Source: an optimization exercise on an open RTL-to-GDS flow (aim: small area, a short achievable clock period and few clock cycles per item). Production flows keep margins and buffers that such runs may drop. At most, simulation tests tie the RTL to the original design; equivalence was not proved. The series may have gaps, and a smaller design here may also do less where the tests do not look. No functional check of the RTL was part of runs 2, 3 and 13 to 16.

==> run_1/power_grid.png <==
Pins as bars on the die edge. Tap cells in gray.
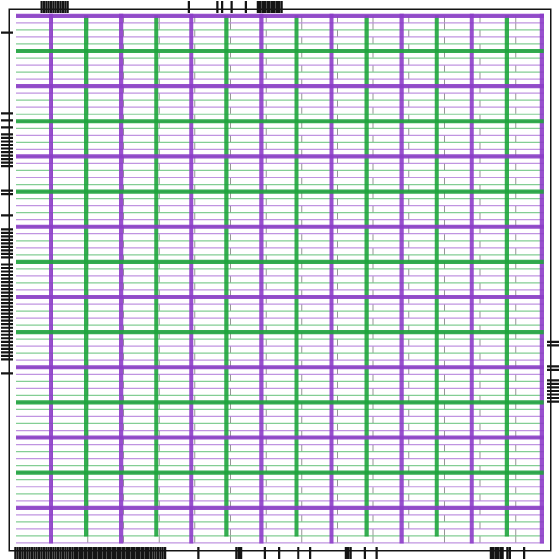
==> run_1/placement_by_type.png <==
Scale bar: 50 microns.
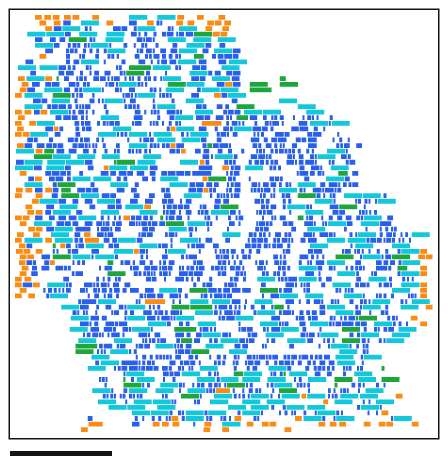
==> run_1/cell_density.png <==
The die is cut into 21 by 21 equal tiles; dark blue is low, red is high, 0 to 100% covered.
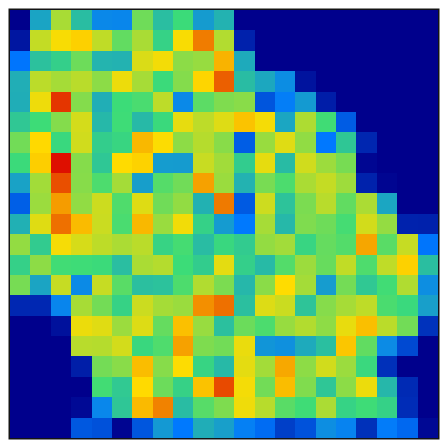
$ cat flow/config.mk
export PLATFORM = sky130hd
export DESIGN_NAME = biriscv_divider
export DESIGN_NICKNAME = biriscv_divider
export VERILOG_FILES = /design/flow/design.v
export SDC_FILE = /design/flow/constraint.sdc
export NUM_CORES = 8
export LEC_CHECK = 0
export CAP_MARGIN = 20
export CORE_MARGIN = 2
export CORE_UTILIZATION = 40
export SLEW_MARGIN = 20
$ cat flow/constraint.sdc
create_clock -name core_clock -period 7.0 [get_ports {clk_i}]
set_input_delay 1.4000 -clock core_clock [delete_from_list [all_inputs] [get_ports {clk_i}]]
set_output_delay 1.4000 -clock core_clock [all_outputs]
set_load 0.01 [all_outputs]
$ cat flow/design.v
module biriscv_divider
(
     input           clk_i
    ,input           rst_i
    ,input           opcode_valid_i
    ,input  [ 31:0]  opcode_opcode_i
    ,input  [ 31:0]  opcode_pc_i
    ,input           opcode_invalid_i
    ,input  [  4:0]  opcode_rd_idx_i
    ,input  [  4:0]  opcode_ra_idx_i
    ,input  [  4:0]  opcode_rb_idx_i
    ,input  [ 31:0]  opcode_ra_operand_i
    ,input  [ 31:0]  opcode_rb_operand_i
    ,output          writeback_valid_o
    ,output [ 31:0]  writeback_value_o
);
reg          valid_q;
reg  [31:0]  wb_result_q;
wire inst_div_w         = (opcode_opcode_i & 32'hfe00707f) == 32'h2004033;
wire inst_divu_w        = (opcode_opcode_i & 32'hfe00707f) == 32'h2005033;
wire inst_rem_w         = (opcode_opcode_i & 32'hfe00707f) == 32'h2006033;
wire inst_remu_w        = (opcode_opcode_i & 32'hfe00707f) == 32'h2007033;
wire div_rem_inst_w     = ((opcode_opcode_i & 32'hfe00707f) == 32'h2004033)  || 
                          ((opcode_opcode_i & 32'hfe00707f) == 32'h2005033) ||
                          ((opcode_opcode_i & 32'hfe00707f) == 32'h2006033)  ||
                          ((opcode_opcode_i & 32'hfe00707f) == 32'h2007033);
wire signed_operation_w = ((opcode_opcode_i & 32'hfe00707f) == 32'h2004033) || ((opcode_opcode_i & 32'hfe00707f) == 32'h2006033);
wire div_operation_w    = ((opcode_opcode_i & 32'hfe00707f) == 32'h2004033) || ((opcode_opcode_i & 32'hfe00707f) == 32'h2005033);
reg [31:0] dividend_q;
reg [62:0] divisor_q;
reg [31:0] quotient_q;
reg [31:0] q_mask_q;
reg        div_inst_q;
reg        div_busy_q;
reg        invert_res_q;
reg [31:0] last_a_q;
reg [31:0] last_b_q;
reg        last_div_q;
reg        last_divu_q;
reg        last_rem_q;
reg        last_remu_q;
wire div_start_w    = opcode_valid_i & div_rem_inst_w;
wire div_complete_w = !(|q_mask_q) & div_busy_q;
always @(posedge clk_i or posedge rst_i)
if (rst_i)
begin
    div_busy_q     <= 1'b0;
    dividend_q     <= 32'b0;
    divisor_q      <= 63'b0;
    invert_res_q   <= 1'b0;
    quotient_q     <= 32'b0;
    q_mask_q       <= 32'b0;
    div_inst_q     <= 1'b0;
    last_a_q       <= 32'b0;
    last_b_q       <= 32'b0;
    last_div_q     <= 1'b0;
    last_divu_q    <= 1'b0;
    last_rem_q     <= 1'b0;
    last_remu_q    <= 1'b0;
end
else if (div_start_w)
begin
    if (last_a_q    == opcode_ra_operand_i && 
        last_b_q    == opcode_rb_operand_i &&
        last_div_q  == inst_div_w &&
        last_divu_q == inst_divu_w &&
        last_rem_q  == inst_rem_w &&
        last_remu_q == inst_remu_w)
    begin
        div_busy_q     <= 1'b1;
    end
    else
    begin
        last_a_q       <= opcode_ra_operand_i;
        last_b_q       <= opcode_rb_operand_i;
        last_div_q     <= inst_div_w;
        last_divu_q    <= inst_divu_w;
        last_rem_q     <= inst_rem_w;
        last_remu_q    <= inst_remu_w;
        div_busy_q     <= 1'b1;
        div_inst_q     <= div_operation_w;
        if (signed_operation_w && opcode_ra_operand_i[31])
            dividend_q <= -opcode_ra_operand_i;
        else
            dividend_q <= opcode_ra_operand_i;
        if (signed_operation_w && opcode_rb_operand_i[31])
            divisor_q <= {-opcode_rb_operand_i, 31'b0};
        else
            divisor_q <= {opcode_rb_operand_i, 31'b0};
        invert_res_q  <= (((opcode_opcode_i & 32'hfe00707f) == 32'h2004033) && (opcode_ra_operand_i[31] != opcode_rb_operand_i[31]) && |opcode_rb_operand_i) || 
                         (((opcode_opcode_i & 32'hfe00707f) == 32'h2006033) && opcode_ra_operand_i[31]);
        quotient_q     <= 32'b0;
        q_mask_q       <= 32'h80000000;
    end
end
else if (div_complete_w)
begin
    div_busy_q <= 1'b0;
end
else if (div_busy_q)
begin
    if (divisor_q <= {31'b0, dividend_q})
    begin
        dividend_q <= dividend_q - divisor_q[31:0];
        quotient_q <= quotient_q | q_mask_q;
    end
    divisor_q <= {1'b0, divisor_q[62:1]};
    q_mask_q  <= {1'b0, q_mask_q[31:1]};
end
reg [31:0] div_result_r;
always @ *
begin
    div_result_r = 32'b0;
    if (div_inst_q)
        div_result_r = invert_res_q ? -quotient_q : quotient_q;
    else
        div_result_r = invert_res_q ? -dividend_q : dividend_q;
end
always @(posedge clk_i or posedge rst_i)
if (rst_i)
    valid_q <= 1'b0;
else
    valid_q <= div_complete_w;
always @(posedge clk_i or posedge rst_i)
if (rst_i)
    wb_result_q <= 32'b0;
else if (div_complete_w)
    wb_result_q <= div_result_r;
assign writeback_valid_o = valid_q;
assign writeback_value_o  = wb_result_q;
endmodule
$ cat flow/run.sh
#!/bin/bash
# synth_recipe.tcl (not shown) runs the flow's synth.tcl, then flattens the netlist and writes it again
# the make line also repeats each setting of config.mk as NAME=value (left out here)
make -C /OpenROAD-flow-scripts/flow DESIGN_CONFIG=/design/flow/config.mk WORK_HOME=/design/flow/orfs CLKGATE_MAP_FILE= SYNTH_SCRIPT=/design/flow/synth_recipe.tcl finish
==> key figures, run 1 <==
Outcome
  – Outcome: complete, no violations

STA
  – Final Max Tran Viols: 0
  – Measured slew at the worst slew-check pin: 1030 ps
  – Final min period: 4760 ps
  – Worst Clk Skew: 26.1 ps
  – Relative slew margins: 31.6%
  – Worst hold slack: 474 ps
  – Max Clk Rate: 0.210 GHz
  – Final setup violation count: 0

Cells and area
  – Multi-input combinational area share: 47.9%
  – Seq cells: 263
  – Number of flip-flops in the largest register: 63
  – Clk tree area frac: under 10%
  – #MultiIn Comb: around 1500
  – Plain + repair buffers: 134
  – Multi-input gate area: 0.00939 sq mm
  – Non-clk buf share: 7.01%
  – # fillers: 4023
  – Finished Cell Area: about 0.020 sq mm
  – Largest Register: divisor_q
  – Clock buf count: 47
  – Inverters, non-clock: approximately 90
  – Fin util: 47.0%
  – Fraction of area in registers: 33.6%

Clock tree
  – Setup bufs post-CTS: 0
  – H-tree depth: 2
  – Num CTS Buffers: 34
  – Reg clk slew, reported paths: 60 ps
  – Cts hold-fix bufs: 0

GRT
  – Vias in the first global route: 13600
  – Busiest grt layer: met2
  – Met3 usage: 3.73%
  – GR Layer Usage met2: around 34%
  – Initial antenna violation count: 3
  – Met1 Usage GRT: approximately 30%
  – First-pass GRT wire length: 75300 microns
  – Total track usage: 21.6%

Logic synthesis
  – Synth Area in Compound Gates: 18.5%
  – Dominant cells by area after synthesis: dfrtp_1, xor2_1, o21ai_0
  – EDFF count, synth: 0
  – Most frequent cell after synthesis: dfrtp_1
  – Post-Synthesis Mean Instance Area: 8.73 sq um
  – Area share of the largest cell type after synthesis: 39.2%
  – Cells after synthesis: 1925
  – Synth unique cells: 70
  – Synth Warn #: 1
  – Ys async rst share: 100%
  – Synth area leader: dfrtp_1
  – Synthesized flop and latch total: 263
  – Post-synth top cells: dfrtp_1, nand2_1, o21ai_0
  – Post-Synth XOR/XNOR Area: about a tenth
  – Synth Flop Type: dfrtp_1
  – Synth Cell Area: approximately 0.017 sq mm
  – Simple-Gate Fraction of Synth Area: between 15 and 20%
  – Largest family of logic cells by synthesized area: compound AO/OA/AOI/OAI gates

Job
  – Max_cap viols: 0

Worst setup path
  – Crit path top cell by count: nor4_1
  – Worst flop-to-flop path endpoint: dividend_q[7]
  – Buffers & Inverters on Critical Path: 2
  – Crit Path Category: in2reg
  – Reg2Reg Depth: 11
  – CP max stage delay: around 650 ps
  – CP endpoint kind: flop
  – Worst Path Required: 7370 ps
  – Crit path launch: opcode_ra_operand_i[3]
  – Critical Path End: dividend_q[7]
  – Startpoint types: primary input
  – Slowest CP cell: nor4_1
  – Flop2flop setup slack: roughly 2800 ps
  – Critical Path Stages: 10
  – RR Startpoint: dividend_q[11]

Routing
  – Met3 routed WL: between 2000 and 2500 microns
  – # DRC: 0
  – Final ANT Viol Nets: 0
  – Vias per cell: 5.54
  – Routed wire length per instance: 18.3 microns
  – Detailed Route Iter0 Violations: 1024
  – Routed wire length: between 40000 and 50000 microns
  – Metal2 WL: 21300 microns
  – WL met1: 21800 microns

Die
  – Die Wd: 209 microns
  – Io pins: 180
  – Core area: 0.0417 sq mm
  – Die Y: 209 microns

Placement
  – Cells after DPL: 2479
  – DP Area: about 0.018 sq mm
  – Detailed Place HPWL: 33400 microns
  – Port Buffer Count: 116
  – Worst Setup Slack post-DPL: 1370 ps
  – Global placement routability congestion: about 0.9

Hold path
  – Worst Hold Path EP: wb_result_q[21]
  – Hold-critical path depth: 2
Testbench counts for the RTL of run 1, summed over its fixed seeds: cycles 148,140, ops 4,800.
Notes on power_grid.png above:
legend:
  purple:
    net: VSS
  green:
    net: VDD
met5 straps: 15
rows: 75
met1 rails: 76

Notes on placement_by_type.png above:
legend:
  blue:
    class: combinational and other logic
    cells: 1546
  cyan:
    class: sequential cells
    cells: 263
  green:
    class: clock drivers and dummy loads
    cells: 62
  orange:
    class: remaining buffers and delay cells
    cells: 134

Notes on cell_density.png above:
emptiest ninth of the die: upper right
tiles over 75% full: 8.2%
fullest tile: 98%
mean over tiles: 43%
nearly empty tiles: 19%

==> run 1 -> run 2 <==
==> flow/design.v (replaced) <==
module biriscv_divider
(
     input           clk_i
    ,input           rst_i
    ,input           opcode_valid_i
    ,input  [ 31:0]  opcode_opcode_i
    ,input  [ 31:0]  opcode_pc_i
    ,input           opcode_invalid_i
    ,input  [  4:0]  opcode_rd_idx_i
    ,input  [  4:0]  opcode_ra_idx_i
    ,input  [  4:0]  opcode_rb_idx_i
    ,input  [ 31:0]  opcode_ra_operand_i
    ,input  [ 31:0]  opcode_rb_operand_i
    ,output          writeback_valid_o
    ,output [ 31:0]  writeback_value_o
);
wire div_rem_inst_w = ((opcode_opcode_i & 32'hfe00707f)  == 32'h2004033)  ||
                      ((opcode_opcode_i & 32'hfe00707f) == 32'h2005033) ||
                      ((opcode_opcode_i & 32'hfe00707f)  == 32'h2006033)  ||
                      ((opcode_opcode_i & 32'hfe00707f) == 32'h2007033);
wire start_w  = opcode_valid_i & div_rem_inst_w;
wire signed_w = ~opcode_opcode_i[12];    
wire div_w    = ~opcode_opcode_i[13];    
wire a_neg_w  = signed_w & opcode_ra_operand_i[31];
wire b_neg_w  = signed_w & opcode_rb_operand_i[31];
wire [31:0] a_abs_w = a_neg_w ? -opcode_ra_operand_i : opcode_ra_operand_i;
wire [31:0] b_abs_w = b_neg_w ? -opcode_rb_operand_i : opcode_rb_operand_i;
function [5:0] clz32;
    input [31:0] x;
    integer i;
    reg found;
    begin
        clz32 = 6'd32;
        found = 1'b0;
        for (i = 31; i >= 0; i = i - 1)
            if (!found && x[i])
            begin
                clz32 = 31 - i;
                found = 1'b1;
            end
    end
endfunction
localparam STATE_IDLE  = 2'd0;
localparam STATE_ALIGN = 2'd1;
localparam STATE_ITER  = 2'd2;
reg [1:0]  state_q;
reg        valid_q;
reg [4:0]  cnt_q;
reg        div_q;       
reg        neg_q;       
reg [31:0] r_q;         
reg [31:0] d_q;         
reg [31:0] q_q;         
wire       idle_w   = (state_q == STATE_IDLE);
wire [5:0] za_w     = clz32(r_q);
wire [5:0] zb_w     = clz32(d_q);
wire       d_zero_w = zb_w[5];
wire [6:0] shift_w  = {1'b0, zb_w} - {1'b0, za_w};
wire       no_q_w   = shift_w[6];        
wire [32:0] sub_w   = {1'b0, r_q} - {1'b0, d_q};
wire        qbit_w  = ~sub_w[32];
always @(posedge clk_i or posedge rst_i)
if (rst_i)
begin
    state_q <= STATE_IDLE;
    valid_q <= 1'b0;
    cnt_q   <= 5'b0;
end
else
begin
    valid_q <= 1'b0;
    case (state_q)
    STATE_ALIGN:
    begin
        cnt_q <= shift_w[4:0];
        if (d_zero_w || no_q_w)
        begin
            valid_q <= 1'b1;
            state_q <= STATE_IDLE;
        end
        else
            state_q <= STATE_ITER;
    end
    STATE_ITER:
    begin
        cnt_q <= cnt_q - 5'd1;
        if (cnt_q == 5'd0)
        begin
            valid_q <= 1'b1;
            state_q <= STATE_IDLE;
        end
    end
    default:
    begin
        if (start_w)
            state_q <= STATE_ALIGN;
    end
    endcase
end
always @(posedge clk_i)
begin
    case (state_q)
    STATE_ALIGN:
    begin
        d_q <= d_q << shift_w[4:0];
        q_q <= {32{d_zero_w}};
        if (d_zero_w & div_q)
            neg_q <= 1'b0;
    end
    STATE_ITER:
    begin
        if (qbit_w)
            r_q <= sub_w[31:0];
        d_q <= {1'b0, d_q[31:1]};
        q_q <= {q_q[30:0], qbit_w};
    end
    default:
    begin
        r_q   <= a_abs_w;
        d_q   <= b_abs_w;
        div_q <= div_w;
        neg_q <= div_w ? (a_neg_w ^ b_neg_w) : a_neg_w;
    end
    endcase
end
wire [31:0] res_w = div_q ? q_q : r_q;
assign writeback_valid_o = valid_q;
assign writeback_value_o = neg_q ? -res_w : res_w;
endmodule
==> run_2/power_grid.png <==
Pins as bars on the die edge. Tap cells in gray.
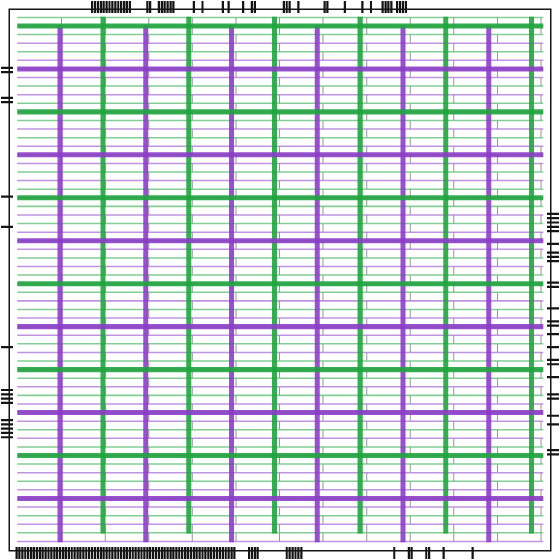
legend:
  green:
    net: VDD
  purple:
    net: VSS
signal pins: 180
tap cells: 378

==> run_2/placement_by_type.png <==
Scale bar: 50 microns.
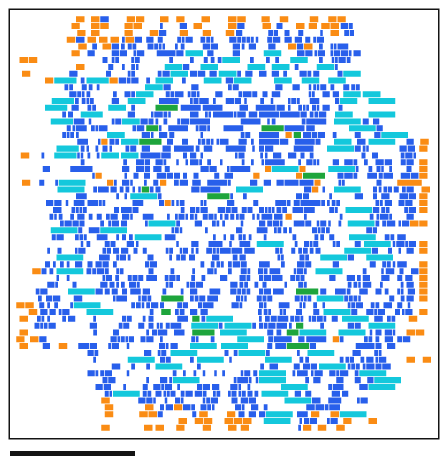
legend:
  orange:
    class: remaining buffers and delay cells
    cells: 131
  cyan:
    class: sequential cells
    cells: 106
  green:
    class: clock drivers and dummy loads
    cells: 16
  blue:
    class: combinational and other logic
    cells: 1195

==> run 2 against run 1 <==
Against the previous run: first-iteration DRC count fell by 13%; via count is 24% lower; sequential share of layout area decreased by 12 points; sequential cell count is 157 lower; utilization decreased by 0.20 points; largest cell class unchanged; die area is 33% lower; register-to-register slack got worse by 1300 ps; highest routed layer is now met4; hold slack gained 42 ps; clock skew down 16 ps.
==> key figures, run 2 <==
Outcome
  – Outcome: complete, no violations

Routing
  – Metal2 WL: 15800 microns
  – Final ANT Viol Nets: 0
  – Met3 routed WL: approximately 2200 microns
  – Detailed Route Iter0 Violations: ~900
  – Routed wire length per instance: 18.7 microns
  – Routed wire length: 34200 microns
  – # DRC: 0
  – Vias per cell: 5.87

Cells and area
  – Clk tree area frac: 2.31%
  – Multi-input gate area: 0.00778 sq mm
  – Inverters, non-clock: 70
  – Plain + repair buffers: 131
  – Fraction of area in registers: 21.8%
  – Seq cells: 106
  – Fin util: 46.8%
  – Clock buf count: 11
  – #MultiIn Comb: 1125
  – Finished Cell Area: approximately 0.013 sq mm

Worst setup path
  – Worst Path Required: roughly 7200 ps
  – Critical Path Stages: 15
  – CP endpoint kind: flop
  – Flop2flop setup slack: 1460 ps
  – Slowest CP cell: fa_2
  – Crit path top cell by count: nand2_1
  – Crit path launch: r_q[28]
  – Worst flop-to-flop path endpoint: d_q[24]
  – Crit Path Category: reg2reg
  – Buffers & Inverters on Critical Path: 1
  – Critical Path End: d_q[24]

STA
  – Worst hold slack: 516 ps
  – Final Max Tran Viols: 0
  – Measured slew at the worst slew-check pin: 1070 ps
  – Max Clk Rate: 0.181 GHz
  – Final setup violation count: 0
  – Relative slew margins: 28.8%

Clock tree
  – Setup bufs post-CTS: 0
  – Reg clk slew, reported paths: 80 ps
  – Cts hold-fix bufs: 0
  – H-tree depth: 3
  – Num CTS Buffers: 9

GRT
  – Met1 Usage GRT: 32.3%
  – Busiest grt layer: met2
  – Total track usage: roughly a quarter
  – Initial antenna violation count: 0
  – Vias in the first global route: 10200
  – GR Layer Usage met2: 37.9%

Logic synthesis
  – Synth Warn #: 1
  – Synth area leader: edfxtp_1
  – Largest family of logic cells by synthesized area: compound AO/OA/AOI/OAI gates
  – Ys async rst share: 7.55%
  – Post-synth top cells: a21oi_1, nor2_1, nand2_1
  – Synth Flop Type: edfxtp_1
  – Synthesized flop and latch total: 106
  – Cells after synthesis: 1378
  – Area share of the largest cell type after synthesis: 17.8%
  – Synth unique cells: 74
  – Post-Synthesis Mean Instance Area: 8.09 sq um
  – Most frequent cell after synthesis: a21oi_1
  – Simple-Gate Fraction of Synth Area: 19.8%

Hold path
  – Hold-critical path depth: 2

Placement
  – Detailed Place HPWL: 26300 microns
  – Global placement routability congestion: a little over 0.9
  – Port Buffer Count: 116
  – Worst Setup Slack post-DPL: 1500 ps

Die
  – Io pins: 180
  – Die Wd: 171 microns
==> run 2 -> run 3 <==
==> flow/design.v (replaced) <==
module biriscv_divider
(
     input           clk_i
    ,input           rst_i
    ,input           opcode_valid_i
    ,input  [ 31:0]  opcode_opcode_i
    ,input  [ 31:0]  opcode_pc_i
    ,input           opcode_invalid_i
    ,input  [  4:0]  opcode_rd_idx_i
    ,input  [  4:0]  opcode_ra_idx_i
    ,input  [  4:0]  opcode_rb_idx_i
    ,input  [ 31:0]  opcode_ra_operand_i
    ,input  [ 31:0]  opcode_rb_operand_i
    ,output          writeback_valid_o
    ,output [ 31:0]  writeback_value_o
);
function [5:0] clz32;
    input [31:0] x;
    integer i;
    reg found;
    begin
        clz32 = 6'd32;
        found = 1'b0;
        for (i = 31; i >= 0; i = i - 1)
            if (!found && x[i])
            begin
                clz32 = 31 - i;
                found = 1'b1;
            end
    end
endfunction
function low_mask32;
    input [31:0] x;
    begin
        low_mask32 = ~|(x[31:1] & ~x[30:0]);
    end
endfunction
wire div_rem_inst_w = ((opcode_opcode_i & 32'hfe00707f)  == 32'h2004033)  ||
                      ((opcode_opcode_i & 32'hfe00707f) == 32'h2005033) ||
                      ((opcode_opcode_i & 32'hfe00707f)  == 32'h2006033)  ||
                      ((opcode_opcode_i & 32'hfe00707f) == 32'h2007033);
wire start_w  = opcode_valid_i & div_rem_inst_w;
wire signed_w = ~opcode_opcode_i[12];    
wire div_w    = ~opcode_opcode_i[13];    
wire [31:0] a_w = opcode_ra_operand_i;
wire [31:0] b_w = opcode_rb_operand_i;
wire a_neg_w  = signed_w & a_w[31];
wire b_neg_w  = signed_w & b_w[31];
wire [31:0] a_abs_w = a_neg_w ? -a_w : a_w;
wire [31:0] b_abs_w = b_neg_w ? -b_w : b_w;
wire [31:0] a_inv_w = a_w ^ {32{a_neg_w}};
wire [31:0] b_inv_w = b_w ^ {32{b_neg_w}};
wire [5:0]  za_w    = clz32(a_inv_w);
wire [5:0]  zb_w    = clz32(b_inv_w);
wire        pa_w    = a_neg_w & low_mask32(a_inv_w);
wire        pb_w    = b_neg_w & low_mask32(b_inv_w);
wire        b_zero_w = zb_w[5] & ~b_neg_w;
wire [6:0]  shift_w  = {1'b0, zb_w} - {1'b0, za_w} + {6'b0, pa_w} - {6'b0, pb_w};
wire        no_q_w   = shift_w[6] | b_zero_w;
wire [4:0]  sh_w     = {shift_w[4:1], 1'b1};
wire [32:0] d_init_w = {1'b0, b_abs_w} << sh_w;
reg        busy_q;
reg        valid_q;
reg [3:0]  cnt_q;
reg        div_q;       
reg        neg_q;       
reg [31:0] r_q;         
reg [32:0] d_q;         
reg [31:0] q_q;         
wire [33:0] sub1_w  = {2'b0, r_q} - {1'b0, d_q};
wire        q1_w    = ~sub1_w[33];
wire [31:0] r1_w    = q1_w ? sub1_w[31:0] : r_q;
wire [32:0] d1_w    = {1'b0, d_q[32:1]};
wire [33:0] sub2_w  = {2'b0, r1_w} - {1'b0, d1_w};
wire        q2_w    = ~sub2_w[33];
wire [31:0] r2_w    = q2_w ? sub2_w[31:0] : r1_w;
always @(posedge clk_i or posedge rst_i)
if (rst_i)
begin
    busy_q  <= 1'b0;
    valid_q <= 1'b0;
    cnt_q   <= 4'b0;
end
else if (busy_q)
begin
    cnt_q   <= cnt_q - 4'd1;
    if (cnt_q == 4'd0)
    begin
        valid_q <= 1'b1;
        busy_q  <= 1'b0;
    end
    else
        valid_q <= 1'b0;
end
else
begin
    cnt_q   <= sh_w[4:1];
    valid_q <= start_w & no_q_w;
    busy_q  <= start_w & ~no_q_w;
end
always @(posedge clk_i)
if (busy_q)
begin
    r_q <= r2_w;
    d_q <= {2'b0, d_q[32:2]};
    q_q <= {q_q[29:0], q1_w, q2_w};
end
else
begin
    r_q   <= a_abs_w;
    d_q   <= d_init_w;
    q_q   <= {32{b_zero_w}};
    div_q <= div_w;
    neg_q <= div_w ? (a_neg_w ^ b_neg_w) & ~b_zero_w : a_neg_w;
end
wire [31:0] res_w = div_q ? q_q : r_q;
assign writeback_valid_o = valid_q;
assign writeback_value_o = neg_q ? -res_w : res_w;
endmodule
==> run_3/placement.png <==
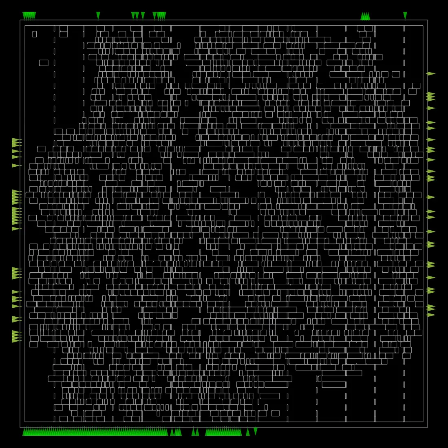
core area: 0.0354 sq mm
row count: 69
fin util: 51.4%
# fillers: 3525
fraction of area in registers: 11.8%

==> run 3 against run 2 <==
Against the previous run: count of clock-buffer cells in the layout fell by 1; final cell count is 52% higher; critical endpoint is now d_q[29]; register-to-register slack worse by 850 ps; utilization is 4.6 points higher; sequential share of layout area down 10 points; non-clock buffer count is 257 higher; synthesized cell count is 49% higher; via count is 53% higher; fmax fell by 19%; still clean on timing, DRC and antenna; die area rose by 27%.
==> key figures, run 3 <==
Cells and area
  – Largest Register: d_q
  – Multi-input gate area: ~0.011 sq mm
  – Non-clk buf share: between 10% and 20%
  – Multi-input combinational area share: around 63%
  – Plain + repair buffers: 388
  – Inverters, non-clock: 101
  – Number of flip-flops in the largest register: 33
  – Clock buf count: 10
  – Finished Cell Area: between 0.015 and 0.02 sq mm

Logic synthesis
  – Synthesized flop and latch total: 105
  – Post-Synthesis Mean Instance Area: 6.94 sq um
  – Simple-Gate Fraction of Synth Area: 24.1%
  – EDFF count, synth: 2
  – Cells after synthesis: roughly 2000
  – Ys async rst share: between 5 and 6%
  – Most frequent cell after synthesis: nor2_1
  – Dominant cells by area after synthesis: dfxtp_1, ha_1, a21oi_1
  – Sequential share of the synthesized area: 15.1%
  – Synth Flop Type: dfxtp_1
  – Area share of the largest cell type after synthesis: between 10% and 20%
  – Largest family of logic cells by synthesized area: compound AO/OA/AOI/OAI gates
  – Synth Area in Compound Gates: 31.7%
  – Synth unique cells: 92
  – Synth Cell Area: 0.0143 sq mm
  – Post-Synth XOR/XNOR Area: about 8.6%

Outcome
  – Outcome: complete, no violations

STA
  – Final setup violation count: 0
  – RSZ-0062 raised after global routing: yes
  – Max Clk Rate: about 0.15 GHz
  – Worst hold slack: 454 ps
  – Relative slew margins: about a quarter
  – Worst Clk Skew: 8.47 ps
  – Measured slew at the worst slew-check pin: 1130 ps
  – Final min period: 6860 ps

Routing
  – Detailed Route Iter0 Violations: 1462
  – Metal2 WL: 22300 microns
  – Met3 routed WL: 3310 microns
  – Vias per cell: 5.91
  – Final ANT Viol Nets: 0
  – # DRC: 0
  – WL met1: 23300 microns
  – Routed wire length per instance: 18.3 microns

Placement
  – DP Area: 0.0175 sq mm
  – Port Buffer Count: 116
  – Cells after DPL: 2744
  – Worst Setup Slack post-DPL: -1090 ps
  – Detailed Place HPWL: 41100 microns
  – Global placement routability congestion: 0.956

Worst setup path
  – CP max stage delay: about 600 ps
  – Crit Path Category: in2reg
  – RR Startpoint: d_q[1]
  – Startpoint types: primary input
  – Worst Path Required: 7290 ps
  – Crit path top cell by count: a21oi_1
  – Crit path launch: opcode_rb_operand_i[31]
  – Buffers & Inverters on Critical Path: 5
  – CP endpoint kind: flop
  – Critical Path Stages: 26
  – Flop2flop setup slack: 610 ps
  – Worst flop-to-flop path endpoint: q_q[0]
  – Reg2Reg Depth: 20

Clock tree
  – Reg clk slew, reported paths: 70 ps
  – Setup bufs post-CTS: 4
  – Num CTS Buffers: 9
  – H-tree depth: 3
  – Cts hold-fix bufs: 0

GRT
  – Vias in the first global route: 15100
  – Total track usage: 26.8%
  – First-pass GRT wire length: 79800 microns
  – GR Layer Usage met2: roughly 43%

Hold path
  – Worst Hold Path EP: q_q[29]

Die
  – Io pins: 180
  – Die Wd: 193 microns
==> run_3/power_grid.png <==
Pins as bars on the die edge. Tap cells in gray.
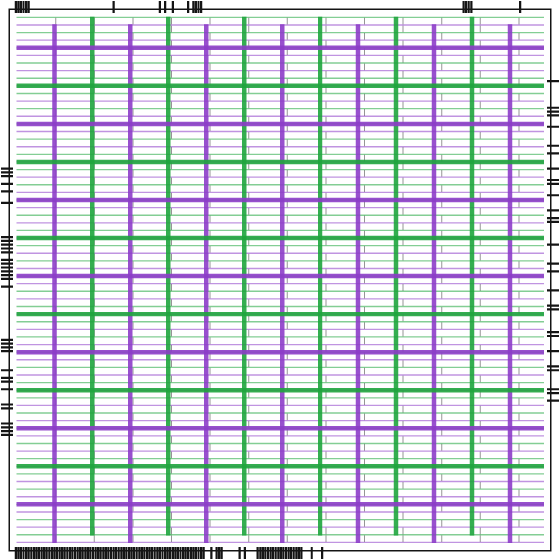
legend:
  green:
    net: VDD
  purple:
    net: VSS
rows: 69
signal pins: 180
met5 straps: 13
tap cells: 461
met1 rails: 70

==> run 3 -> run 4 <==
--- a/flow/design.v
+++ b/flow/design.v
@@ -14,21 +14,6 @@
     ,output          writeback_valid_o
     ,output [ 31:0]  writeback_value_o
 );
-function [5:0] clz32;
-    input [31:0] x;
-    integer i;
-    reg found;
-    begin
-        clz32 = 6'd32;
-        found = 1'b0;
-        for (i = 31; i >= 0; i = i - 1)
-            if (!found && x[i])
-            begin
-                clz32 = 31 - i;
-                found = 1'b1;
-            end
-    end
-endfunction
 function low_mask32;
     input [31:0] x;
     begin
@@ -47,31 +32,34 @@
 wire a_neg_w  = signed_w & a_w[31];
 wire b_neg_w  = signed_w & b_w[31];
 wire [31:0] a_abs_w = a_neg_w ? -a_w : a_w;
-wire [31:0] b_abs_w = b_neg_w ? -b_w : b_w;
 wire [31:0] a_inv_w = a_w ^ {32{a_neg_w}};
 wire [31:0] b_inv_w = b_w ^ {32{b_neg_w}};
-wire [5:0]  za_w    = clz32(a_inv_w);
-wire [5:0]  zb_w    = clz32(b_inv_w);
+wire [5:0]  za_w;
+wire [5:0]  zb_w;
+biriscv_divider_clz u_clz_a (.x_i(a_inv_w), .z_o(za_w));
+biriscv_divider_clz u_clz_b (.x_i(b_inv_w), .z_o(zb_w));
 wire        pa_w    = a_neg_w & low_mask32(a_inv_w);
 wire        pb_w    = b_neg_w & low_mask32(b_inv_w);
 wire        b_zero_w = zb_w[5] & ~b_neg_w;
 wire [6:0]  shift_w  = {1'b0, zb_w} - {1'b0, za_w} + {6'b0, pa_w} - {6'b0, pb_w};
 wire        no_q_w   = shift_w[6] | b_zero_w;
 wire [4:0]  sh_w     = {shift_w[4:1], 1'b1};
-wire [32:0] d_init_w = {1'b0, b_abs_w} << sh_w;
+wire [64:0] e_sh_w   = {1'b1, ~b_inv_w, {32{~b_neg_w}}} << sh_w;
+wire [32:0] e_init_w = e_sh_w[64:32];
 reg        busy_q;
 reg        valid_q;
 reg [3:0]  cnt_q;
 reg        div_q;       
 reg        neg_q;       
 reg [31:0] r_q;         
-reg [32:0] d_q;         
+reg [32:0] e_q;         
+reg        c_q;         
 reg [31:0] q_q;         
-wire [33:0] sub1_w  = {2'b0, r_q} - {1'b0, d_q};
+wire [33:0] sub1_w  = {2'b0, r_q} + {1'b1, e_q} + {33'b0, c_q};
 wire        q1_w    = ~sub1_w[33];
 wire [31:0] r1_w    = q1_w ? sub1_w[31:0] : r_q;
-wire [32:0] d1_w    = {1'b0, d_q[32:1]};
-wire [33:0] sub2_w  = {2'b0, r1_w} - {1'b0, d1_w};
+wire [32:0] e1_w    = {1'b1, e_q[32:1]};
+wire [33:0] sub2_w  = {2'b0, r1_w} + {1'b1, e1_w} + {33'b0, c_q};
 wire        q2_w    = ~sub2_w[33];
 wire [31:0] r2_w    = q2_w ? sub2_w[31:0] : r1_w;
 always @(posedge clk_i or posedge rst_i)
@@ -102,13 +90,14 @@
 if (busy_q)
 begin
     r_q <= r2_w;
-    d_q <= {2'b0, d_q[32:2]};
+    e_q <= {2'b11, e_q[32:2]};
     q_q <= {q_q[29:0], q1_w, q2_w};
 end
 else
 begin
     r_q   <= a_abs_w;
-    d_q   <= d_init_w;
+    e_q   <= e_init_w;
+    c_q   <= ~b_neg_w;
     q_q   <= {32{b_zero_w}};
     div_q <= div_w;
     neg_q <= div_w ? (a_neg_w ^ b_neg_w) & ~b_zero_w : a_neg_w;
@@ -117,3 +106,39 @@
 assign writeback_valid_o = valid_q;
 assign writeback_value_o = neg_q ? -res_w : res_w;
 endmodule
+module biriscv_divider_clz
+(
+     input  [31:0] x_i
+    ,output [5:0]  z_o
+);
+wire [15:0] v1; wire [15:0] c1;
+wire [7:0]  v2; wire [15:0] c2;
+wire [3:0]  v3; wire [11:0] c3;
+wire [1:0]  v4; wire [7:0]  c4;
+genvar i;
+generate
+for (i = 0; i < 16; i = i + 1)
+begin : l1
+    assign v1[i] = x_i[2*i+1] | x_i[2*i];
+    assign c1[i] = ~x_i[2*i+1];
+end
+for (i = 0; i < 8; i = i + 1)
+begin : l2
+    assign v2[i]         = v1[2*i+1] | v1[2*i];
+    assign c2[2*i+1:2*i] = v1[2*i+1] ? {1'b0, c1[2*i+1]} : {1'b1, c1[2*i]};
+end
+for (i = 0; i < 4; i = i + 1)
+begin : l3
+    assign v3[i]         = v2[2*i+1] | v2[2*i];
+    assign c3[3*i+2:3*i] = v2[2*i+1] ? {1'b0, c2[4*i+3:4*i+2]} : {1'b1, c2[4*i+1:4*i]};
+end
+for (i = 0; i < 2; i = i + 1)
+begin : l4
+    assign v4[i]         = v3[2*i+1] | v3[2*i];
+    assign c4[4*i+3:4*i] = v3[2*i+1] ? {1'b0, c3[6*i+5:6*i+3]} : {1'b1, c3[6*i+2:6*i]};
+end
+endgenerate
+wire       v5 = v4[1] | v4[0];
+wire [4:0] c5 = v4[1] ? {1'b0, c4[7:4]} : {1'b1, c4[3:0]};
+assign z_o = v5 ? {1'b0, c5} : 6'd32;
+endmodule
==> run_4/placement_by_type.png <==
Scale bar: 50 microns.
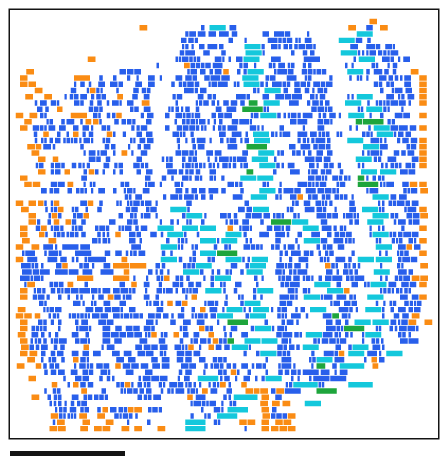
legend:
  green:
    class: clock drivers and dummy loads
    cells: 16
  blue:
    class: combinational and other logic
    cells: 1695
  orange:
    class: remaining buffers and delay cells
    cells: 193
  cyan:
    class: sequential cells
    cells: 106

==> run 4 against run 3 <==
Against the previous run: non-clock buffer count down 195; highest routed layer is now met4; die area down 7.2%; critical endpoint is now e_q[30]; synthesized area down 7.4%; sequential cell count up 1; register-to-register slack better by 410 ps; utilization down 4.0 points; still clean on timing, DRC and antenna.
==> key figures, run 4 <==
Worst setup path
  – Critical Path End: e_q[30]
  – Startpoint types: primary input
  – Slowest CP cell: clkdlybuf4s50_1
  – Worst flop-to-flop path endpoint: r_q[23]
  – Critical Path Stages: 24
  – Crit Path Category: in2reg
  – Crit path launch: opcode_ra_operand_i[31]
  – Buffers & Inverters on Critical Path: 4
  – CP max stage delay: 640 ps
  – Reg2Reg Depth: 22
  – Crit path top cell by count: o21ai_0
  – Flop2flop setup slack: 1020 ps
  – CP endpoint kind: flop
  – RR Startpoint: r_q[1]
  – Worst Path Required: approximately 7200 ps

Logic synthesis
  – Cells after synthesis: 1927
  – Synth Flop Type: dfxtp_1
  – Post-Synthesis Mean Instance Area: roughly 6.9 sq um
  – Synth unique cells: ~80
  – Post-Synth XOR/XNOR Area: 10.7%
  – Synth Cell Area: about 0.013 sq mm
  – Largest family of logic cells by synthesized area: compound AO/OA/AOI/OAI gates
  – Synth area leader: dfxtp_1
  – Synth Area in Compound Gates: 28.8%
  – Synth Warn #: 1
  – Dominant cells by area after synthesis: dfxtp_1, nand2_1, xnor2_1
  – Simple-Gate Fraction of Synth Area: between 20 and 25%
  – Synthesized flop and latch total: 106
  – Post-synth top cells: nand2_1, o21ai_0, a21oi_1
  – Area share of the largest cell type after synthesis: 14.7%
  – Most frequent cell after synthesis: nand2_1

Job
  – Max_cap viols: 0

Placement
  – Cells after DPL: 2436
  – Worst Setup Slack post-DPL: 99.4 ps
  – Port Buffer Count: roughly 120
  – Detailed Place HPWL: 34900 microns
  – DP Area: about 0.015 sq mm

Cells and area
  – Multi-input gate area: a little over 0.01 sq mm
  – Most frequent cells in the layout: nand2_1, o21ai_0, a21oi_1
  – Clk tree area frac: 1.89%
  – Number of flip-flops in the largest register: 33
  – Non-clk buf share: a little under an eighth
  – Clock buf count: 9
  – Multi-input combinational area share: 66.6%
  – Largest Register: e_q
  – Plain + repair buffers: roughly 190
  – Fin util: 47.4%
  – Seq cells: 106
  – Inverters, non-clock: 82
  – #MultiIn Comb: 1613
  – Synthesis-to-layout area growth: 16.5%

Clock tree
  – Reg clk slew, reported paths: 80 ps
  – H-tree depth: 3
  – Num CTS Buffers: 9
  – Cts hold-fix bufs: 0
  – Setup bufs post-CTS: 0

GRT
  – Total track usage: between 20 and 25%
  – First-pass GRT wire length: 68400 microns
  – Initial antenna violation count: 0
  – Busiest grt layer: met2
  – Vias in the first global route: around 13000
  – Met1 Usage GRT: approximately 36%
  – Pin count of the biggest net entering global routing: 86
  – GR Layer Usage met2: 38.9%
  – Met3 usage: 2.03%

Hold path
  – Worst Hold Path EP: q_q[20]
  – Hold-critical path depth: 2
  – Path type of the worst min-delay path: reg2reg

Routing
  – WL met1: 21200 microns
  – # DRC: 0
  – Routed wire length per instance: 17.4 microns
  – Metal2 WL: around 18000 microns
  – Met3 routed WL: 1930 microns
  – Vias per cell: ~5.7
  – 1st-pass router iterations: 5

Die
  – Die Y: 186 microns
  – Core area: 0.0325 sq mm
  – Io pins: between 150 and 200

STA
  – Worst hold slack: around 470 ps
  – Worst Clk Skew: approximately 12 ps
  – Measured slew at the worst slew-check pin: 733 ps
  – Relative slew margins: 51.1%
  – Final min period: 6520 ps
  – RSZ-0062 raised after global routing: no
  – Final setup violation count: 0
  – Max Clk Rate: 0.153 GHz

Outcome
  – Outcome: complete, no violations
Testbench counts for the RTL of run 4, summed over its fixed seeds: cycles 19,588, ops 4,800.
==> run_4/placement.png <==
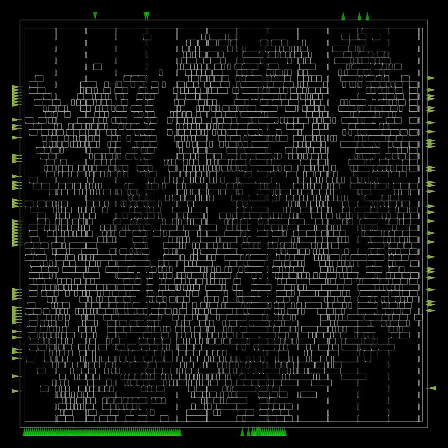
row count: 66
fraction of area in registers: 14.2%
# fillers: 3414
TAP cells: 442

==> run 4 -> run 5 <==
--- a/flow/config.mk
+++ b/flow/config.mk
@@ -8,4 +8,5 @@
 export CAP_MARGIN = 20
 export CORE_MARGIN = 2
 export CORE_UTILIZATION = 40
+export GPL_TIMING_DRIVEN = 0
 export SLEW_MARGIN = 20
==> run_5/placement_by_type.png <==
Scale bar: 50 microns.
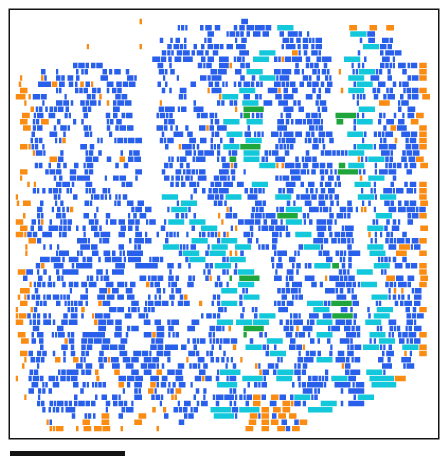
legend:
  orange:
    class: remaining buffers and delay cells
    cells: 204
  blue:
    class: combinational and other logic
    cells: 1695
  green:
    class: clock drivers and dummy loads
    cells: 16
  cyan:
    class: sequential cells
    cells: 106

==> run_5/cell_density.png <==
The die is cut into 19 by 19 equal tiles; dark blue is low, red is high, 0 to 100% covered.
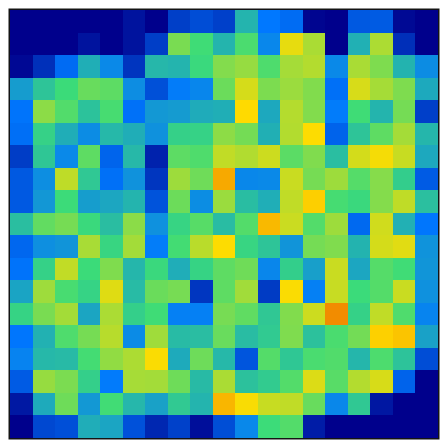
mean over tiles: 42%
fullest tile: 84%
emptiest ninth of the die: upper left
tiles over 75% full: 2.2%

==> run 5 against run 4 <==
Against the previous run: critical path depth fell by 1; synthesized cell count did not move; fmax decreased by 3.7%; die area unchanged; highest routed layer unchanged.
==> key figures, run 5 <==
Logic synthesis
  – Post-Synth XOR/XNOR Area: 10.7%
  – Synthesized flop and latch total: 106
  – Area share of the largest cell type after synthesis: 14.7%
  – Synth Warn #: 1
  – Dominant cells by area after synthesis: dfxtp_1, nand2_1, xnor2_1
  – Post-Synthesis Mean Instance Area: around 6.9 sq um
  – Synth unique cells: 78
  – Post-synth top cells: nand2_1, o21ai_0, a21oi_1
  – Most frequent cell after synthesis: nand2_1
  – Sequential share of the synthesized area: 16.5%
  – Cells after synthesis: 1927
  – EDFF count, synth: 3

Routing
  – Met3 routed WL: about 3000 microns
  – Routed wire length: 49900 microns
  – # DRC: 0
  – WL met1: between 20000 and 25000 microns
  – Detailed Route Iter0 Violations: around 1200
  – 1st-pass router iterations: 5
  – Metal2 WL: 22700 microns
  – Vias per cell: 5.91
  – Routed wire length per instance: 20.3 microns

Worst setup path
  – Startpoint types: primary input
  – Crit Path Category: in2reg
  – Crit path launch: opcode_ra_operand_i[31]
  – Worst flop-to-flop path endpoint: r_q[1]
  – CP max stage delay: approximately 620 ps
  – Critical Path End: e_q[29]
  – RR Startpoint: r_q[1]
  – Buffers & Inverters on Critical Path: 5
  – Reg2Reg Depth: 23

Clock tree
  – Reg clk slew, reported paths: approximately 70 ps
  – Setup bufs post-CTS: 0
  – H-tree depth: 3
  – Num CTS Buffers: 9

Cells and area
  – Largest Register: e_q
  – Multi-input combinational area share: 68.7%
  – Most frequent cells in the layout: nand2_1, o21ai_0, nor2_1
  – Clock buf count: 9
  – Inverters, non-clock: 82
  – Fin util: 46.3%
  – #MultiIn Comb: 1613
  – Clk tree area frac: roughly 1.8%
  – Synthesis-to-layout area growth: 13.8%
  – Number of flip-flops in the largest register: 33
  – Multi-input gate area: 0.0103 sq mm
  – Fraction of area in registers: 14.5%
  – # fillers: 3454
  – Plain + repair buffers: a little over 200

Hold path
  – Worst Hold Path EP: q_q[30]
  – Hold-critical path depth: 2
  – Path type of the worst min-delay path: reg2reg

Placement
  – Detailed Place HPWL: 41700 microns
  – DP Area: 0.0146 sq mm
  – Port Buffer Count: 82

Die
  – Die Wd: 186 microns
  – Io pins: 180
  – Row count: 66
  – Die Y: 186 microns
  – Core area: 0.0325 sq mm

Outcome
  – Outcome: complete, no violations

GRT
  – Busiest grt layer: met2
  – Initial antenna violation count: 0
  – Vias in the first global route: ~14000
  – Met1 Usage GRT: 39.3%
  – Pin count of the biggest net entering global routing: 20
  – Total track usage: ~29%
  – First-pass GRT wire length: about 78000 microns

STA
  – Final Max Tran Viols: 0
==> run_5/sizes.png <==
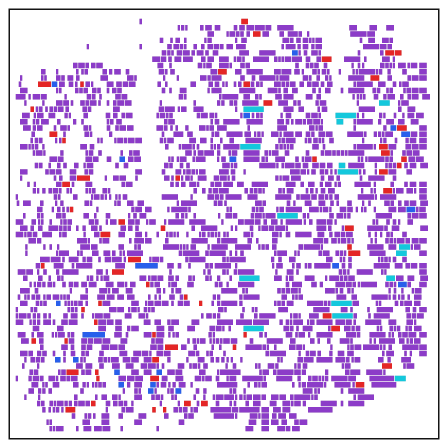

==> run 5 -> run 6 <==
--- a/flow/design.v
+++ b/flow/design.v
@@ -41,7 +41,9 @@
 wire        pa_w    = a_neg_w & low_mask32(a_inv_w);
 wire        pb_w    = b_neg_w & low_mask32(b_inv_w);
 wire        b_zero_w = zb_w[5] & ~b_neg_w;
-wire [6:0]  shift_w  = {1'b0, zb_w} - {1'b0, za_w} + {6'b0, pa_w} - {6'b0, pb_w};
+wire [5:0]  za_x_w   = za_w - {5'b0, pa_w};
+wire [5:0]  zb_x_w   = zb_w - {5'b0, pb_w};
+wire [6:0]  shift_w  = {1'b0, zb_x_w} - {1'b0, za_x_w};
 wire        no_q_w   = shift_w[6] | b_zero_w;
 wire [4:0]  sh_w     = {shift_w[4:1], 1'b1};
 wire [64:0] e_sh_w   = {1'b1, ~b_inv_w, {32{~b_neg_w}}} << sh_w;
--- a/flow/config.mk
+++ b/flow/config.mk
@@ -8,5 +8,5 @@
 export CAP_MARGIN = 20
 export CORE_MARGIN = 2
 export CORE_UTILIZATION = 40
-export GPL_TIMING_DRIVEN = 0
+export SETUP_SLACK_MARGIN = 1.75
 export SLEW_MARGIN = 20
==> run_6/sizes.png <==
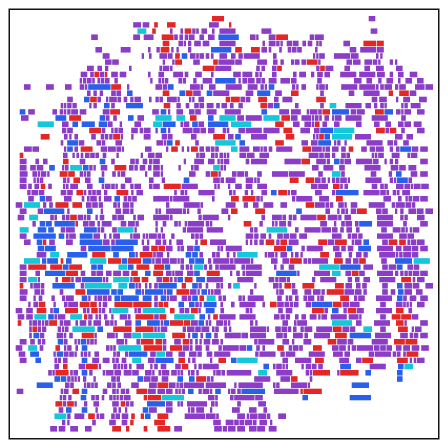
legend:
  red:
    size: _2 cells
    cells: 216
    share: 11%
    most_used: mux2_2
  cyan:
    size: _6 and larger
    cells: 55
    share: 2.7%
    most_used: buf_6
  purple:
    size: _0 and _1 cells
    cells: 1567
    share: 78%
    most_used: nand2_1
  blue:
    size: _3 and _4 cells
    cells: 178
    share: 8.8%
    most_used: buf_4

==> run_6/power_grid.png <==
Pins as bars on the die edge. Tap cells in gray.
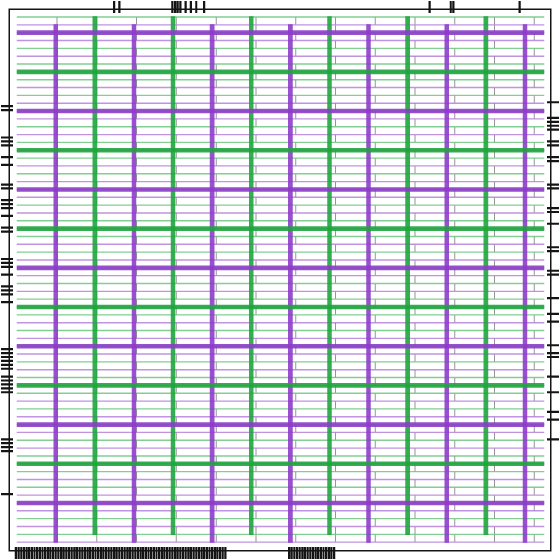
legend:
  green:
    net: VDD
  purple:
    net: VSS
met1 rails: 68
tap cells: 448
signal pins: 180

==> run 6 against run 5 <==
Against the previous run: largest cell class unchanged; hold slack worse by 13 ps; critical endpoint is now e_q[17]; first-iteration DRC count is 4.9% lower; register-to-register slack better by 1500 ps; routed wire length is 6.8% lower; worst setup slack better by 1300 ps.
==> key figures, run 6 <==
Outcome
  – Outcome: complete, no violations

Die
  – Die Y: roughly 190 microns
  – TAP cells: 448
  – Io pins: 180
  – Row count: 67
  – Die Wd: approximately 190 microns
  – Core area: 0.0334 sq mm

Placement
  – Global placement routability congestion: a little over 0.9
  – Detailed Place HPWL: 34600 microns
  – DP Area: 0.0151 sq mm
  – Cells after DPL: between 2000 and 2500
  – Port Buffer Count: 116
  – Worst Setup Slack post-DPL: 288 ps

Job
  – Max_cap viols: 0

Logic synthesis
  – EDFF count, synth: 3
  – Post-Synthesis Mean Instance Area: roughly 7 sq um
  – Syn nets: 2107
  – Sequential share of the synthesized area: about 16%
  – Post-Synth XOR/XNOR Area: 10.8%
  – Most frequent cell after synthesis: nand2_1
  – Synthesized flop and latch total: 106
  – Synth unique cells: between 80 and 90
  – Synth Cell Area: 0.0135 sq mm
  – Synth area leader: dfxtp_1
  – Synth Flop Type: dfxtp_1
  – Dominant cells by area after synthesis: dfxtp_1, xnor2_1, ha_1
  – Ys async rst share: between 5 and 6%
  – Synth Warn #: 1
  – Largest family of logic cells by synthesized area: compound AO/OA/AOI/OAI gates
  – Cells after synthesis: between 1500 and 2000
  – Synth Area in Compound Gates: 29.1%
  – Post-synth top cells: nand2_1, a21oi_1, o21ai_0
  – Simple-Gate Fraction of Synth Area: 21.2%
  – Area share of the largest cell type after synthesis: 14.4%

GRT
  – Met1 Usage GRT: 34.8%
  – Pin count of the biggest net entering global routing: 82
  – Total track usage: 24.9%
  – Met3 usage: 2.36%
  – Total gr overflow: 0
  – Vias in the first global route: ~13000
  – Initial antenna violation count: 2
  – Busiest grt layer: met2
  – First-pass GRT wire length: 71000 microns
  – GR Layer Usage met2: 40.3%

Worst setup path
  – Reg2Reg Depth: 23
  – Critical path peak fanout: 9
  – RR Startpoint: c_q
  – Crit Path Category: in2reg
  – Delay-heaviest family, CP: compound AO/OA/AOI/OAI gates
  – Crit path launch: opcode_rb_operand_i[6]
  – Buffers & Inverters on Critical Path: 5
  – CP endpoint kind: flop
  – Worst flop-to-flop path endpoint: r_q[29]
  – Startpoint types: primary input
  – Critical Path End: e_q[17]
  – Critical Path Stages: 19
  – Flop2flop setup slack: 1890 ps
  – Worst Path Required: 7220 ps
  – Crit path DAT: between 5000 and 6000 ps
  – Slowest CP cell: fa_2
  – CP max stage delay: 520 ps

Routing
  – WL met1: 21200 microns
  – Met3 routed WL: between 2000 and 3000 microns
  – Vias per cell: 5.89
  – Detailed Route Iter0 Violations: 1177
  – DR vias: ~15000
  – Final ANT Viol Nets: 0
  – Top sig layer: met4
  – # DRC: 0
  – Routed wire length per instance: 18.9 microns
  – Metal2 WL: 21100 microns
  – 1st-pass router iterations: 7
  – Routed wire length: 46600 microns

Hold path
  – Hold path startpoint: q_q[23]
  – Worst Hold Path EP: q_q[25]
  – Path type of the worst min-delay path: reg2reg
  – Hold-critical path depth: 1

STA
  – Final setup violation count: 0
  – Final min period: 5440 ps
  – Max Clk Rate: 0.184 GHz
  – Final Max Tran Viols: 0
  – Worst hold slack: 457 ps
  – Final period util: 77.8%
  – RSZ-0062 raised after global routing: yes
  – Relative slew margins: 50.0%
  – Fin Setup TNS: 0 ps
  – Measured slew at the worst slew-check pin: 750 ps
  – Worst Clk Skew: 10.1 ps

Clock tree
  – Clk latency of the worst-skew pair: 360 ps
  – Cts hold-fix bufs: 0
  – H-tree depth: 3
  – Num CTS Buffers: 9
  – Reg clk slew, reported paths: 80 ps
  – Setup bufs post-CTS: 52
  – CTS tree: done

Cells and area
  – Clock buf count: 9
  – Number of flip-flops in the largest register: 33
  – Inverters, non-clock: 66
  – Leading cell kind: multi-input gates
  – # fillers: 3258
  – Seq cells: 106
  – Finished Cell Area: 0.0175 sq mm
  – Plain + repair buffers: 263
  – Largest registers: e_q x33, q_q x32, r_q x32
  – Synthesis-to-layout area growth: 30.2%
  – Multi-input gate area: 0.0117 sq mm
  – Fraction of area in registers: 12.5%
  – Total Nets Final: 2237
  – #MultiIn Comb: ~1600
  – Multi-input combinational area share: 66.7%
  – Storage element area: 0.00219 sq mm
  – Largest Register: e_q
  – Share of cells above drive strength 1: 22.3%
  – Non-clk buf share: 14.5%
  – Clk tree area frac: 1.66%
  – Most frequent cells in the layout: nand2_1, a21oi_1, nor2_1
  – Fin util: 52.5%
Testbench counts for the RTL of run 6, summed over its fixed seeds: cycles 19,588, ops 4,800.
==> run_6/placement.png <==
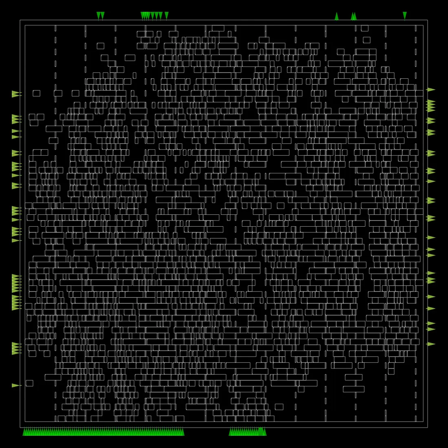

==> run 6 -> run 7 <==
--- a/flow/config.mk
+++ b/flow/config.mk
@@ -8,5 +8,5 @@
 export CAP_MARGIN = 20
 export CORE_MARGIN = 2
 export CORE_UTILIZATION = 40
-export SETUP_SLACK_MARGIN = 1.75
+export SETUP_SLACK_MARGIN = 1.5
 export SLEW_MARGIN = 20
==> run_7/placement.png <==
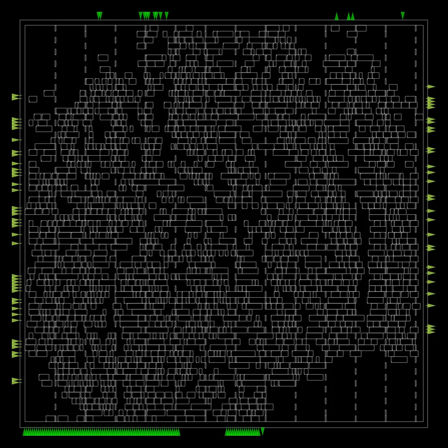
TAP cells: 448
fin util: 50.4%

==> run 7 against run 6 <==
Against the previous run: still clean on timing, DRC and antenna; global-route usage is 0.19 points lower; largest cell class unchanged.
==> key figures, run 7 <==
GRT
  – Met3 usage: 1.29%
  – First-pass GRT wire length: 70800 microns
  – Total track usage: around a quarter
  – Initial antenna violation count: 0
  – GR Layer Usage met2: 40.2%

Job
  – Max_cap viols: 0

Cells and area
  – Storage element area: 0.00219 sq mm
  – Multi-input combinational area share: about two thirds
  – Fraction of area in registers: between 10% and 20%
  – Non-clk buf share: 13.4%
  – Finished Cell Area: 0.0168 sq mm
  – Leading cell kind: multi-input gates
  – #MultiIn Comb: 1565
  – Most frequent cells in the layout: nand2_1, a21oi_1, nor2_1
  – Total Nets Final: ~2200
  – Largest registers: e_q x33, q_q x32, r_q x32
  – Plain + repair buffers: roughly 220

Die
  – Die Y: 187 microns
  – Io pins: 180
  – Core area: roughly 0.033 sq mm

Worst setup path
  – Crit path launch: opcode_rb_operand_i[24]
  – Critical Path End: e_q[9]
  – Delay-heaviest family, CP: adder cells
  – Startpoint types: primary input
  – Reg2Reg Depth: 21
  – Slowest CP cell: fa_2
  – Crit path top cell by count: o21ai_1
  – CP endpoint kind: flop
  – Critical Path Stages: 20
  – CP max stage delay: 670 ps
  – Crit path DAT: 5550 ps
  – Critical path peak fanout: 9

Logic synthesis
  – EDFF count, synth: 3
  – Dominant cells by area after synthesis: dfxtp_1, xnor2_1, ha_1
  – Synth Area in Compound Gates: 29.1%
  – Synthesized flop and latch total: 106
  – Most frequent cell after synthesis: nand2_1
  – Synth unique cells: 89
  – Synth Cell Area: 0.0135 sq mm
  – Cells after synthesis: around 1900
  – Sequential share of the synthesized area: 16.2%

STA
  – Final Max Tran Viols: 0
  – Relative slew margins: 48.7%
  – Worst Clk Skew: around 11 ps
  – Final min period: 5340 ps
  – Measured slew at the worst slew-check pin: 769 ps
  – RSZ-0062 raised after global routing: yes
  – Worst hold slack: 446 ps

Clock tree
  – Num CTS Buffers: 9
  – Reg clk slew, reported paths: around 70 ps
  – CTS tree: done

Placement
  – Global placement routability congestion: ~0.96
  – Detailed Place HPWL: 34600 microns

Hold path
  – Path type of the worst min-delay path: reg2reg
  – Worst Hold Path EP: q_q[9]
  – Hold path startpoint: q_q[7]

Routing
  – # DRC: 0
  – Routed wire length per instance: 18.5 microns
  – Detailed Route Iter0 Violations: 1085
  – Vias per cell: 5.84
  – DR vias: 14100

Outcome
  – Outcome: complete, no violations
==> run_7/sizes.png <==
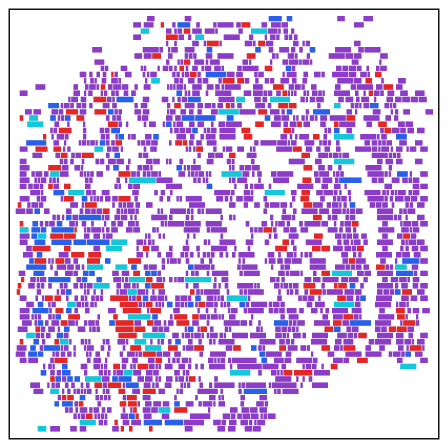
legend:
  blue:
    size: _3 and _4 cells
    cells: 119
    share: 6.0%
    most_used: buf_4
  cyan:
    size: _6 and larger
    cells: 47
    share: 2.4%
    most_used: buf_6
  red:
    size: _2 cells
    cells: 180
    share: 9.1%
    most_used: mux2_2
  purple:
    size: _0 and _1 cells
    cells: 1629
    share: 82%
    most_used: nand2_1

==> run 7 -> run 8 <==
==> flow/flow/run.sh (new file) <==
#!/bin/bash
# Standard layout, with plain buffers (buf_1) on the ports instead of the
# default delay cells; repair resizes them where timing needs it.
set -euo pipefail
export BUFFER_PORTS_ARGS="-buffer_cell sky130_fd_sc_hd__buf_1"
bash standard.sh > standard.log 2>&1
==> flow/standard.sh (new file) <==
#!/bin/bash
# synth_recipe.tcl (not shown) runs the flow's synth.tcl, then flattens the netlist and writes it again
# the make line also repeats each setting of config.mk as NAME=value (left out here)
make -C /OpenROAD-flow-scripts/flow DESIGN_CONFIG=/design/flow/config.mk WORK_HOME=/design/flow/orfs CLKGATE_MAP_FILE= SYNTH_SCRIPT=/design/flow/synth_recipe.tcl "${@:-finish}"
removed: flow/run.sh
==> run_8/sizes.png <==
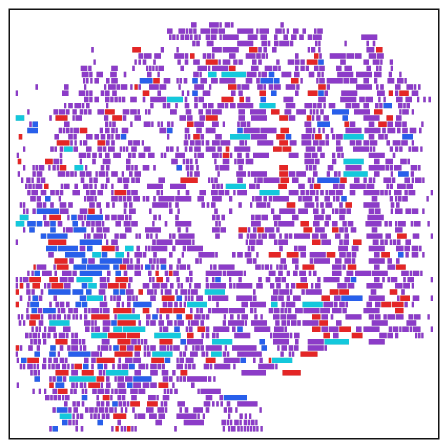
legend:
  purple:
    size: _0 and _1 cells
    cells: 1663
    share: 85%
    most_used: nand2_1
  cyan:
    size: _6 and larger
    cells: 39
    share: 2.0%
    most_used: clkbuf_16
  red:
    size: _2 cells
    cells: 154
    share: 7.9%
    most_used: mux2_2
  blue:
    size: _3 and _4 cells
    cells: 104
    share: 5.3%
    most_used: buf_4

==> run 8 against run 7 <==
Against the previous run: register-to-register slack worse by 60 ps; fmax is 3.1% lower; first-iteration DRC count is 24% higher; global-route usage is 0.72 points lower; routed wire length is 1.3% lower; sequential share of layout area is 0.76 points higher; via count is 1.4% lower; clock skew is 3.5 ps lower; final area is 5.4% lower; still clean on timing, DRC and antenna.
==> key figures, run 8 <==
Die
  – Io pins: 180
  – Die Y: between 150 and 200 microns
  – Die Wd: between 150 and 200 microns
  – TAP cells: 448
  – Core area: approximately 0.033 sq mm

GRT
  – Vias in the first global route: 12800
  – Total track usage: 24.0%
  – Busiest grt layer: met2
  – Met3 usage: 2.93%
  – First-pass GRT wire length: 68500 microns
  – Total gr overflow: 0

Worst setup path
  – Startpoint types: primary input
  – Buffers & Inverters on Critical Path: 6
  – Critical Path End: e_q[23]
  – Flop2flop setup slack: ~1700 ps
  – Critical path peak fanout: 14
  – Crit path launch: opcode_rb_operand_i[31]
  – Crit path DAT: 5730 ps
  – Delay-heaviest family, CP: compound AO/OA/AOI/OAI gates
  – Worst Path Required: between 7000 and 8000 ps
  – CP max stage delay: about 500 ps
  – Reg2Reg Depth: 21

Cells and area
  – Total Nets Final: 2181
  – # fillers: 3403
  – Multi-input gate area: about 0.011 sq mm
  – Clk tree area frac: under 10%
  – Plain + repair buffers: 207
  – Leading cell kind: multi-input gates
  – Finished Cell Area: between 0.015 and 0.02 sq mm
  – Largest registers: e_q x33, q_q x32, r_q x32
  – Storage element area: 0.00219 sq mm
  – Largest Register: e_q
  – Synthesis-to-layout area growth: 18.2%
  – Non-clk buf share: 8.89%
  – Most frequent cells in the layout: nand2_1, a21oi_1, nor2_1

Clock tree
  – CTS tree: done
  – Setup bufs post-CTS: 7
  – H-tree depth: 3

Logic synthesis
  – Synth Cell Area: 0.0135 sq mm
  – Sequential share of the synthesized area: 16.2%
  – Dominant cells by area after synthesis: dfxtp_1, xnor2_1, ha_1
  – Area share of the largest cell type after synthesis: between 10 and 15%
  – Synthesized flop and latch total: between 100 and 150
  – Synth Area in Compound Gates: 29.1%
  – Post-synth top cells: nand2_1, a21oi_1, o21ai_0
  – Post-Synthesis Mean Instance Area: 7.15 sq um
  – Post-Synth XOR/XNOR Area: 10.8%
  – Largest family of logic cells by synthesized area: compound AO/OA/AOI/OAI gates
  – Cells after synthesis: around 1900
  – Synth unique cells: 89

STA
  – Fin Setup TNS: 0 ps
  – Final period util: 78.7%
  – Final Max Tran Viols: 0

Outcome
  – Outcome: complete, no violations

Routing
  – WL met1: 21300 microns
  – Top sig layer: met5
  – Detailed Route Iter0 Violations: 1340
  – Routed wire length: ~44000 microns
  – Metal2 WL: 19100 microns
  – 1st-pass router iterations: 7
  – Routed wire length per instance: 18.4 microns

Job
  – Max_cap viols: 0

Hold path
  – Hold-critical path depth: 1

Placement
  – Port Buffer Count: about 120
  – Detailed Place HPWL: 34100 microns
  – Worst Setup Slack post-DPL: 421 ps
  – Global placement routability congestion: 0.928
==> run_8/power_grid.png <==
Pins as bars on the die edge. Tap cells in gray.
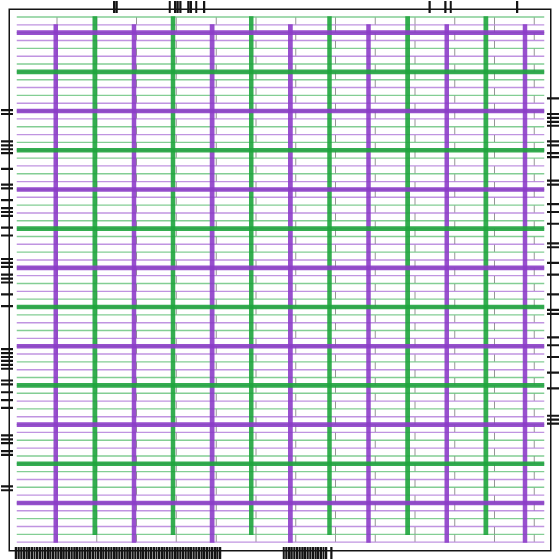
legend:
  purple:
    net: VSS
  green:
    net: VDD
met4 straps: 13
met1 rails: 68
tap cells: 448
met5 straps: 13
rows: 67

==> run 8 -> run 9 <==
--- a/flow/config.mk
+++ b/flow/config.mk
@@ -8,5 +8,5 @@
 export CAP_MARGIN = 20
 export CORE_MARGIN = 2
 export CORE_UTILIZATION = 40
-export SETUP_SLACK_MARGIN = 1.5
+export SETUP_SLACK_MARGIN = 1.25
 export SLEW_MARGIN = 20
==> run 9 against run 8 <==
Against the previous run: synthesized cell count unchanged; final cell count decreased by 1.1%; via count decreased by 1.2%; routed wire length decreased by 3.1%; final area down 4.5%; highest routed layer unchanged.
==> key figures, run 9 <==
Outcome
  – Outcome: complete, no violations

Cells and area
  – Finished Cell Area: 0.0152 sq mm
  – # fillers: 3485
  – Fin util: 45.5%
  – Largest registers: e_q x33, q_q x32, r_q x32
  – Clock buf count: 10
  – Total Nets Final: between 2000 and 2500
  – Leading cell kind: multi-input gates
  – #MultiIn Comb: 1565
  – Multi-input combinational area share: 71.5%
  – Fraction of area in registers: 14.4%
  – Largest Register: e_q
  – Synthesis-to-layout area growth: 12.9%
  – Share of cells above drive strength 1: a little under an eighth
  – Inverters, non-clock: 66
  – Seq cells: around 110
  – Commonest non-fill, non-tap cell in the layout: nand2_1
  – Most frequent cells in the layout: nand2_1, a21oi_1, nor2_1
  – Plain + repair buffers: 181
  – Multi-input gate area: 0.0109 sq mm

Placement
  – Detailed Place HPWL: around 34000 microns
  – DP Area: between 0.01 and 0.015 sq mm
  – Global placement routability congestion: between 0.9 and 1
  – Port Buffer Count: 116
  – Cells after DPL: 2337
  – Worst Setup Slack post-DPL: 302 ps

Logic synthesis
  – Synth unique cells: 89
  – Synth Warn #: 1
  – Synth Area in Compound Gates: 29.1%
  – Most frequent cell after synthesis: nand2_1
  – Ys async rst share: 5.66%
  – Mux contribution to synthesized area: 8.84%
  – Sequential share of the synthesized area: between 15 and 20%
  – Simple-Gate Fraction of Synth Area: 21.2%
  – Synth Flop Type: dfxtp_1
  – Largest family of logic cells by synthesized area: compound AO/OA/AOI/OAI gates
  – Syn nets: around 2100
  – Synth area leader: dfxtp_1
  – Post-synth top cells: nand2_1, a21oi_1, o21ai_0
  – Synth Cell Area: ~0.013 sq mm
  – Post-Synthesis Mean Instance Area: 7.15 sq um
  – EDFF count, synth: 3
  – Synthesized flop and latch total: 106
  – Post-Synth XOR/XNOR Area: between 10 and 15%

Routing
  – Detailed Route Iter0 Violations: about 900
  – Vias per cell: 5.78
  – Final ANT Viol Nets: 0
  – # DRC: 0
  – Routed wire length per instance: 18.0 microns
  – WL met1: 20200 microns
  – DR vias: 13800
  – Top sig layer: met5
  – 1st-pass router iterations: 5
  – Met3 routed WL: 2630 microns
  – Metal2 WL: 18600 microns

GRT
  – Initial antenna violation count: 4
  – Pin count of the biggest net entering global routing: between 70 and 80
  – Vias in the first global route: 12600
  – Met3 usage: 3.64%
  – Total track usage: about a quarter
  – GR Layer Usage met2: 36.9%
  – First-pass GRT wire length: 67800 microns

Worst setup path
  – Crit path DAT: around 5800 ps
  – Worst Path Required: 7280 ps
  – Worst flop-to-flop path endpoint: r_q[29]
  – Slowest CP cell: or3_4
  – Crit Path Category: in2reg
  – Critical path peak fanout: 8
  – CP max stage delay: between 400 and 500 ps
  – Flop2flop setup slack: 1550 ps
  – Reg2Reg Depth: 20
  – Critical Path End: e_q[29]
  – Buffers & Inverters on Critical Path: 4
  – CP endpoint kind: flop
  – RR Startpoint: r_q[0]
  – Delay-heaviest family, CP: simple AND/OR/NAND/NOR gates

Hold path
  – Hold path startpoint: q_q[29]
  – Worst Hold Path EP: q_q[31]
  – Hold-critical path depth: 1

STA
  – Final period util: 78.3%
  – Worst Clk Skew: 10.3 ps
  – Fin Setup TNS: 0 ps
  – Worst hold slack: 455 ps
  – RSZ-0062 raised after global routing: no
  – Final min period: 5480 ps
  – Final setup violation count: 0
  – Final Max Tran Viols: 0
  – Relative slew margins: a little over 50%
  – Max Clk Rate: 0.182 GHz

Clock tree
  – Num CTS Buffers: 9
  – H-tree depth: 3
  – Reg clk slew, reported paths: 70 ps
  – CTS tree: done
  – Cts hold-fix bufs: 0
  – Clk latency of the worst-skew pair: 370 ps
  – Setup bufs post-CTS: 6

Job
  – Max_cap viols: 0

Die
  – Die Wd: 187 microns
  – Die Y: 187 microns
  – Core area: 0.0334 sq mm
  – Io pins: 180
  – TAP cells: roughly 450
==> run_9/placement_by_type.png <==
Scale bar: 50 microns.
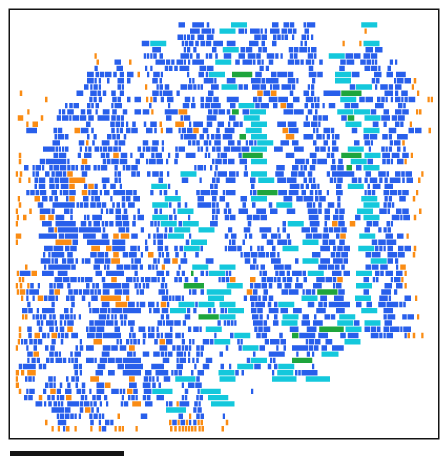
legend:
  blue:
    class: combinational and other logic
    cells: 1631
  green:
    class: clock drivers and dummy loads
    cells: 16
  orange:
    class: remaining buffers and delay cells
    cells: 181
  cyan:
    class: sequential cells
    cells: 106

==> run_9/power_grid.png <==
Pins as bars on the die edge. Tap cells in gray.
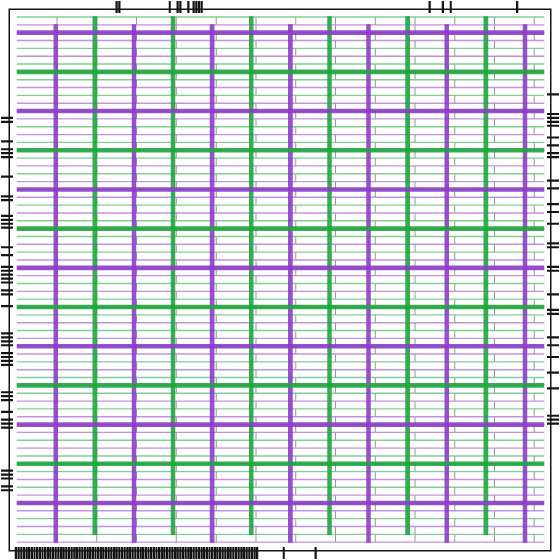
legend:
  green:
    net: VDD
  purple:
    net: VSS
tap cells: 448
met1 rails: 68
rows: 67

==> run 9 -> run 10 <==
--- a/flow/config.mk
+++ b/flow/config.mk
@@ -8,5 +8,5 @@
 export CAP_MARGIN = 20
 export CORE_MARGIN = 2
 export CORE_UTILIZATION = 40
-export SETUP_SLACK_MARGIN = 1.25
+export SETUP_SLACK_MARGIN = 1.75
 export SLEW_MARGIN = 20
==> run 10 against run 9 <==
Against the previous run: clock skew is 1.7 ps higher; die area did not move; sequential cell count unchanged; sequential share of layout area down 1.6 points; critical path depth decreased by 2; worst setup slack better by 110 ps; register-to-register slack gained 280 ps; count of clock-buffer cells in the layout down 1; critical path type unchanged.
==> key figures, run 10 <==
Routing
  – Routed wire length: 46900 microns
  – WL met1: 21500 microns
  – DR vias: between 10000 and 15000
  – Final ANT Viol Nets: 0
  – Metal2 WL: 20900 microns
  – Detailed Route Iter0 Violations: 1199
  – Top sig layer: met4

Logic synthesis
  – Synth unique cells: 89
  – Most frequent cell after synthesis: nand2_1
  – EDFF count, synth: 3
  – Cells after synthesis: 1881
  – Dominant cells by area after synthesis: dfxtp_1, xnor2_1, ha_1
  – Ys async rst share: 5.66%
  – Synth Flop Type: dfxtp_1
  – Post-Synthesis Mean Instance Area: approximately 7.2 sq um
  – Synth Area in Compound Gates: 29.1%
  – Sequential share of the synthesized area: 16.2%
  – Post-Synth XOR/XNOR Area: between 10% and 20%

STA
  – RSZ-0062 raised after global routing: yes
  – Worst hold slack: 452 ps
  – Measured slew at the worst slew-check pin: 850 ps
  – Fin Setup TNS: 0 ps
  – Final period util: 76.7%
  – Final setup violation count: 0
  – Final min period: 5370 ps
  – Relative slew margins: 43.3%

Worst setup path
  – CP max stage delay: 540 ps
  – Crit path top cell by count: buf_12
  – Crit Path Category: in2reg
  – Reg2Reg Depth: 22
  – Delay-heaviest family, CP: adder cells
  – Startpoint types: primary input
  – CP endpoint kind: flop
  – Critical path peak fanout: 8

Cells and area
  – Largest Register: e_q
  – Multi-input combinational area share: between 60% and 70%
  – Fraction of area in registers: 12.8%
  – #MultiIn Comb: 1566
  – Clock buf count: 9
  – Finished Cell Area: 0.0172 sq mm
  – Non-clk buf share: 11.7%
  – Storage element area: 0.00220 sq mm
  – Plain + repair buffers: 258
  – Clk tree area frac: 1.71%
  – Inverters, non-clock: 68
  – # fillers: roughly 3300

Placement
  – Worst Setup Slack post-DPL: 374 ps
  – Global placement routability congestion: 0.942
  – DP Area: between 0.01 and 0.015 sq mm

Hold path
  – Path type of the worst min-delay path: reg2reg
  – Hold path startpoint: q_q[23]
  – Hold-critical path depth: 1

Outcome
  – Outcome: complete, no violations

Job
  – Max_cap viols: 0

GRT
  – Pin count of the biggest net entering global routing: 80
  – Total track usage: 24.8%
  – Met1 Usage GRT: 34.7%
  – Busiest grt layer: met2

Clock tree
  – Setup bufs post-CTS: 56
  – Num CTS Buffers: 9
  – Reg clk slew, reported paths: 70 ps
  – Clk latency of the worst-skew pair: between 300 and 400 ps

Die
  – Io pins: 180
==> run_10/placement_by_type.png <==
Scale bar: 50 microns.
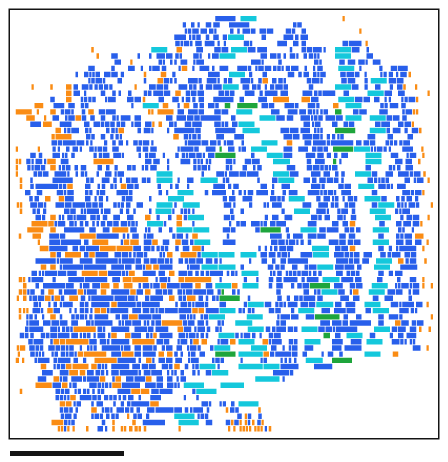
legend:
  orange:
    class: remaining buffers and delay cells
    cells: 258
  green:
    class: clock drivers and dummy loads
    cells: 16
  blue:
    class: combinational and other logic
    cells: 1634
  cyan:
    class: sequential cells
    cells: 106

==> run_10/cell_density.png <==
The die is cut into 19 by 19 equal tiles; dark blue is low, red is high, 0 to 100% covered.
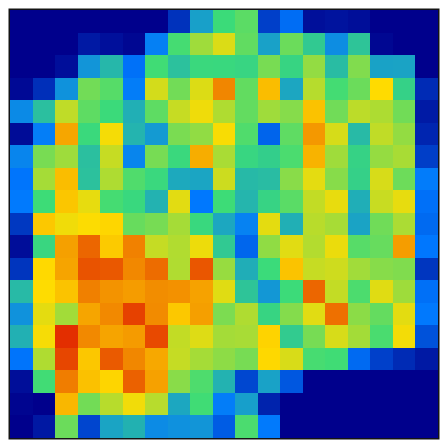
fullest tile: 95%
tiles over 75% full: 16%
nearly empty tiles: 12%
mean over tiles: 47%

==> run 10 -> run 11 <==
--- a/flow/config.mk
+++ b/flow/config.mk
@@ -8,5 +8,5 @@
 export CAP_MARGIN = 20
 export CORE_MARGIN = 2
 export CORE_UTILIZATION = 40
-export SETUP_SLACK_MARGIN = 1.75
+export SETUP_SLACK_MARGIN = 1.0
 export SLEW_MARGIN = 20
==> run 11 against run 10 <==
Against the previous run: synthesized area unchanged; final cell count decreased by 4.0%; register-to-register slack got worse by 600 ps; critical endpoint is now r_q[29].
==> key figures, run 11 <==
Cells and area
  – Non-clk buf share: 6.18%
  – Synthesis-to-layout area growth: 10.9%
  – Plain + repair buffers: 163
  – Largest Register: e_q
  – Finished Cell Area: 0.0149 sq mm
  – Clock buf count: 9
  – Share of cells above drive strength 1: 8.82%
  – Leading cell kind: multi-input gates
  – Fin util: about 45%
  – Total Nets Final: between 2000 and 2500
  – Clk tree area frac: 2.09%
  – Most frequent cells in the layout: nand2_1, a21oi_1, nor2_1
  – #MultiIn Comb: 1565
  – # fillers: 3489
  – Multi-input combinational area share: a little under three quarters
  – Number of flip-flops in the largest register: 33
  – Commonest non-fill, non-tap cell in the layout: nand2_1
  – Seq cells: 106
  – Storage element area: 0.00219 sq mm
  – Inverters, non-clock: 66
  – Largest registers: e_q x33, q_q x32, r_q x32

Logic synthesis
  – Syn nets: between 2000 and 2500
  – Synth area leader: dfxtp_1
  – Ys async rst share: 5.66%
  – Simple-Gate Fraction of Synth Area: between 20% and 30%
  – Sequential share of the synthesized area: between 10% and 20%
  – Synth Area in Compound Gates: 29.1%
  – Area share of the largest cell type after synthesis: 14.4%
  – Largest family of logic cells by synthesized area: compound AO/OA/AOI/OAI gates
  – Dominant cells by area after synthesis: dfxtp_1, xnor2_1, ha_1
  – Cells after synthesis: ~1900
  – Synthesized flop and latch total: 106
  – Post-synth top cells: nand2_1, a21oi_1, o21ai_0
  – Synth Warn #: 1
  – Synth Cell Area: 0.0135 sq mm
  – Post-Synthesis Mean Instance Area: slightly above 7 sq um
  – EDFF count, synth: 3
  – Synth unique cells: ~90
  – Synth Flop Type: dfxtp_1
  – Most frequent cell after synthesis: nand2_1
  – Mux contribution to synthesized area: ~9%

Placement
  – Port Buffer Count: roughly 120
  – Worst Setup Slack post-DPL: ~520 ps
  – Detailed Place HPWL: 34200 microns
  – DP Area: 0.0142 sq mm
  – Cells after DPL: 2336

STA
  – Final min period: roughly 5800 ps
  – Final Max Tran Viols: 0
  – Fin Setup TNS: 0 ps
  – Measured slew at the worst slew-check pin: 736 ps
  – Final period util: between 80 and 90%
  – RSZ-0062 raised after global routing: no
  – Worst hold slack: 459 ps
  – Worst Clk Skew: 7.36 ps
  – Final setup violation count: 0
  – Max Clk Rate: ~0.17 GHz
  – Relative slew margins: between 50% and 60%

Routing
  – WL met1: 20700 microns
  – Metal2 WL: 19100 microns
  – DR vias: 13700
  – Met3 routed WL: 2050 microns
  – Routed wire length: 42900 microns
  – Final ANT Viol Nets: 0
  – # DRC: 0
  – Vias per cell: 5.80
  – Detailed Route Iter0 Violations: 972
  – 1st-pass router iterations: 8
  – Routed wire length per instance: 18.1 microns
  – Top sig layer: met4

Clock tree
  – Setup bufs post-CTS: 0
  – Cts hold-fix bufs: 0
  – Reg clk slew, reported paths: around 80 ps
  – H-tree depth: 3
  – CTS tree: done

Worst setup path
  – Critical path peak fanout: 14
  – Slowest CP cell: ha_1
  – Worst Path Required: roughly 7300 ps
  – Crit Path Category: reg2reg
  – Delay-heaviest family, CP: compound AO/OA/AOI/OAI gates
  – RR Startpoint: r_q[0]
  – Worst flop-to-flop path endpoint: r_q[29]
  – Critical Path Stages: 21
  – Buffers & Inverters on Critical Path: 3
  – CP max stage delay: 490 ps
  – Crit path launch: r_q[0]
  – Startpoint types: flop
  – Critical Path End: r_q[29]
  – CP endpoint kind: flop
  – Flop2flop setup slack: 1230 ps
  – Crit path DAT: just over 6000 ps
  – Reg2Reg Depth: 21

GRT
  – First-pass GRT wire length: 68000 microns
  – Met3 usage: 2.03%
  – Pin count of the biggest net entering global routing: 80
  – Total track usage: a little under a quarter
  – Busiest grt layer: met2
  – Vias in the first global route: 12600
  – Met1 Usage GRT: 33.7%
  – GR Layer Usage met2: 38.2%
  – Initial antenna violation count: 0
  – Total gr overflow: 0

Hold path
  – Hold-critical path depth: 1
  – Path type of the worst min-delay path: reg2reg
  – Worst Hold Path EP: q_q[25]

Die
  – Row count: 67
  – Die Y: 187 microns
  – Die Wd: 187 microns
  – TAP cells: 448

Outcome
  – Outcome: complete, no violations

Job
  – Max_cap viols: 0
==> run_11/power_grid.png <==
Pins as bars on the die edge. Tap cells in gray.
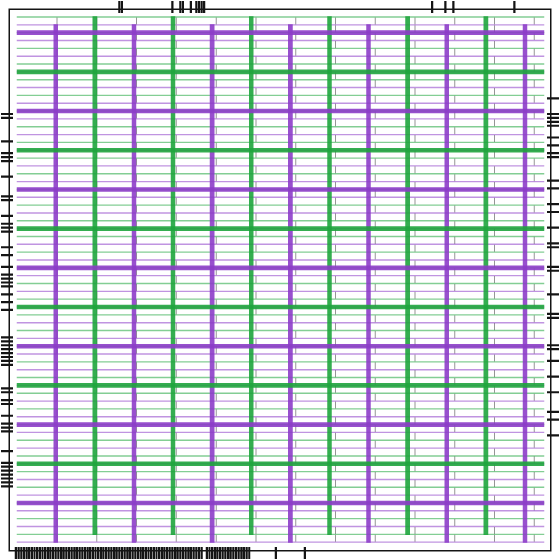
legend:
  purple:
    net: VSS
  green:
    net: VDD
rows: 67
tap cells: 448
met1 rails: 68

==> run_11/placement.png <==
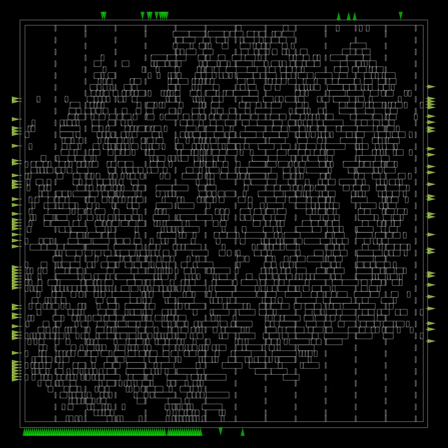
Non-Filler Instances: 2364
core area: 0.0334 sq mm

==> run 11 -> run 12 <==
--- a/flow/config.mk
+++ b/flow/config.mk
@@ -8,5 +8,5 @@
 export CAP_MARGIN = 20
 export CORE_MARGIN = 2
 export CORE_UTILIZATION = 40
-export SETUP_SLACK_MARGIN = 1.0
+export SETUP_SLACK_MARGIN = 0.75
 export SLEW_MARGIN = 20
==> run_12/placement_by_type.png <==
Scale bar: 50 microns.
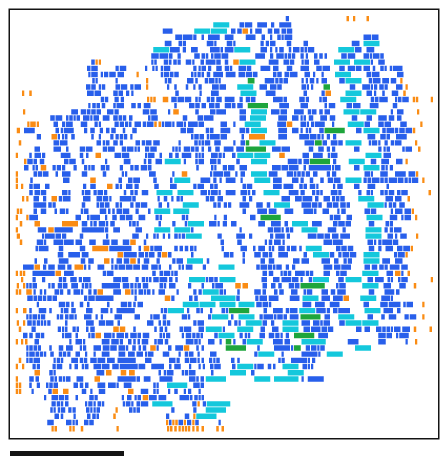
legend:
  green:
    class: clock drivers and dummy loads
    cells: 16
  blue:
    class: combinational and other logic
    cells: 1631
  orange:
    class: remaining buffers and delay cells
    cells: 167
  cyan:
    class: sequential cells
    cells: 106

==> run 12 against run 11 <==
Against the previous run: register-to-register slack worse by 50 ps; routed wire length is 2.1% lower; critical path type is now in2reg; die area stayed put; via count is 0.82% lower; global-route usage is 0.19 points lower; largest cell class unchanged; hold slack worse by 9.0 ps.
==> key figures, run 12 <==
Outcome
  – Outcome: complete, no violations

Routing
  – 1st-pass router iterations: 6
  – Vias per cell: 5.75
  – Detailed Route Iter0 Violations: approximately 800
  – Metal2 WL: 18200 microns
  – Routed wire length: about 42000 microns
  – Routed wire length per instance: 17.7 microns
  – Final ANT Viol Nets: 0

Cells and area
  – Seq cells: ~110
  – #MultiIn Comb: about 1600
  – Largest registers: e_q x33, q_q x32, r_q x32
  – Multi-input gate area: 0.0106 sq mm
  – Multi-input combinational area share: 71.7%
  – Fin util: about 44%
  – Clk tree area frac: about 2%
  – Share of cells above drive strength 1: 8.07%
  – Leading cell kind: multi-input gates
  – Largest Register: e_q
  – Plain + repair buffers: 167
  – # fillers: 3539
  – Inverters, non-clock: 66
  – Synthesis-to-layout area growth: 9.39%
  – Most frequent cells in the layout: nand2_1, a21oi_1, o21ai_0
  – Non-clk buf share: 5.87%
  – Non-Filler Instances: 2368

Worst setup path
  – Delay-heaviest family, CP: simple AND/OR/NAND/NOR gates
  – Critical Path End: e_q[22]
  – RR Startpoint: r_q[1]
  – Reg2Reg Depth: 19
  – Crit Path Category: in2reg
  – Worst flop-to-flop path endpoint: r_q[29]
  – Startpoint types: primary input
  – Buffers & Inverters on Critical Path: 5
  – Slowest CP cell: or3_1
  – Critical Path Stages: 23
  – Critical path peak fanout: 21

Logic synthesis
  – Synth area leader: dfxtp_1
  – Largest family of logic cells by synthesized area: compound AO/OA/AOI/OAI gates
  – EDFF count, synth: 3
  – Synth unique cells: 89
  – Synth Flop Type: dfxtp_1
  – Cells after synthesis: roughly 1900
  – Post-Synth XOR/XNOR Area: 10.8%
  – Dominant cells by area after synthesis: dfxtp_1, xnor2_1, ha_1
  – Post-Synthesis Mean Instance Area: 7.15 sq um
  – Post-synth top cells: nand2_1, a21oi_1, o21ai_0
  – Most frequent cell after synthesis: nand2_1
  – Simple-Gate Fraction of Synth Area: 21.2%
  – Area share of the largest cell type after synthesis: 14.4%

Clock tree
  – Cts hold-fix bufs: 0
  – Num CTS Buffers: 9
  – Setup bufs post-CTS: 0
  – Clk latency of the worst-skew pair: 350 ps

STA
  – Worst hold slack: 450 ps
  – Final Max Tran Viols: 0
  – Fin Setup TNS: 0 ps
  – Final setup violation count: 0
  – Worst Clk Skew: 7.12 ps
  – Measured slew at the worst slew-check pin: about 1000 ps

Hold path
  – Path type of the worst min-delay path: reg2reg
  – Hold-critical path depth: 1
  – Hold path startpoint: q_q[7]
  – Worst Hold Path EP: q_q[9]

GRT
  – GR Layer Usage met2: 37.7%
  – First-pass GRT wire length: 67600 microns
  – Met1 Usage GRT: between 30% and 40%

Job
  – Max_cap viols: 0

Die
  – Die Wd: about 190 microns
  – Die Y: approximately 190 microns

Placement
  – Global placement routability congestion: 0.942
  – DP Area: about 0.014 sq mm
  – Worst Setup Slack post-DPL: roughly 270 ps
  – Cells after DPL: 2347
==> run_12/sizes.png <==
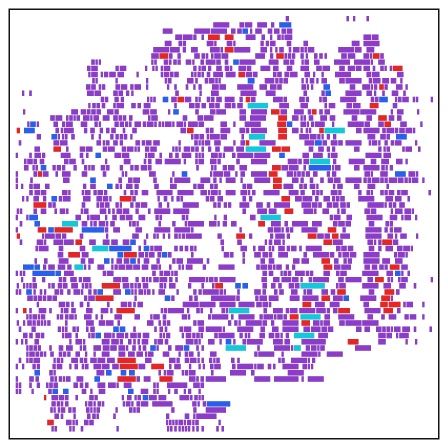
legend:
  purple:
    size: _0 and _1 cells
    cells: 1765
    share: 92%
    most_used: nand2_1
  red:
    size: _2 cells
    cells: 77
    share: 4.0%
    most_used: mux2_2
  blue:
    size: _3 and _4 cells
    cells: 63
    share: 3.3%
    most_used: buf_4
  cyan:
    size: _6 and larger
    cells: 15
    share: 0.78%
    most_used: clkbuf_16

==> run 12 -> run 13 <==
--- a/flow/design.v
+++ b/flow/design.v
@@ -57,11 +57,13 @@
 reg [32:0] e_q;         
 reg        c_q;         
 reg [31:0] q_q;         
-wire [33:0] sub1_w  = {2'b0, r_q} + {1'b1, e_q} + {33'b0, c_q};
+wire [34:0] sum1_w  = {2'b0, r_q, 1'b1} + {1'b1, e_q, c_q};
+wire [33:0] sub1_w  = sum1_w[34:1];
 wire        q1_w    = ~sub1_w[33];
 wire [31:0] r1_w    = q1_w ? sub1_w[31:0] : r_q;
 wire [32:0] e1_w    = {1'b1, e_q[32:1]};
-wire [33:0] sub2_w  = {2'b0, r1_w} + {1'b1, e1_w} + {33'b0, c_q};
+wire [34:0] sum2_w  = {2'b0, r1_w, 1'b1} + {1'b1, e1_w, c_q};
+wire [33:0] sub2_w  = sum2_w[34:1];
 wire        q2_w    = ~sub2_w[33];
 wire [31:0] r2_w    = q2_w ? sub2_w[31:0] : r1_w;
 always @(posedge clk_i or posedge rst_i)
@@ -91,22 +93,24 @@
 always @(posedge clk_i)
 if (busy_q)
 begin
-    r_q <= r2_w;
+    if (div_q && cnt_q == 4'd0)
+        r_q <= {q_q[29:0], q1_w, q2_w};
+    else
+        r_q <= r2_w;
     e_q <= {2'b11, e_q[32:2]};
     q_q <= {q_q[29:0], q1_w, q2_w};
 end
 else
 begin
-    r_q   <= a_abs_w;
+    r_q   <= (div_w & no_q_w) ? {32{b_zero_w}} : a_abs_w;
     e_q   <= e_init_w;
     c_q   <= ~b_neg_w;
-    q_q   <= {32{b_zero_w}};
+    q_q   <= 32'b0;
     div_q <= div_w;
     neg_q <= div_w ? (a_neg_w ^ b_neg_w) & ~b_zero_w : a_neg_w;
 end
-wire [31:0] res_w = div_q ? q_q : r_q;
 assign writeback_valid_o = valid_q;
-assign writeback_value_o = neg_q ? -res_w : res_w;
+assign writeback_value_o = neg_q ? -r_q : r_q;
 endmodule
 module biriscv_divider_clz
 (
--- a/flow/config.mk
+++ b/flow/config.mk
@@ -7,6 +7,6 @@
 export LEC_CHECK = 0
 export CAP_MARGIN = 20
 export CORE_MARGIN = 2
-export CORE_UTILIZATION = 40
-export SETUP_SLACK_MARGIN = 0.75
+export CORE_UTILIZATION = 50
+export SETUP_SLACK_MARGIN = 1.5
 export SLEW_MARGIN = 20
==> run 13 against run 12 <==
Against the previous run: routed wire length up 9.1%; final area rose by 8.5%; sequential share of layout area down 1.4 points; sequential cell count is 2 lower; largest cell class unchanged.
==> key figures, run 13 <==
Outcome
  – Outcome: complete, no violations

Logic synthesis
  – Synth Area in Compound Gates: 31.5%
  – Synth Cell Area: 0.0128 sq mm
  – Post-Synth XOR/XNOR Area: 11.6%
  – Dominant cells by area after synthesis: dfxtp_1, xnor2_1, o21ai_0
  – Ys async rst share: about 5.8%
  – Area share of the largest cell type after synthesis: 14.8%
  – Simple-Gate Fraction of Synth Area: between 20 and 25%
  – Most frequent cell after synthesis: o21ai_0
  – Synthesized flop and latch total: about 100
  – Post-synth top cells: o21ai_0, nand2_1, a21oi_1
  – Cells after synthesis: 1827

Worst setup path
  – Critical path peak fanout: 8
  – CP max stage delay: 400 ps
  – Crit path DAT: 5880 ps
  – Critical Path Stages: 25
  – Worst flop-to-flop path endpoint: r_q[22]
  – Slowest CP cell: fa_2
  – Crit Path Category: in2reg
  – CP endpoint kind: flop
  – Critical Path End: e_q[30]

Cells and area
  – Fin util: a little under two thirds
  – Share of cells above drive strength 1: 20.0%
  – Multi-input gate area: 0.0111 sq mm
  – Commonest non-fill, non-tap cell in the layout: nand2_1
  – Most frequent cells in the layout: nand2_1, nor2_1, a21oi_1
  – Non-Filler Instances: 2274
  – Multi-input combinational area share: a little over two thirds
  – Seq cells: 104
  – Largest registers: e_q x33, r_q x32, q_q x30
  – # fillers: approximately 2300
  – Synthesis-to-layout area growth: 24.6%
  – Total Nets Final: 2165
  – Leading cell kind: multi-input gates
  – Inverters, non-clock: between 70 and 80
  – Number of flip-flops in the largest register: 33
  – #MultiIn Comb: 1523

STA
  – Worst Clk Skew: about 14 ps
  – Final period util: 80.5%
  – Fin Setup TNS: 0 ps
  – Final Max Tran Viols: 0
  – Final setup violation count: 0
  – Measured slew at the worst slew-check pin: 1230 ps
  – Worst hold slack: 447 ps

Die
  – Io pins: between 150 and 200
  – TAP cells: 330
  – Core area: 0.0252 sq mm

Routing
  – Final ANT Viol Nets: 0
  – Routed wire length: 45800 microns
  – Routed wire length per instance: 20.1 microns
  – DR vias: 14100
  – # DRC: 0
  – Metal2 WL: 20900 microns
  – WL met1: 20300 microns
  – Detailed Route Iter0 Violations: roughly 1100

GRT
  – GR Layer Usage met2: 52.9%
  – Vias in the first global route: approximately 13000
  – Total gr overflow: 0
  – Met3 usage: 3.51%

Clock tree
  – Cts hold-fix bufs: 0
  – Reg clk slew, reported paths: 70 ps
  – H-tree depth: 3
  – Clk latency of the worst-skew pair: 360 ps
  – Setup bufs post-CTS: 28

Hold path
  – Worst Hold Path EP: q_q[3]
  – Hold path startpoint: q_q[1]
  – Path type of the worst min-delay path: reg2reg

Placement
  – Port Buffer Count: 116
  – DP Area: 0.0136 sq mm
  – Global placement routability congestion: 0.959
  – Cells after DPL: 2196

Job
  – Max_cap viols: 0
==> run_13/sizes.png <==
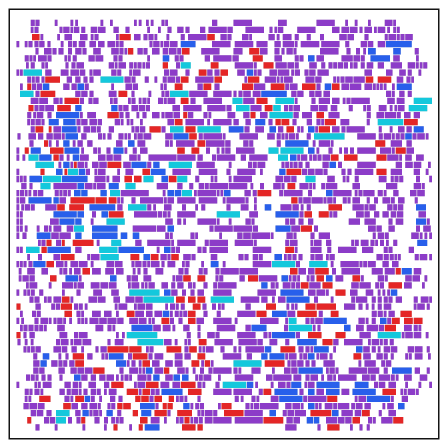
legend:
  cyan:
    size: _6 and larger
    cells: 53
    share: 2.7%
    most_used: buf_6
  red:
    size: _2 cells
    cells: 191
    share: 9.8%
  blue:
    size: _3 and _4 cells
    cells: 145
    share: 7.5%
    most_used: buf_4
  purple:
    size: _0 and _1 cells
    cells: 1555
    share: 80%
    most_used: nand2_1

==> run_13/power_grid.png <==
Pins as bars on the die edge. Tap cells in gray.
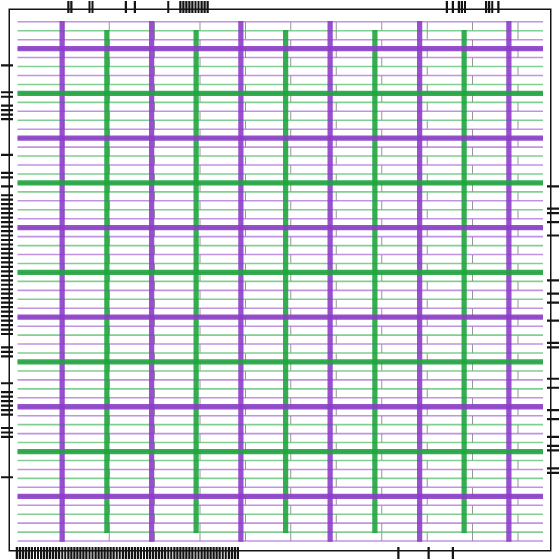
legend:
  green:
    net: VDD
  purple:
    net: VSS
tap cells: 330
met5 straps: 11
rows: 58
met1 rails: 59
met4 straps: 11

==> run 13 -> run 14 <==
--- a/flow/config.mk
+++ b/flow/config.mk
@@ -7,6 +7,6 @@
 export LEC_CHECK = 0
 export CAP_MARGIN = 20
 export CORE_MARGIN = 2
-export CORE_UTILIZATION = 50
+export CORE_UTILIZATION = 40
 export SETUP_SLACK_MARGIN = 1.5
 export SLEW_MARGIN = 20
==> run_14/placement_by_type.png <==
Scale bar: 50 microns.
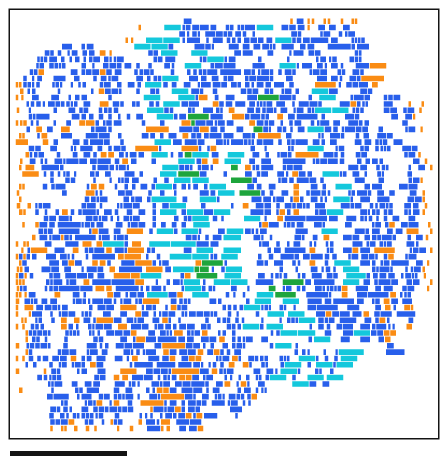
legend:
  orange:
    class: remaining buffers and delay cells
    cells: 263
  cyan:
    class: sequential cells
    cells: 104
  green:
    class: clock drivers and dummy loads
    cells: 16
  blue:
    class: combinational and other logic
    cells: 1601

==> run 14 against run 13 <==
Against the previous run: via count up 0.76%; synthesized area unchanged; clock skew down 3.5 ps; first-iteration DRC count down 6.9%; utilization down 11 points; worst setup slack better by 130 ps; largest cell class unchanged.
==> key figures, run 14 <==
Logic synthesis
  – Synth Flop Type: dfxtp_1
  – Sequential share of the synthesized area: 16.7%
  – Synth Cell Area: roughly 0.013 sq mm
  – Post-Synth XOR/XNOR Area: a little under an eighth
  – Mux contribution to synthesized area: ~4.5%
  – Synth Warn #: 1
  – Post-synth top cells: o21ai_0, nand2_1, a21oi_1
  – Post-Synthesis Mean Instance Area: between 7 and 8 sq um
  – Synth Area in Compound Gates: 31.5%
  – Area share of the largest cell type after synthesis: 14.8%
  – Syn nets: 2053
  – Dominant cells by area after synthesis: dfxtp_1, xnor2_1, o21ai_0
  – Simple-Gate Fraction of Synth Area: 21.7%
  – Most frequent cell after synthesis: o21ai_0

Worst setup path
  – Crit Path Category: reg2reg
  – Reg2Reg Depth: 23
  – CP endpoint kind: flop
  – Worst flop-to-flop path endpoint: r_q[22]
  – CP max stage delay: between 400 and 500 ps
  – Worst Path Required: about 7200 ps
  – Critical path peak fanout: 8
  – RR Startpoint: r_q[0]
  – Buffers & Inverters on Critical Path: 4

Die
  – Row count: 65
  – Die Y: 183 microns
  – Die Wd: about 180 microns

GRT
  – Pin count of the biggest net entering global routing: slightly below 100
  – Met1 Usage GRT: 39.3%
  – Initial antenna violation count: 0
  – First-pass GRT wire length: just over 70000 microns

Routing
  – 1st-pass router iterations: 7
  – Vias per cell: 5.96
  – # DRC: 0
  – Detailed Route Iter0 Violations: 1041
  – Metal2 WL: between 20000 and 25000 microns
  – DR vias: 14200

Job
  – Max_cap viols: 0

STA
  – Max Clk Rate: 0.182 GHz
  – Final min period: 5500 ps
  – Final Max Tran Viols: 0
  – RSZ-0062 raised after global routing: yes
  – Fin Setup TNS: 0 ps
  – Final setup violation count: 0

Cells and area
  – Multi-input combinational area share: between 60% and 70%
  – Multi-input gate area: 0.0111 sq mm
  – Fraction of area in registers: 13.1%
  – Finished Cell Area: between 0.015 and 0.02 sq mm
  – Non-Filler Instances: 2386
  – Share of cells above drive strength 1: 22.2%
  – Leading cell kind: multi-input gates
  – Seq cells: 104
  – Plain + repair buffers: 263
  – Commonest non-fill, non-tap cell in the layout: nand2_1
  – #MultiIn Comb: 1523
  – Most frequent cells in the layout: nand2_1, nor2_1, o21ai_0
  – Storage element area: 0.00215 sq mm

Placement
  – Cells after DPL: 2286
  – DP Area: 0.0139 sq mm

Hold path
  – Worst Hold Path EP: q_q[3]

Outcome
  – Outcome: complete, no violations

Clock tree
  – Num CTS Buffers: 9
  – Clk latency of the worst-skew pair: 360 ps
  – Reg clk slew, reported paths: 80 ps
  – H-tree depth: 3
  – Cts hold-fix bufs: 0
==> run_14/power_grid.png <==
Pins as bars on the die edge. Tap cells in gray.
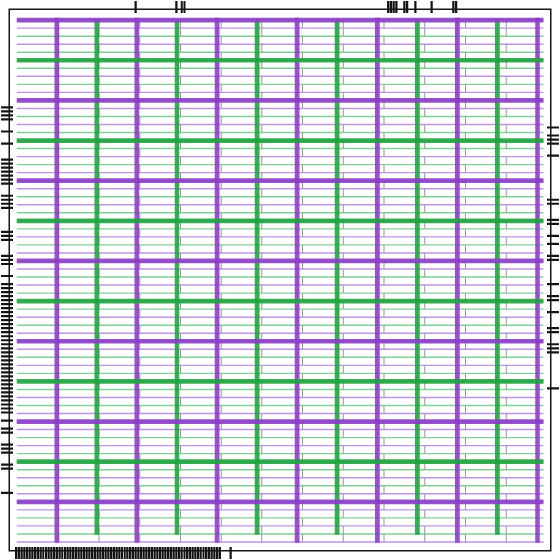
legend:
  green:
    net: VDD
  purple:
    net: VSS
tap cells: 402
rows: 65
met1 rails: 66
met4 straps: 13
met5 straps: 13

==> run 14 -> run 15 <==
==> flow/run.sh (new file) <==
#!/bin/bash
# synth_recipe.tcl (not shown) runs the flow's synth.tcl, then flattens the netlist and writes it again
# the make line also repeats each setting of config.mk as NAME=value (left out here)
make -C /OpenROAD-flow-scripts/flow DESIGN_CONFIG=/design/flow/config.mk WORK_HOME=/design/flow/orfs CLKGATE_MAP_FILE= SYNTH_SCRIPT=/design/flow/synth_recipe.tcl finish
--- a/flow/config.mk
+++ b/flow/config.mk
@@ -7,6 +7,6 @@
 export LEC_CHECK = 0
 export CAP_MARGIN = 20
 export CORE_MARGIN = 2
-export CORE_UTILIZATION = 40
+export CORE_UTILIZATION = 60
 export SETUP_SLACK_MARGIN = 1.5
 export SLEW_MARGIN = 20
removed: flow/flow/run.sh
removed: flow/standard.sh
==> run 15 against run 14 <==
Against the previous run: via count rose by 5.9%; worst setup slack got worse by 97 ps; hold slack got worse by 16 ps; clock skew rose by 6.2 ps; critical path type unchanged.
==> key figures, run 15 <==
Worst setup path
  – Critical path peak fanout: 5
  – CP endpoint kind: flop
  – Crit path DAT: 5870 ps
  – CP max stage delay: 500 ps
  – Worst Path Required: 7270 ps
  – Delay-heaviest family, CP: compound AO/OA/AOI/OAI gates
  – Reg2Reg Depth: 23
  – Startpoint types: flop
  – Worst flop-to-flop path endpoint: r_q[31]
  – Crit path launch: c_q
  – Buffers & Inverters on Critical Path: 4
  – Critical Path End: r_q[31]
  – Slowest CP cell: o41a_1
  – Flop2flop setup slack: 1400 ps

Logic synthesis
  – Post-synth top cells: o21ai_0, nand2_1, a21oi_1
  – Most frequent cell after synthesis: o21ai_0
  – Synth Flop Type: dfxtp_1
  – Area share of the largest cell type after synthesis: 14.8%
  – EDFF count, synth: 3
  – Simple-Gate Fraction of Synth Area: approximately 22%
  – Sequential share of the synthesized area: 16.7%
  – Post-Synth XOR/XNOR Area: a little under an eighth
  – Largest family of logic cells by synthesized area: compound AO/OA/AOI/OAI gates
  – Mux contribution to synthesized area: ~4.5%
  – Synthesized flop and latch total: 104
  – Syn nets: 2053
  – Synth Warn #: 1
  – Synth area leader: dfxtp_1
  – Synth Cell Area: 0.0128 sq mm
  – Ys async rst share: 5.77%
  – Dominant cells by area after synthesis: dfxtp_1, xnor2_1, o21ai_0
  – Cells after synthesis: 1827
  – Synth unique cells: 88

Placement
  – Global placement routability congestion: 1.01
  – Cells after DPL: 2147
  – Worst Setup Slack post-DPL: 219 ps
  – Port Buffer Count: 116
  – Detailed Place HPWL: 32200 microns

Cells and area
  – Seq cells: 104
  – Commonest non-fill, non-tap cell in the layout: nand2_1
  – Total Nets Final: around 2200
  – Clk tree area frac: 1.88%
  – Storage element area: 0.00215 sq mm
  – Non-clk buf share: 14.7%
  – Fin util: between 70 and 80%
  – Number of flip-flops in the largest register: 33
  – Fraction of area in registers: 13.0%
  – Clock buf count: 9
  – Synthesis-to-layout area growth: 29.1%
  – #MultiIn Comb: 1523
  – Largest registers: e_q x33, r_q x32, q_q x30
  – Most frequent cells in the layout: nand2_1, nor2_1, xnor2_1
  – # fillers: 1519
  – Multi-input gate area: 0.0110 sq mm
  – Share of cells above drive strength 1: 20.7%
  – Multi-input combinational area share: 66.5%
  – Finished Cell Area: 0.0165 sq mm
  – Non-Filler Instances: 2243

Clock tree
  – Cts hold-fix bufs: 0
  – Reg clk slew, reported paths: ~90 ps
  – Clk latency of the worst-skew pair: 370 ps
  – Num CTS Buffers: 9
  – CTS tree: done

Die
  – Row count: 53
  – TAP cells: around 280
  – Core area: approximately 0.021 sq mm
  – Die Wd: 150 microns
  – Die Y: 150 microns
  – Io pins: 180

STA
  – Fin Setup TNS: 0 ps
  – Worst hold slack: 432 ps
  – Measured slew at the worst slew-check pin: 1070 ps
  – Relative slew margins: 28.4%
  – Final setup violation count: 0
  – Final period util: around four fifths
  – Worst Clk Skew: 16.4 ps
  – Final Max Tran Viols: 0
  – RSZ-0062 raised after global routing: yes

GRT
  – Met3 usage: 3.45%
  – Pin count of the biggest net entering global routing: 96
  – Total gr overflow: 0
  – Vias in the first global route: 13100
  – Busiest grt layer: met2
  – Initial antenna violation count: 0
  – GR Layer Usage met2: about 62%
  – Total track usage: a little under two fifths
  – First-pass GRT wire length: just under 70000 microns

Routing
  – Detailed Route Iter0 Violations: 1432
  – Routed wire length: 46100 microns
  – DR vias: between 15000 and 20000
  – # DRC: 0
  – Final ANT Viol Nets: 0
  – Vias per cell: 6.72
  – 1st-pass router iterations: 9
  – WL met1: 18500 microns
  – Routed wire length per instance: a little over 20 microns
  – Met3 routed WL: 3990 microns
  – Top sig layer: met4

Job
  – Max_cap viols: 0

Hold path
  – Hold-critical path depth: 2
  – Hold path startpoint: q_q[1]

Outcome
  – Outcome: complete, no violations
==> run_15/sizes.png <==
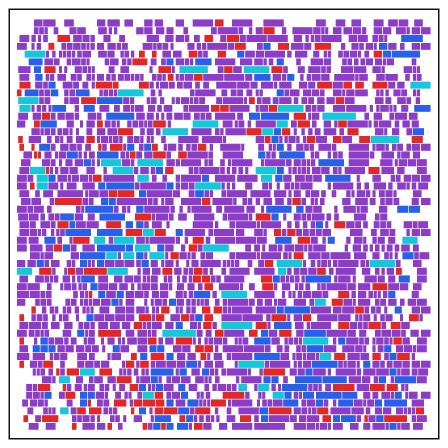
legend:
  purple:
    size: _0 and _1 cells
    cells: 1560
    share: 79%
    most_used: nand2_1
  red:
    size: _2 cells
    cells: 188
    share: 9.6%
    most_used: a21oi_2
  blue:
    size: _3 and _4 cells
    cells: 168
    share: 8.5%
    most_used: buf_4
  cyan:
    size: _6 and larger
    cells: 52
    share: 2.6%
    most_used: buf_6

==> run_15/placement_by_type.png <==
Scale bar: 50 microns.
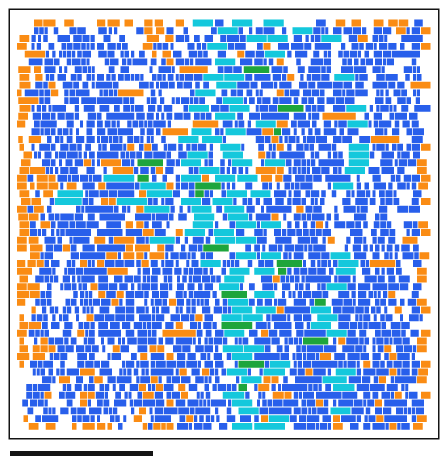
legend:
  orange:
    class: remaining buffers and delay cells
    cells: 247
  blue:
    class: combinational and other logic
    cells: 1601
  cyan:
    class: sequential cells
    cells: 104
  green:
    class: clock drivers and dummy loads
    cells: 16

==> run 15 -> run 16 <==
--- a/flow/config.mk
+++ b/flow/config.mk
@@ -7,6 +7,6 @@
 export LEC_CHECK = 0
 export CAP_MARGIN = 20
 export CORE_MARGIN = 2
-export CORE_UTILIZATION = 60
+export CORE_UTILIZATION = 40
 export SETUP_SLACK_MARGIN = 1.5
 export SLEW_MARGIN = 20
==> run_16/cell_density.png <==
The die is cut into 18 by 18 equal tiles; dark blue is low, red is high, 0 to 100% covered.
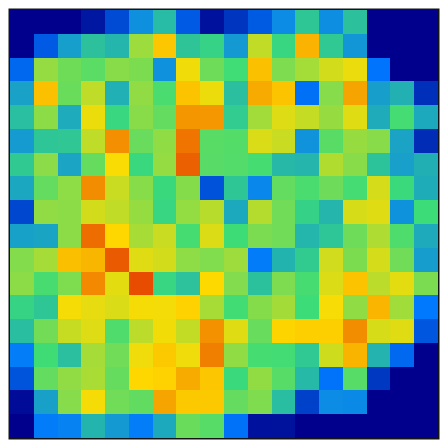
tiles over 75% full: 12%
mean over tiles: 50%
fullest tile: 91%
nearly empty tiles: 7.7%

==> run_16/sizes.png <==
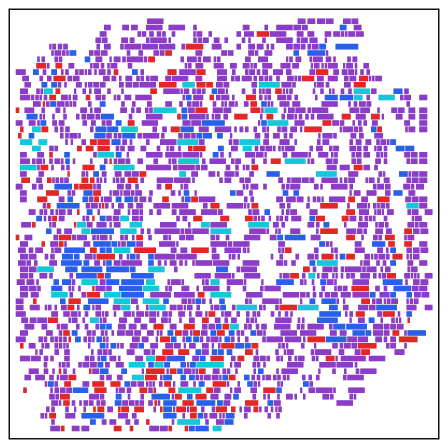
legend:
  red:
    size: _2 cells
    cells: 198
    share: 9.9%
    most_used: a21oi_2
  cyan:
    size: _6 and larger
    cells: 61
    share: 3.0%
    most_used: buf_12
  blue:
    size: _3 and _4 cells
    cells: 202
    share: 10%
    most_used: buf_4
  purple:
    size: _0 and _1 cells
    cells: 1543
    share: 77%
    most_used: nand2_1

==> run 16 against run 15 <==
Against the previous run: hold slack gained 12 ps; sequential share of layout area shrank 0.46 points; sequential cell count is the same.
==> key figures, run 16 <==
Logic synthesis
  – Synthesized flop and latch total: 104
  – Area share of the largest cell type after synthesis: 14.8%
  – Simple-Gate Fraction of Synth Area: 21.7%
  – Most frequent cell after synthesis: o21ai_0
  – Dominant cells by area after synthesis: dfxtp_1, xnor2_1, o21ai_0
  – Cells after synthesis: 1827
  – EDFF count, synth: 3
  – Synth unique cells: 88
  – Ys async rst share: 5.77%
  – Synth Area in Compound Gates: 31.5%
  – Synth area leader: dfxtp_1
  – Post-Synth XOR/XNOR Area: between 10% and 20%
  – Post-Synthesis Mean Instance Area: about 7 sq um
  – Sequential share of the synthesized area: 16.7%
  – Synth Cell Area: 0.0128 sq mm
  – Largest family of logic cells by synthesized area: compound AO/OA/AOI/OAI gates

STA
  – RSZ-0062 raised after global routing: yes
  – Fin Setup TNS: 0 ps
  – Max Clk Rate: approximately 0.18 GHz
  – Final period util: 78.8%
  – Worst Clk Skew: 13.4 ps
  – Final setup violation count: 0
  – Final Max Tran Viols: 0
  – Relative slew margins: around 44%

Placement
  – DP Area: 0.0147 sq mm
  – Port Buffer Count: approximately 120
  – Detailed Place HPWL: 36300 microns

GRT
  – First-pass GRT wire length: 73900 microns
  – Total gr overflow: 0
  – GR Layer Usage met2: 43.2%
  – Met1 Usage GRT: 39.6%

Cells and area
  – Seq cells: 104
  – Largest registers: e_q x33, r_q x32, q_q x30
  – Storage element area: 0.00216 sq mm
  – Total Nets Final: 2225
  – Leading cell kind: multi-input gates
  – Most frequent cells in the layout: nand2_1, a21oi_1, o21ai_0
  – Plain + repair buffers: ~280
  – Fraction of area in registers: 12.5%
  – Synthesis-to-layout area growth: 34.3%
  – Fin util: between 50 and 60%
  – # fillers: 3078
  – Non-Filler Instances: 2406
  – Finished Cell Area: 0.0172 sq mm

Clock tree
  – Setup bufs post-CTS: 40
  – H-tree depth: 3
  – Num CTS Buffers: 9
  – Reg clk slew, reported paths: approximately 80 ps
  – Cts hold-fix bufs: 0

Worst setup path
  – Crit Path Category: in2reg
  – RR Startpoint: e_q[26]
  – Crit path launch: opcode_ra_operand_i[24]
  – Crit path DAT: 5740 ps
  – Slowest CP cell: fa_2
  – Reg2Reg Depth: 23
  – CP endpoint kind: flop
  – Crit path top cell by count: or3_1
  – Critical path peak fanout: 8
  – CP max stage delay: 590 ps
  – Flop2flop setup slack: 1520 ps
  – Worst flop-to-flop path endpoint: r_q[22]

Die
  – Die Wd: between 150 and 200 microns
  – Core area: roughly 0.032 sq mm
  – TAP cells: 402
  – Io pins: 180
  – Row count: 65

Job
  – Max_cap viols: 0

Routing
  – Vias per cell: slightly above 6
  – Met3 routed WL: 3230 microns
  – Detailed Route Iter0 Violations: 1121
  – Final ANT Viol Nets: 0
  – WL met1: 22500 microns
  – Metal2 WL: ~21000 microns
  – Top sig layer: met4

Outcome
  – Outcome: complete, no violations

Hold path
  – Hold-critical path depth: 2
  – Worst Hold Path EP: q_q[3]
  – Hold path startpoint: q_q[1]

==> notes/layouts.md <==
Pictures saved along the way, in no particular order.

Sizing map.
Plate I
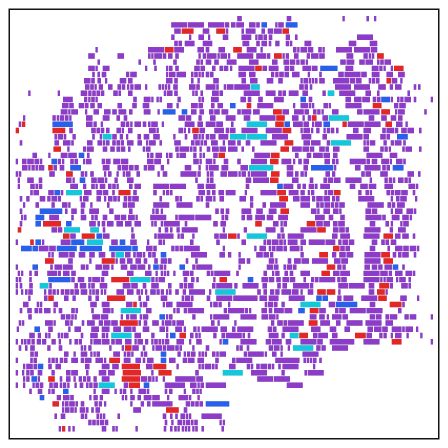
Plate II
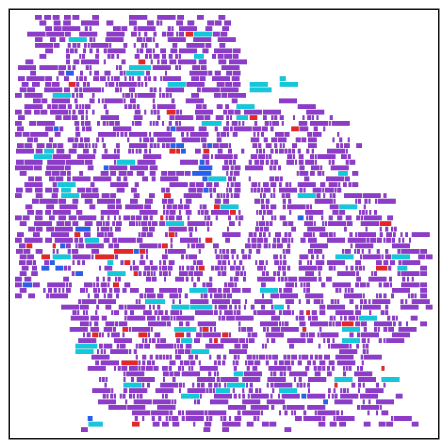
Plate III
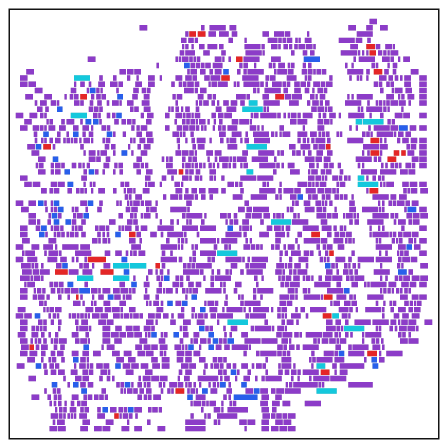
Plate IV
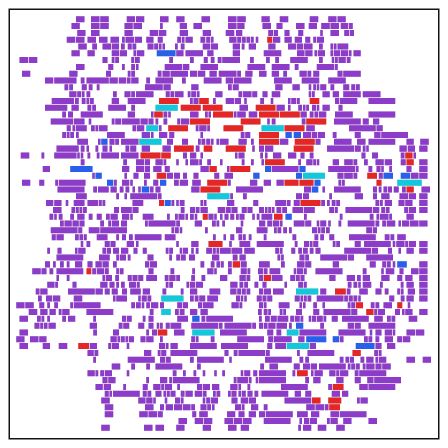
- fewest cells: Plate IV
- Plate III = run 4
- Plate IV = run 2
- Plate II = run 1
- Plate I = run 11


==> gallery <==
Cell outlines without signal wires.
panel A
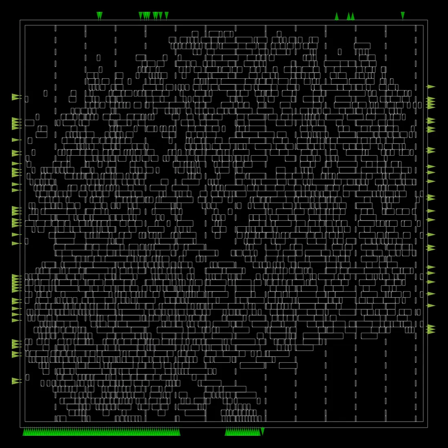
panel B
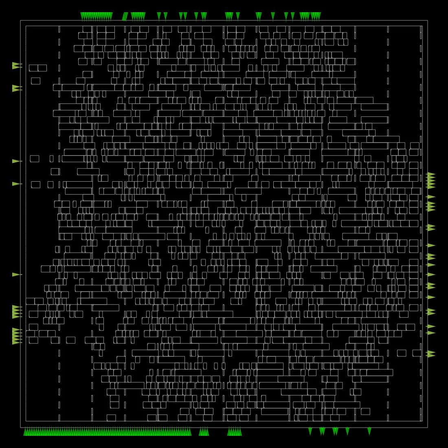
panel C
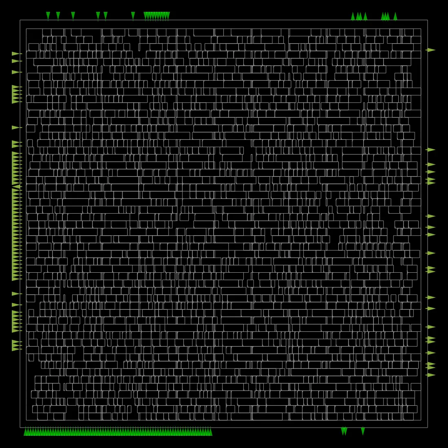
panel D
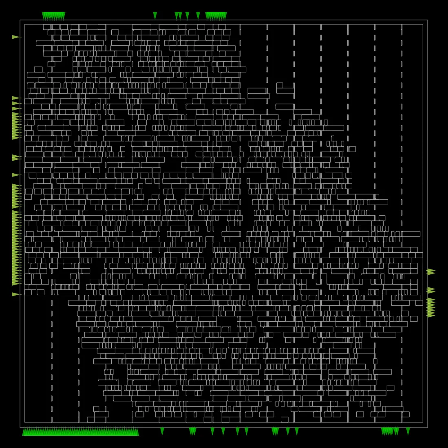
panel E
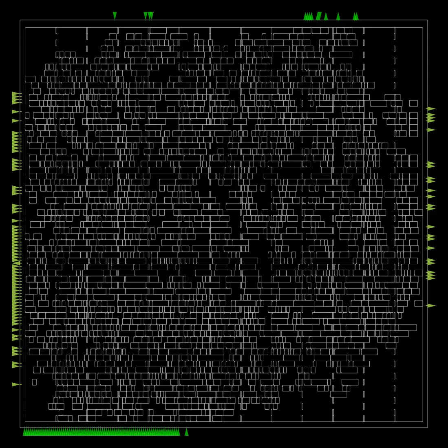
run 8: panel A
run 2: panel B
run 16: panel E
run 1: panel D
run 15: panel C
Of these, most sequential cells: panel D

## re-timing with driven ports
No port has a modelled driver above. Below, the same layouts with a new extraction and two added sets of constraints.
Step 1 assumes that a clkbuf_16 drives the clock port and a buf_2 every other input.
Step 2, shift: input delay + t, output delay - t, t = (earliest + latest rising clock arrival at the registers) / 2. This alone moves slack from input paths to output paths.
Slacks: ideal / step 1 / step 2; pairs: ideal / step 1.
| run | t (ns) | setup slack, ns | worst setup path after step 2 |
|---|---|---|---|
| run 1 | 0.591 | 2.243 / 2.270 / 1.679 | input to register |
| run 2 | 0.414 | 1.461 / 1.461 / 1.461 | register to register |
| run 3 | 0.402 | 0.138 / 0.148 / -0.254 | input to register |
| run 4 | 0.409 | 0.484 / 0.505 / 0.096 | input to register |
| run 5 | 0.408 | 0.235 / 0.262 / -0.146 | input to register |
| run 6 | 0.406 | 1.556 / 1.582 / 1.176 | input to register |
| run 7 | 0.401 | 1.663 / 1.656 / 1.287 | input to register |
| run 8 | 0.403 | 1.491 / 1.516 / 1.113 | input to register |
| run 9 | 0.410 | 1.518 / 1.503 / 1.135 | input to register |
| run 10 | 0.408 | 1.633 / 1.633 / 1.225 | input to register |
| run 11 | 0.407 | 1.225 / 1.225 / 0.904 | input to register |
| run 12 | 0.395 | 1.099 / 1.121 / 0.726 | input to register |
| run 13 | 0.399 | 1.362 / 1.359 / 0.960 | input to register |
| run 14 | 0.397 | 1.496 / 1.496 / 1.154 | input to register |
| run 15 | 0.397 | 1.399 / 1.399 / 1.039 | input to register |
| run 16 | 0.401 | 1.485 / 1.507 / 1.106 | input to register |
Met with ideal ports but missed after step 2: setup timing in run 3 and run 5. For run 1, which loses most, drivers alone change the setup slack by +0.027 ns; drivers and shift together by -0.564 ns.
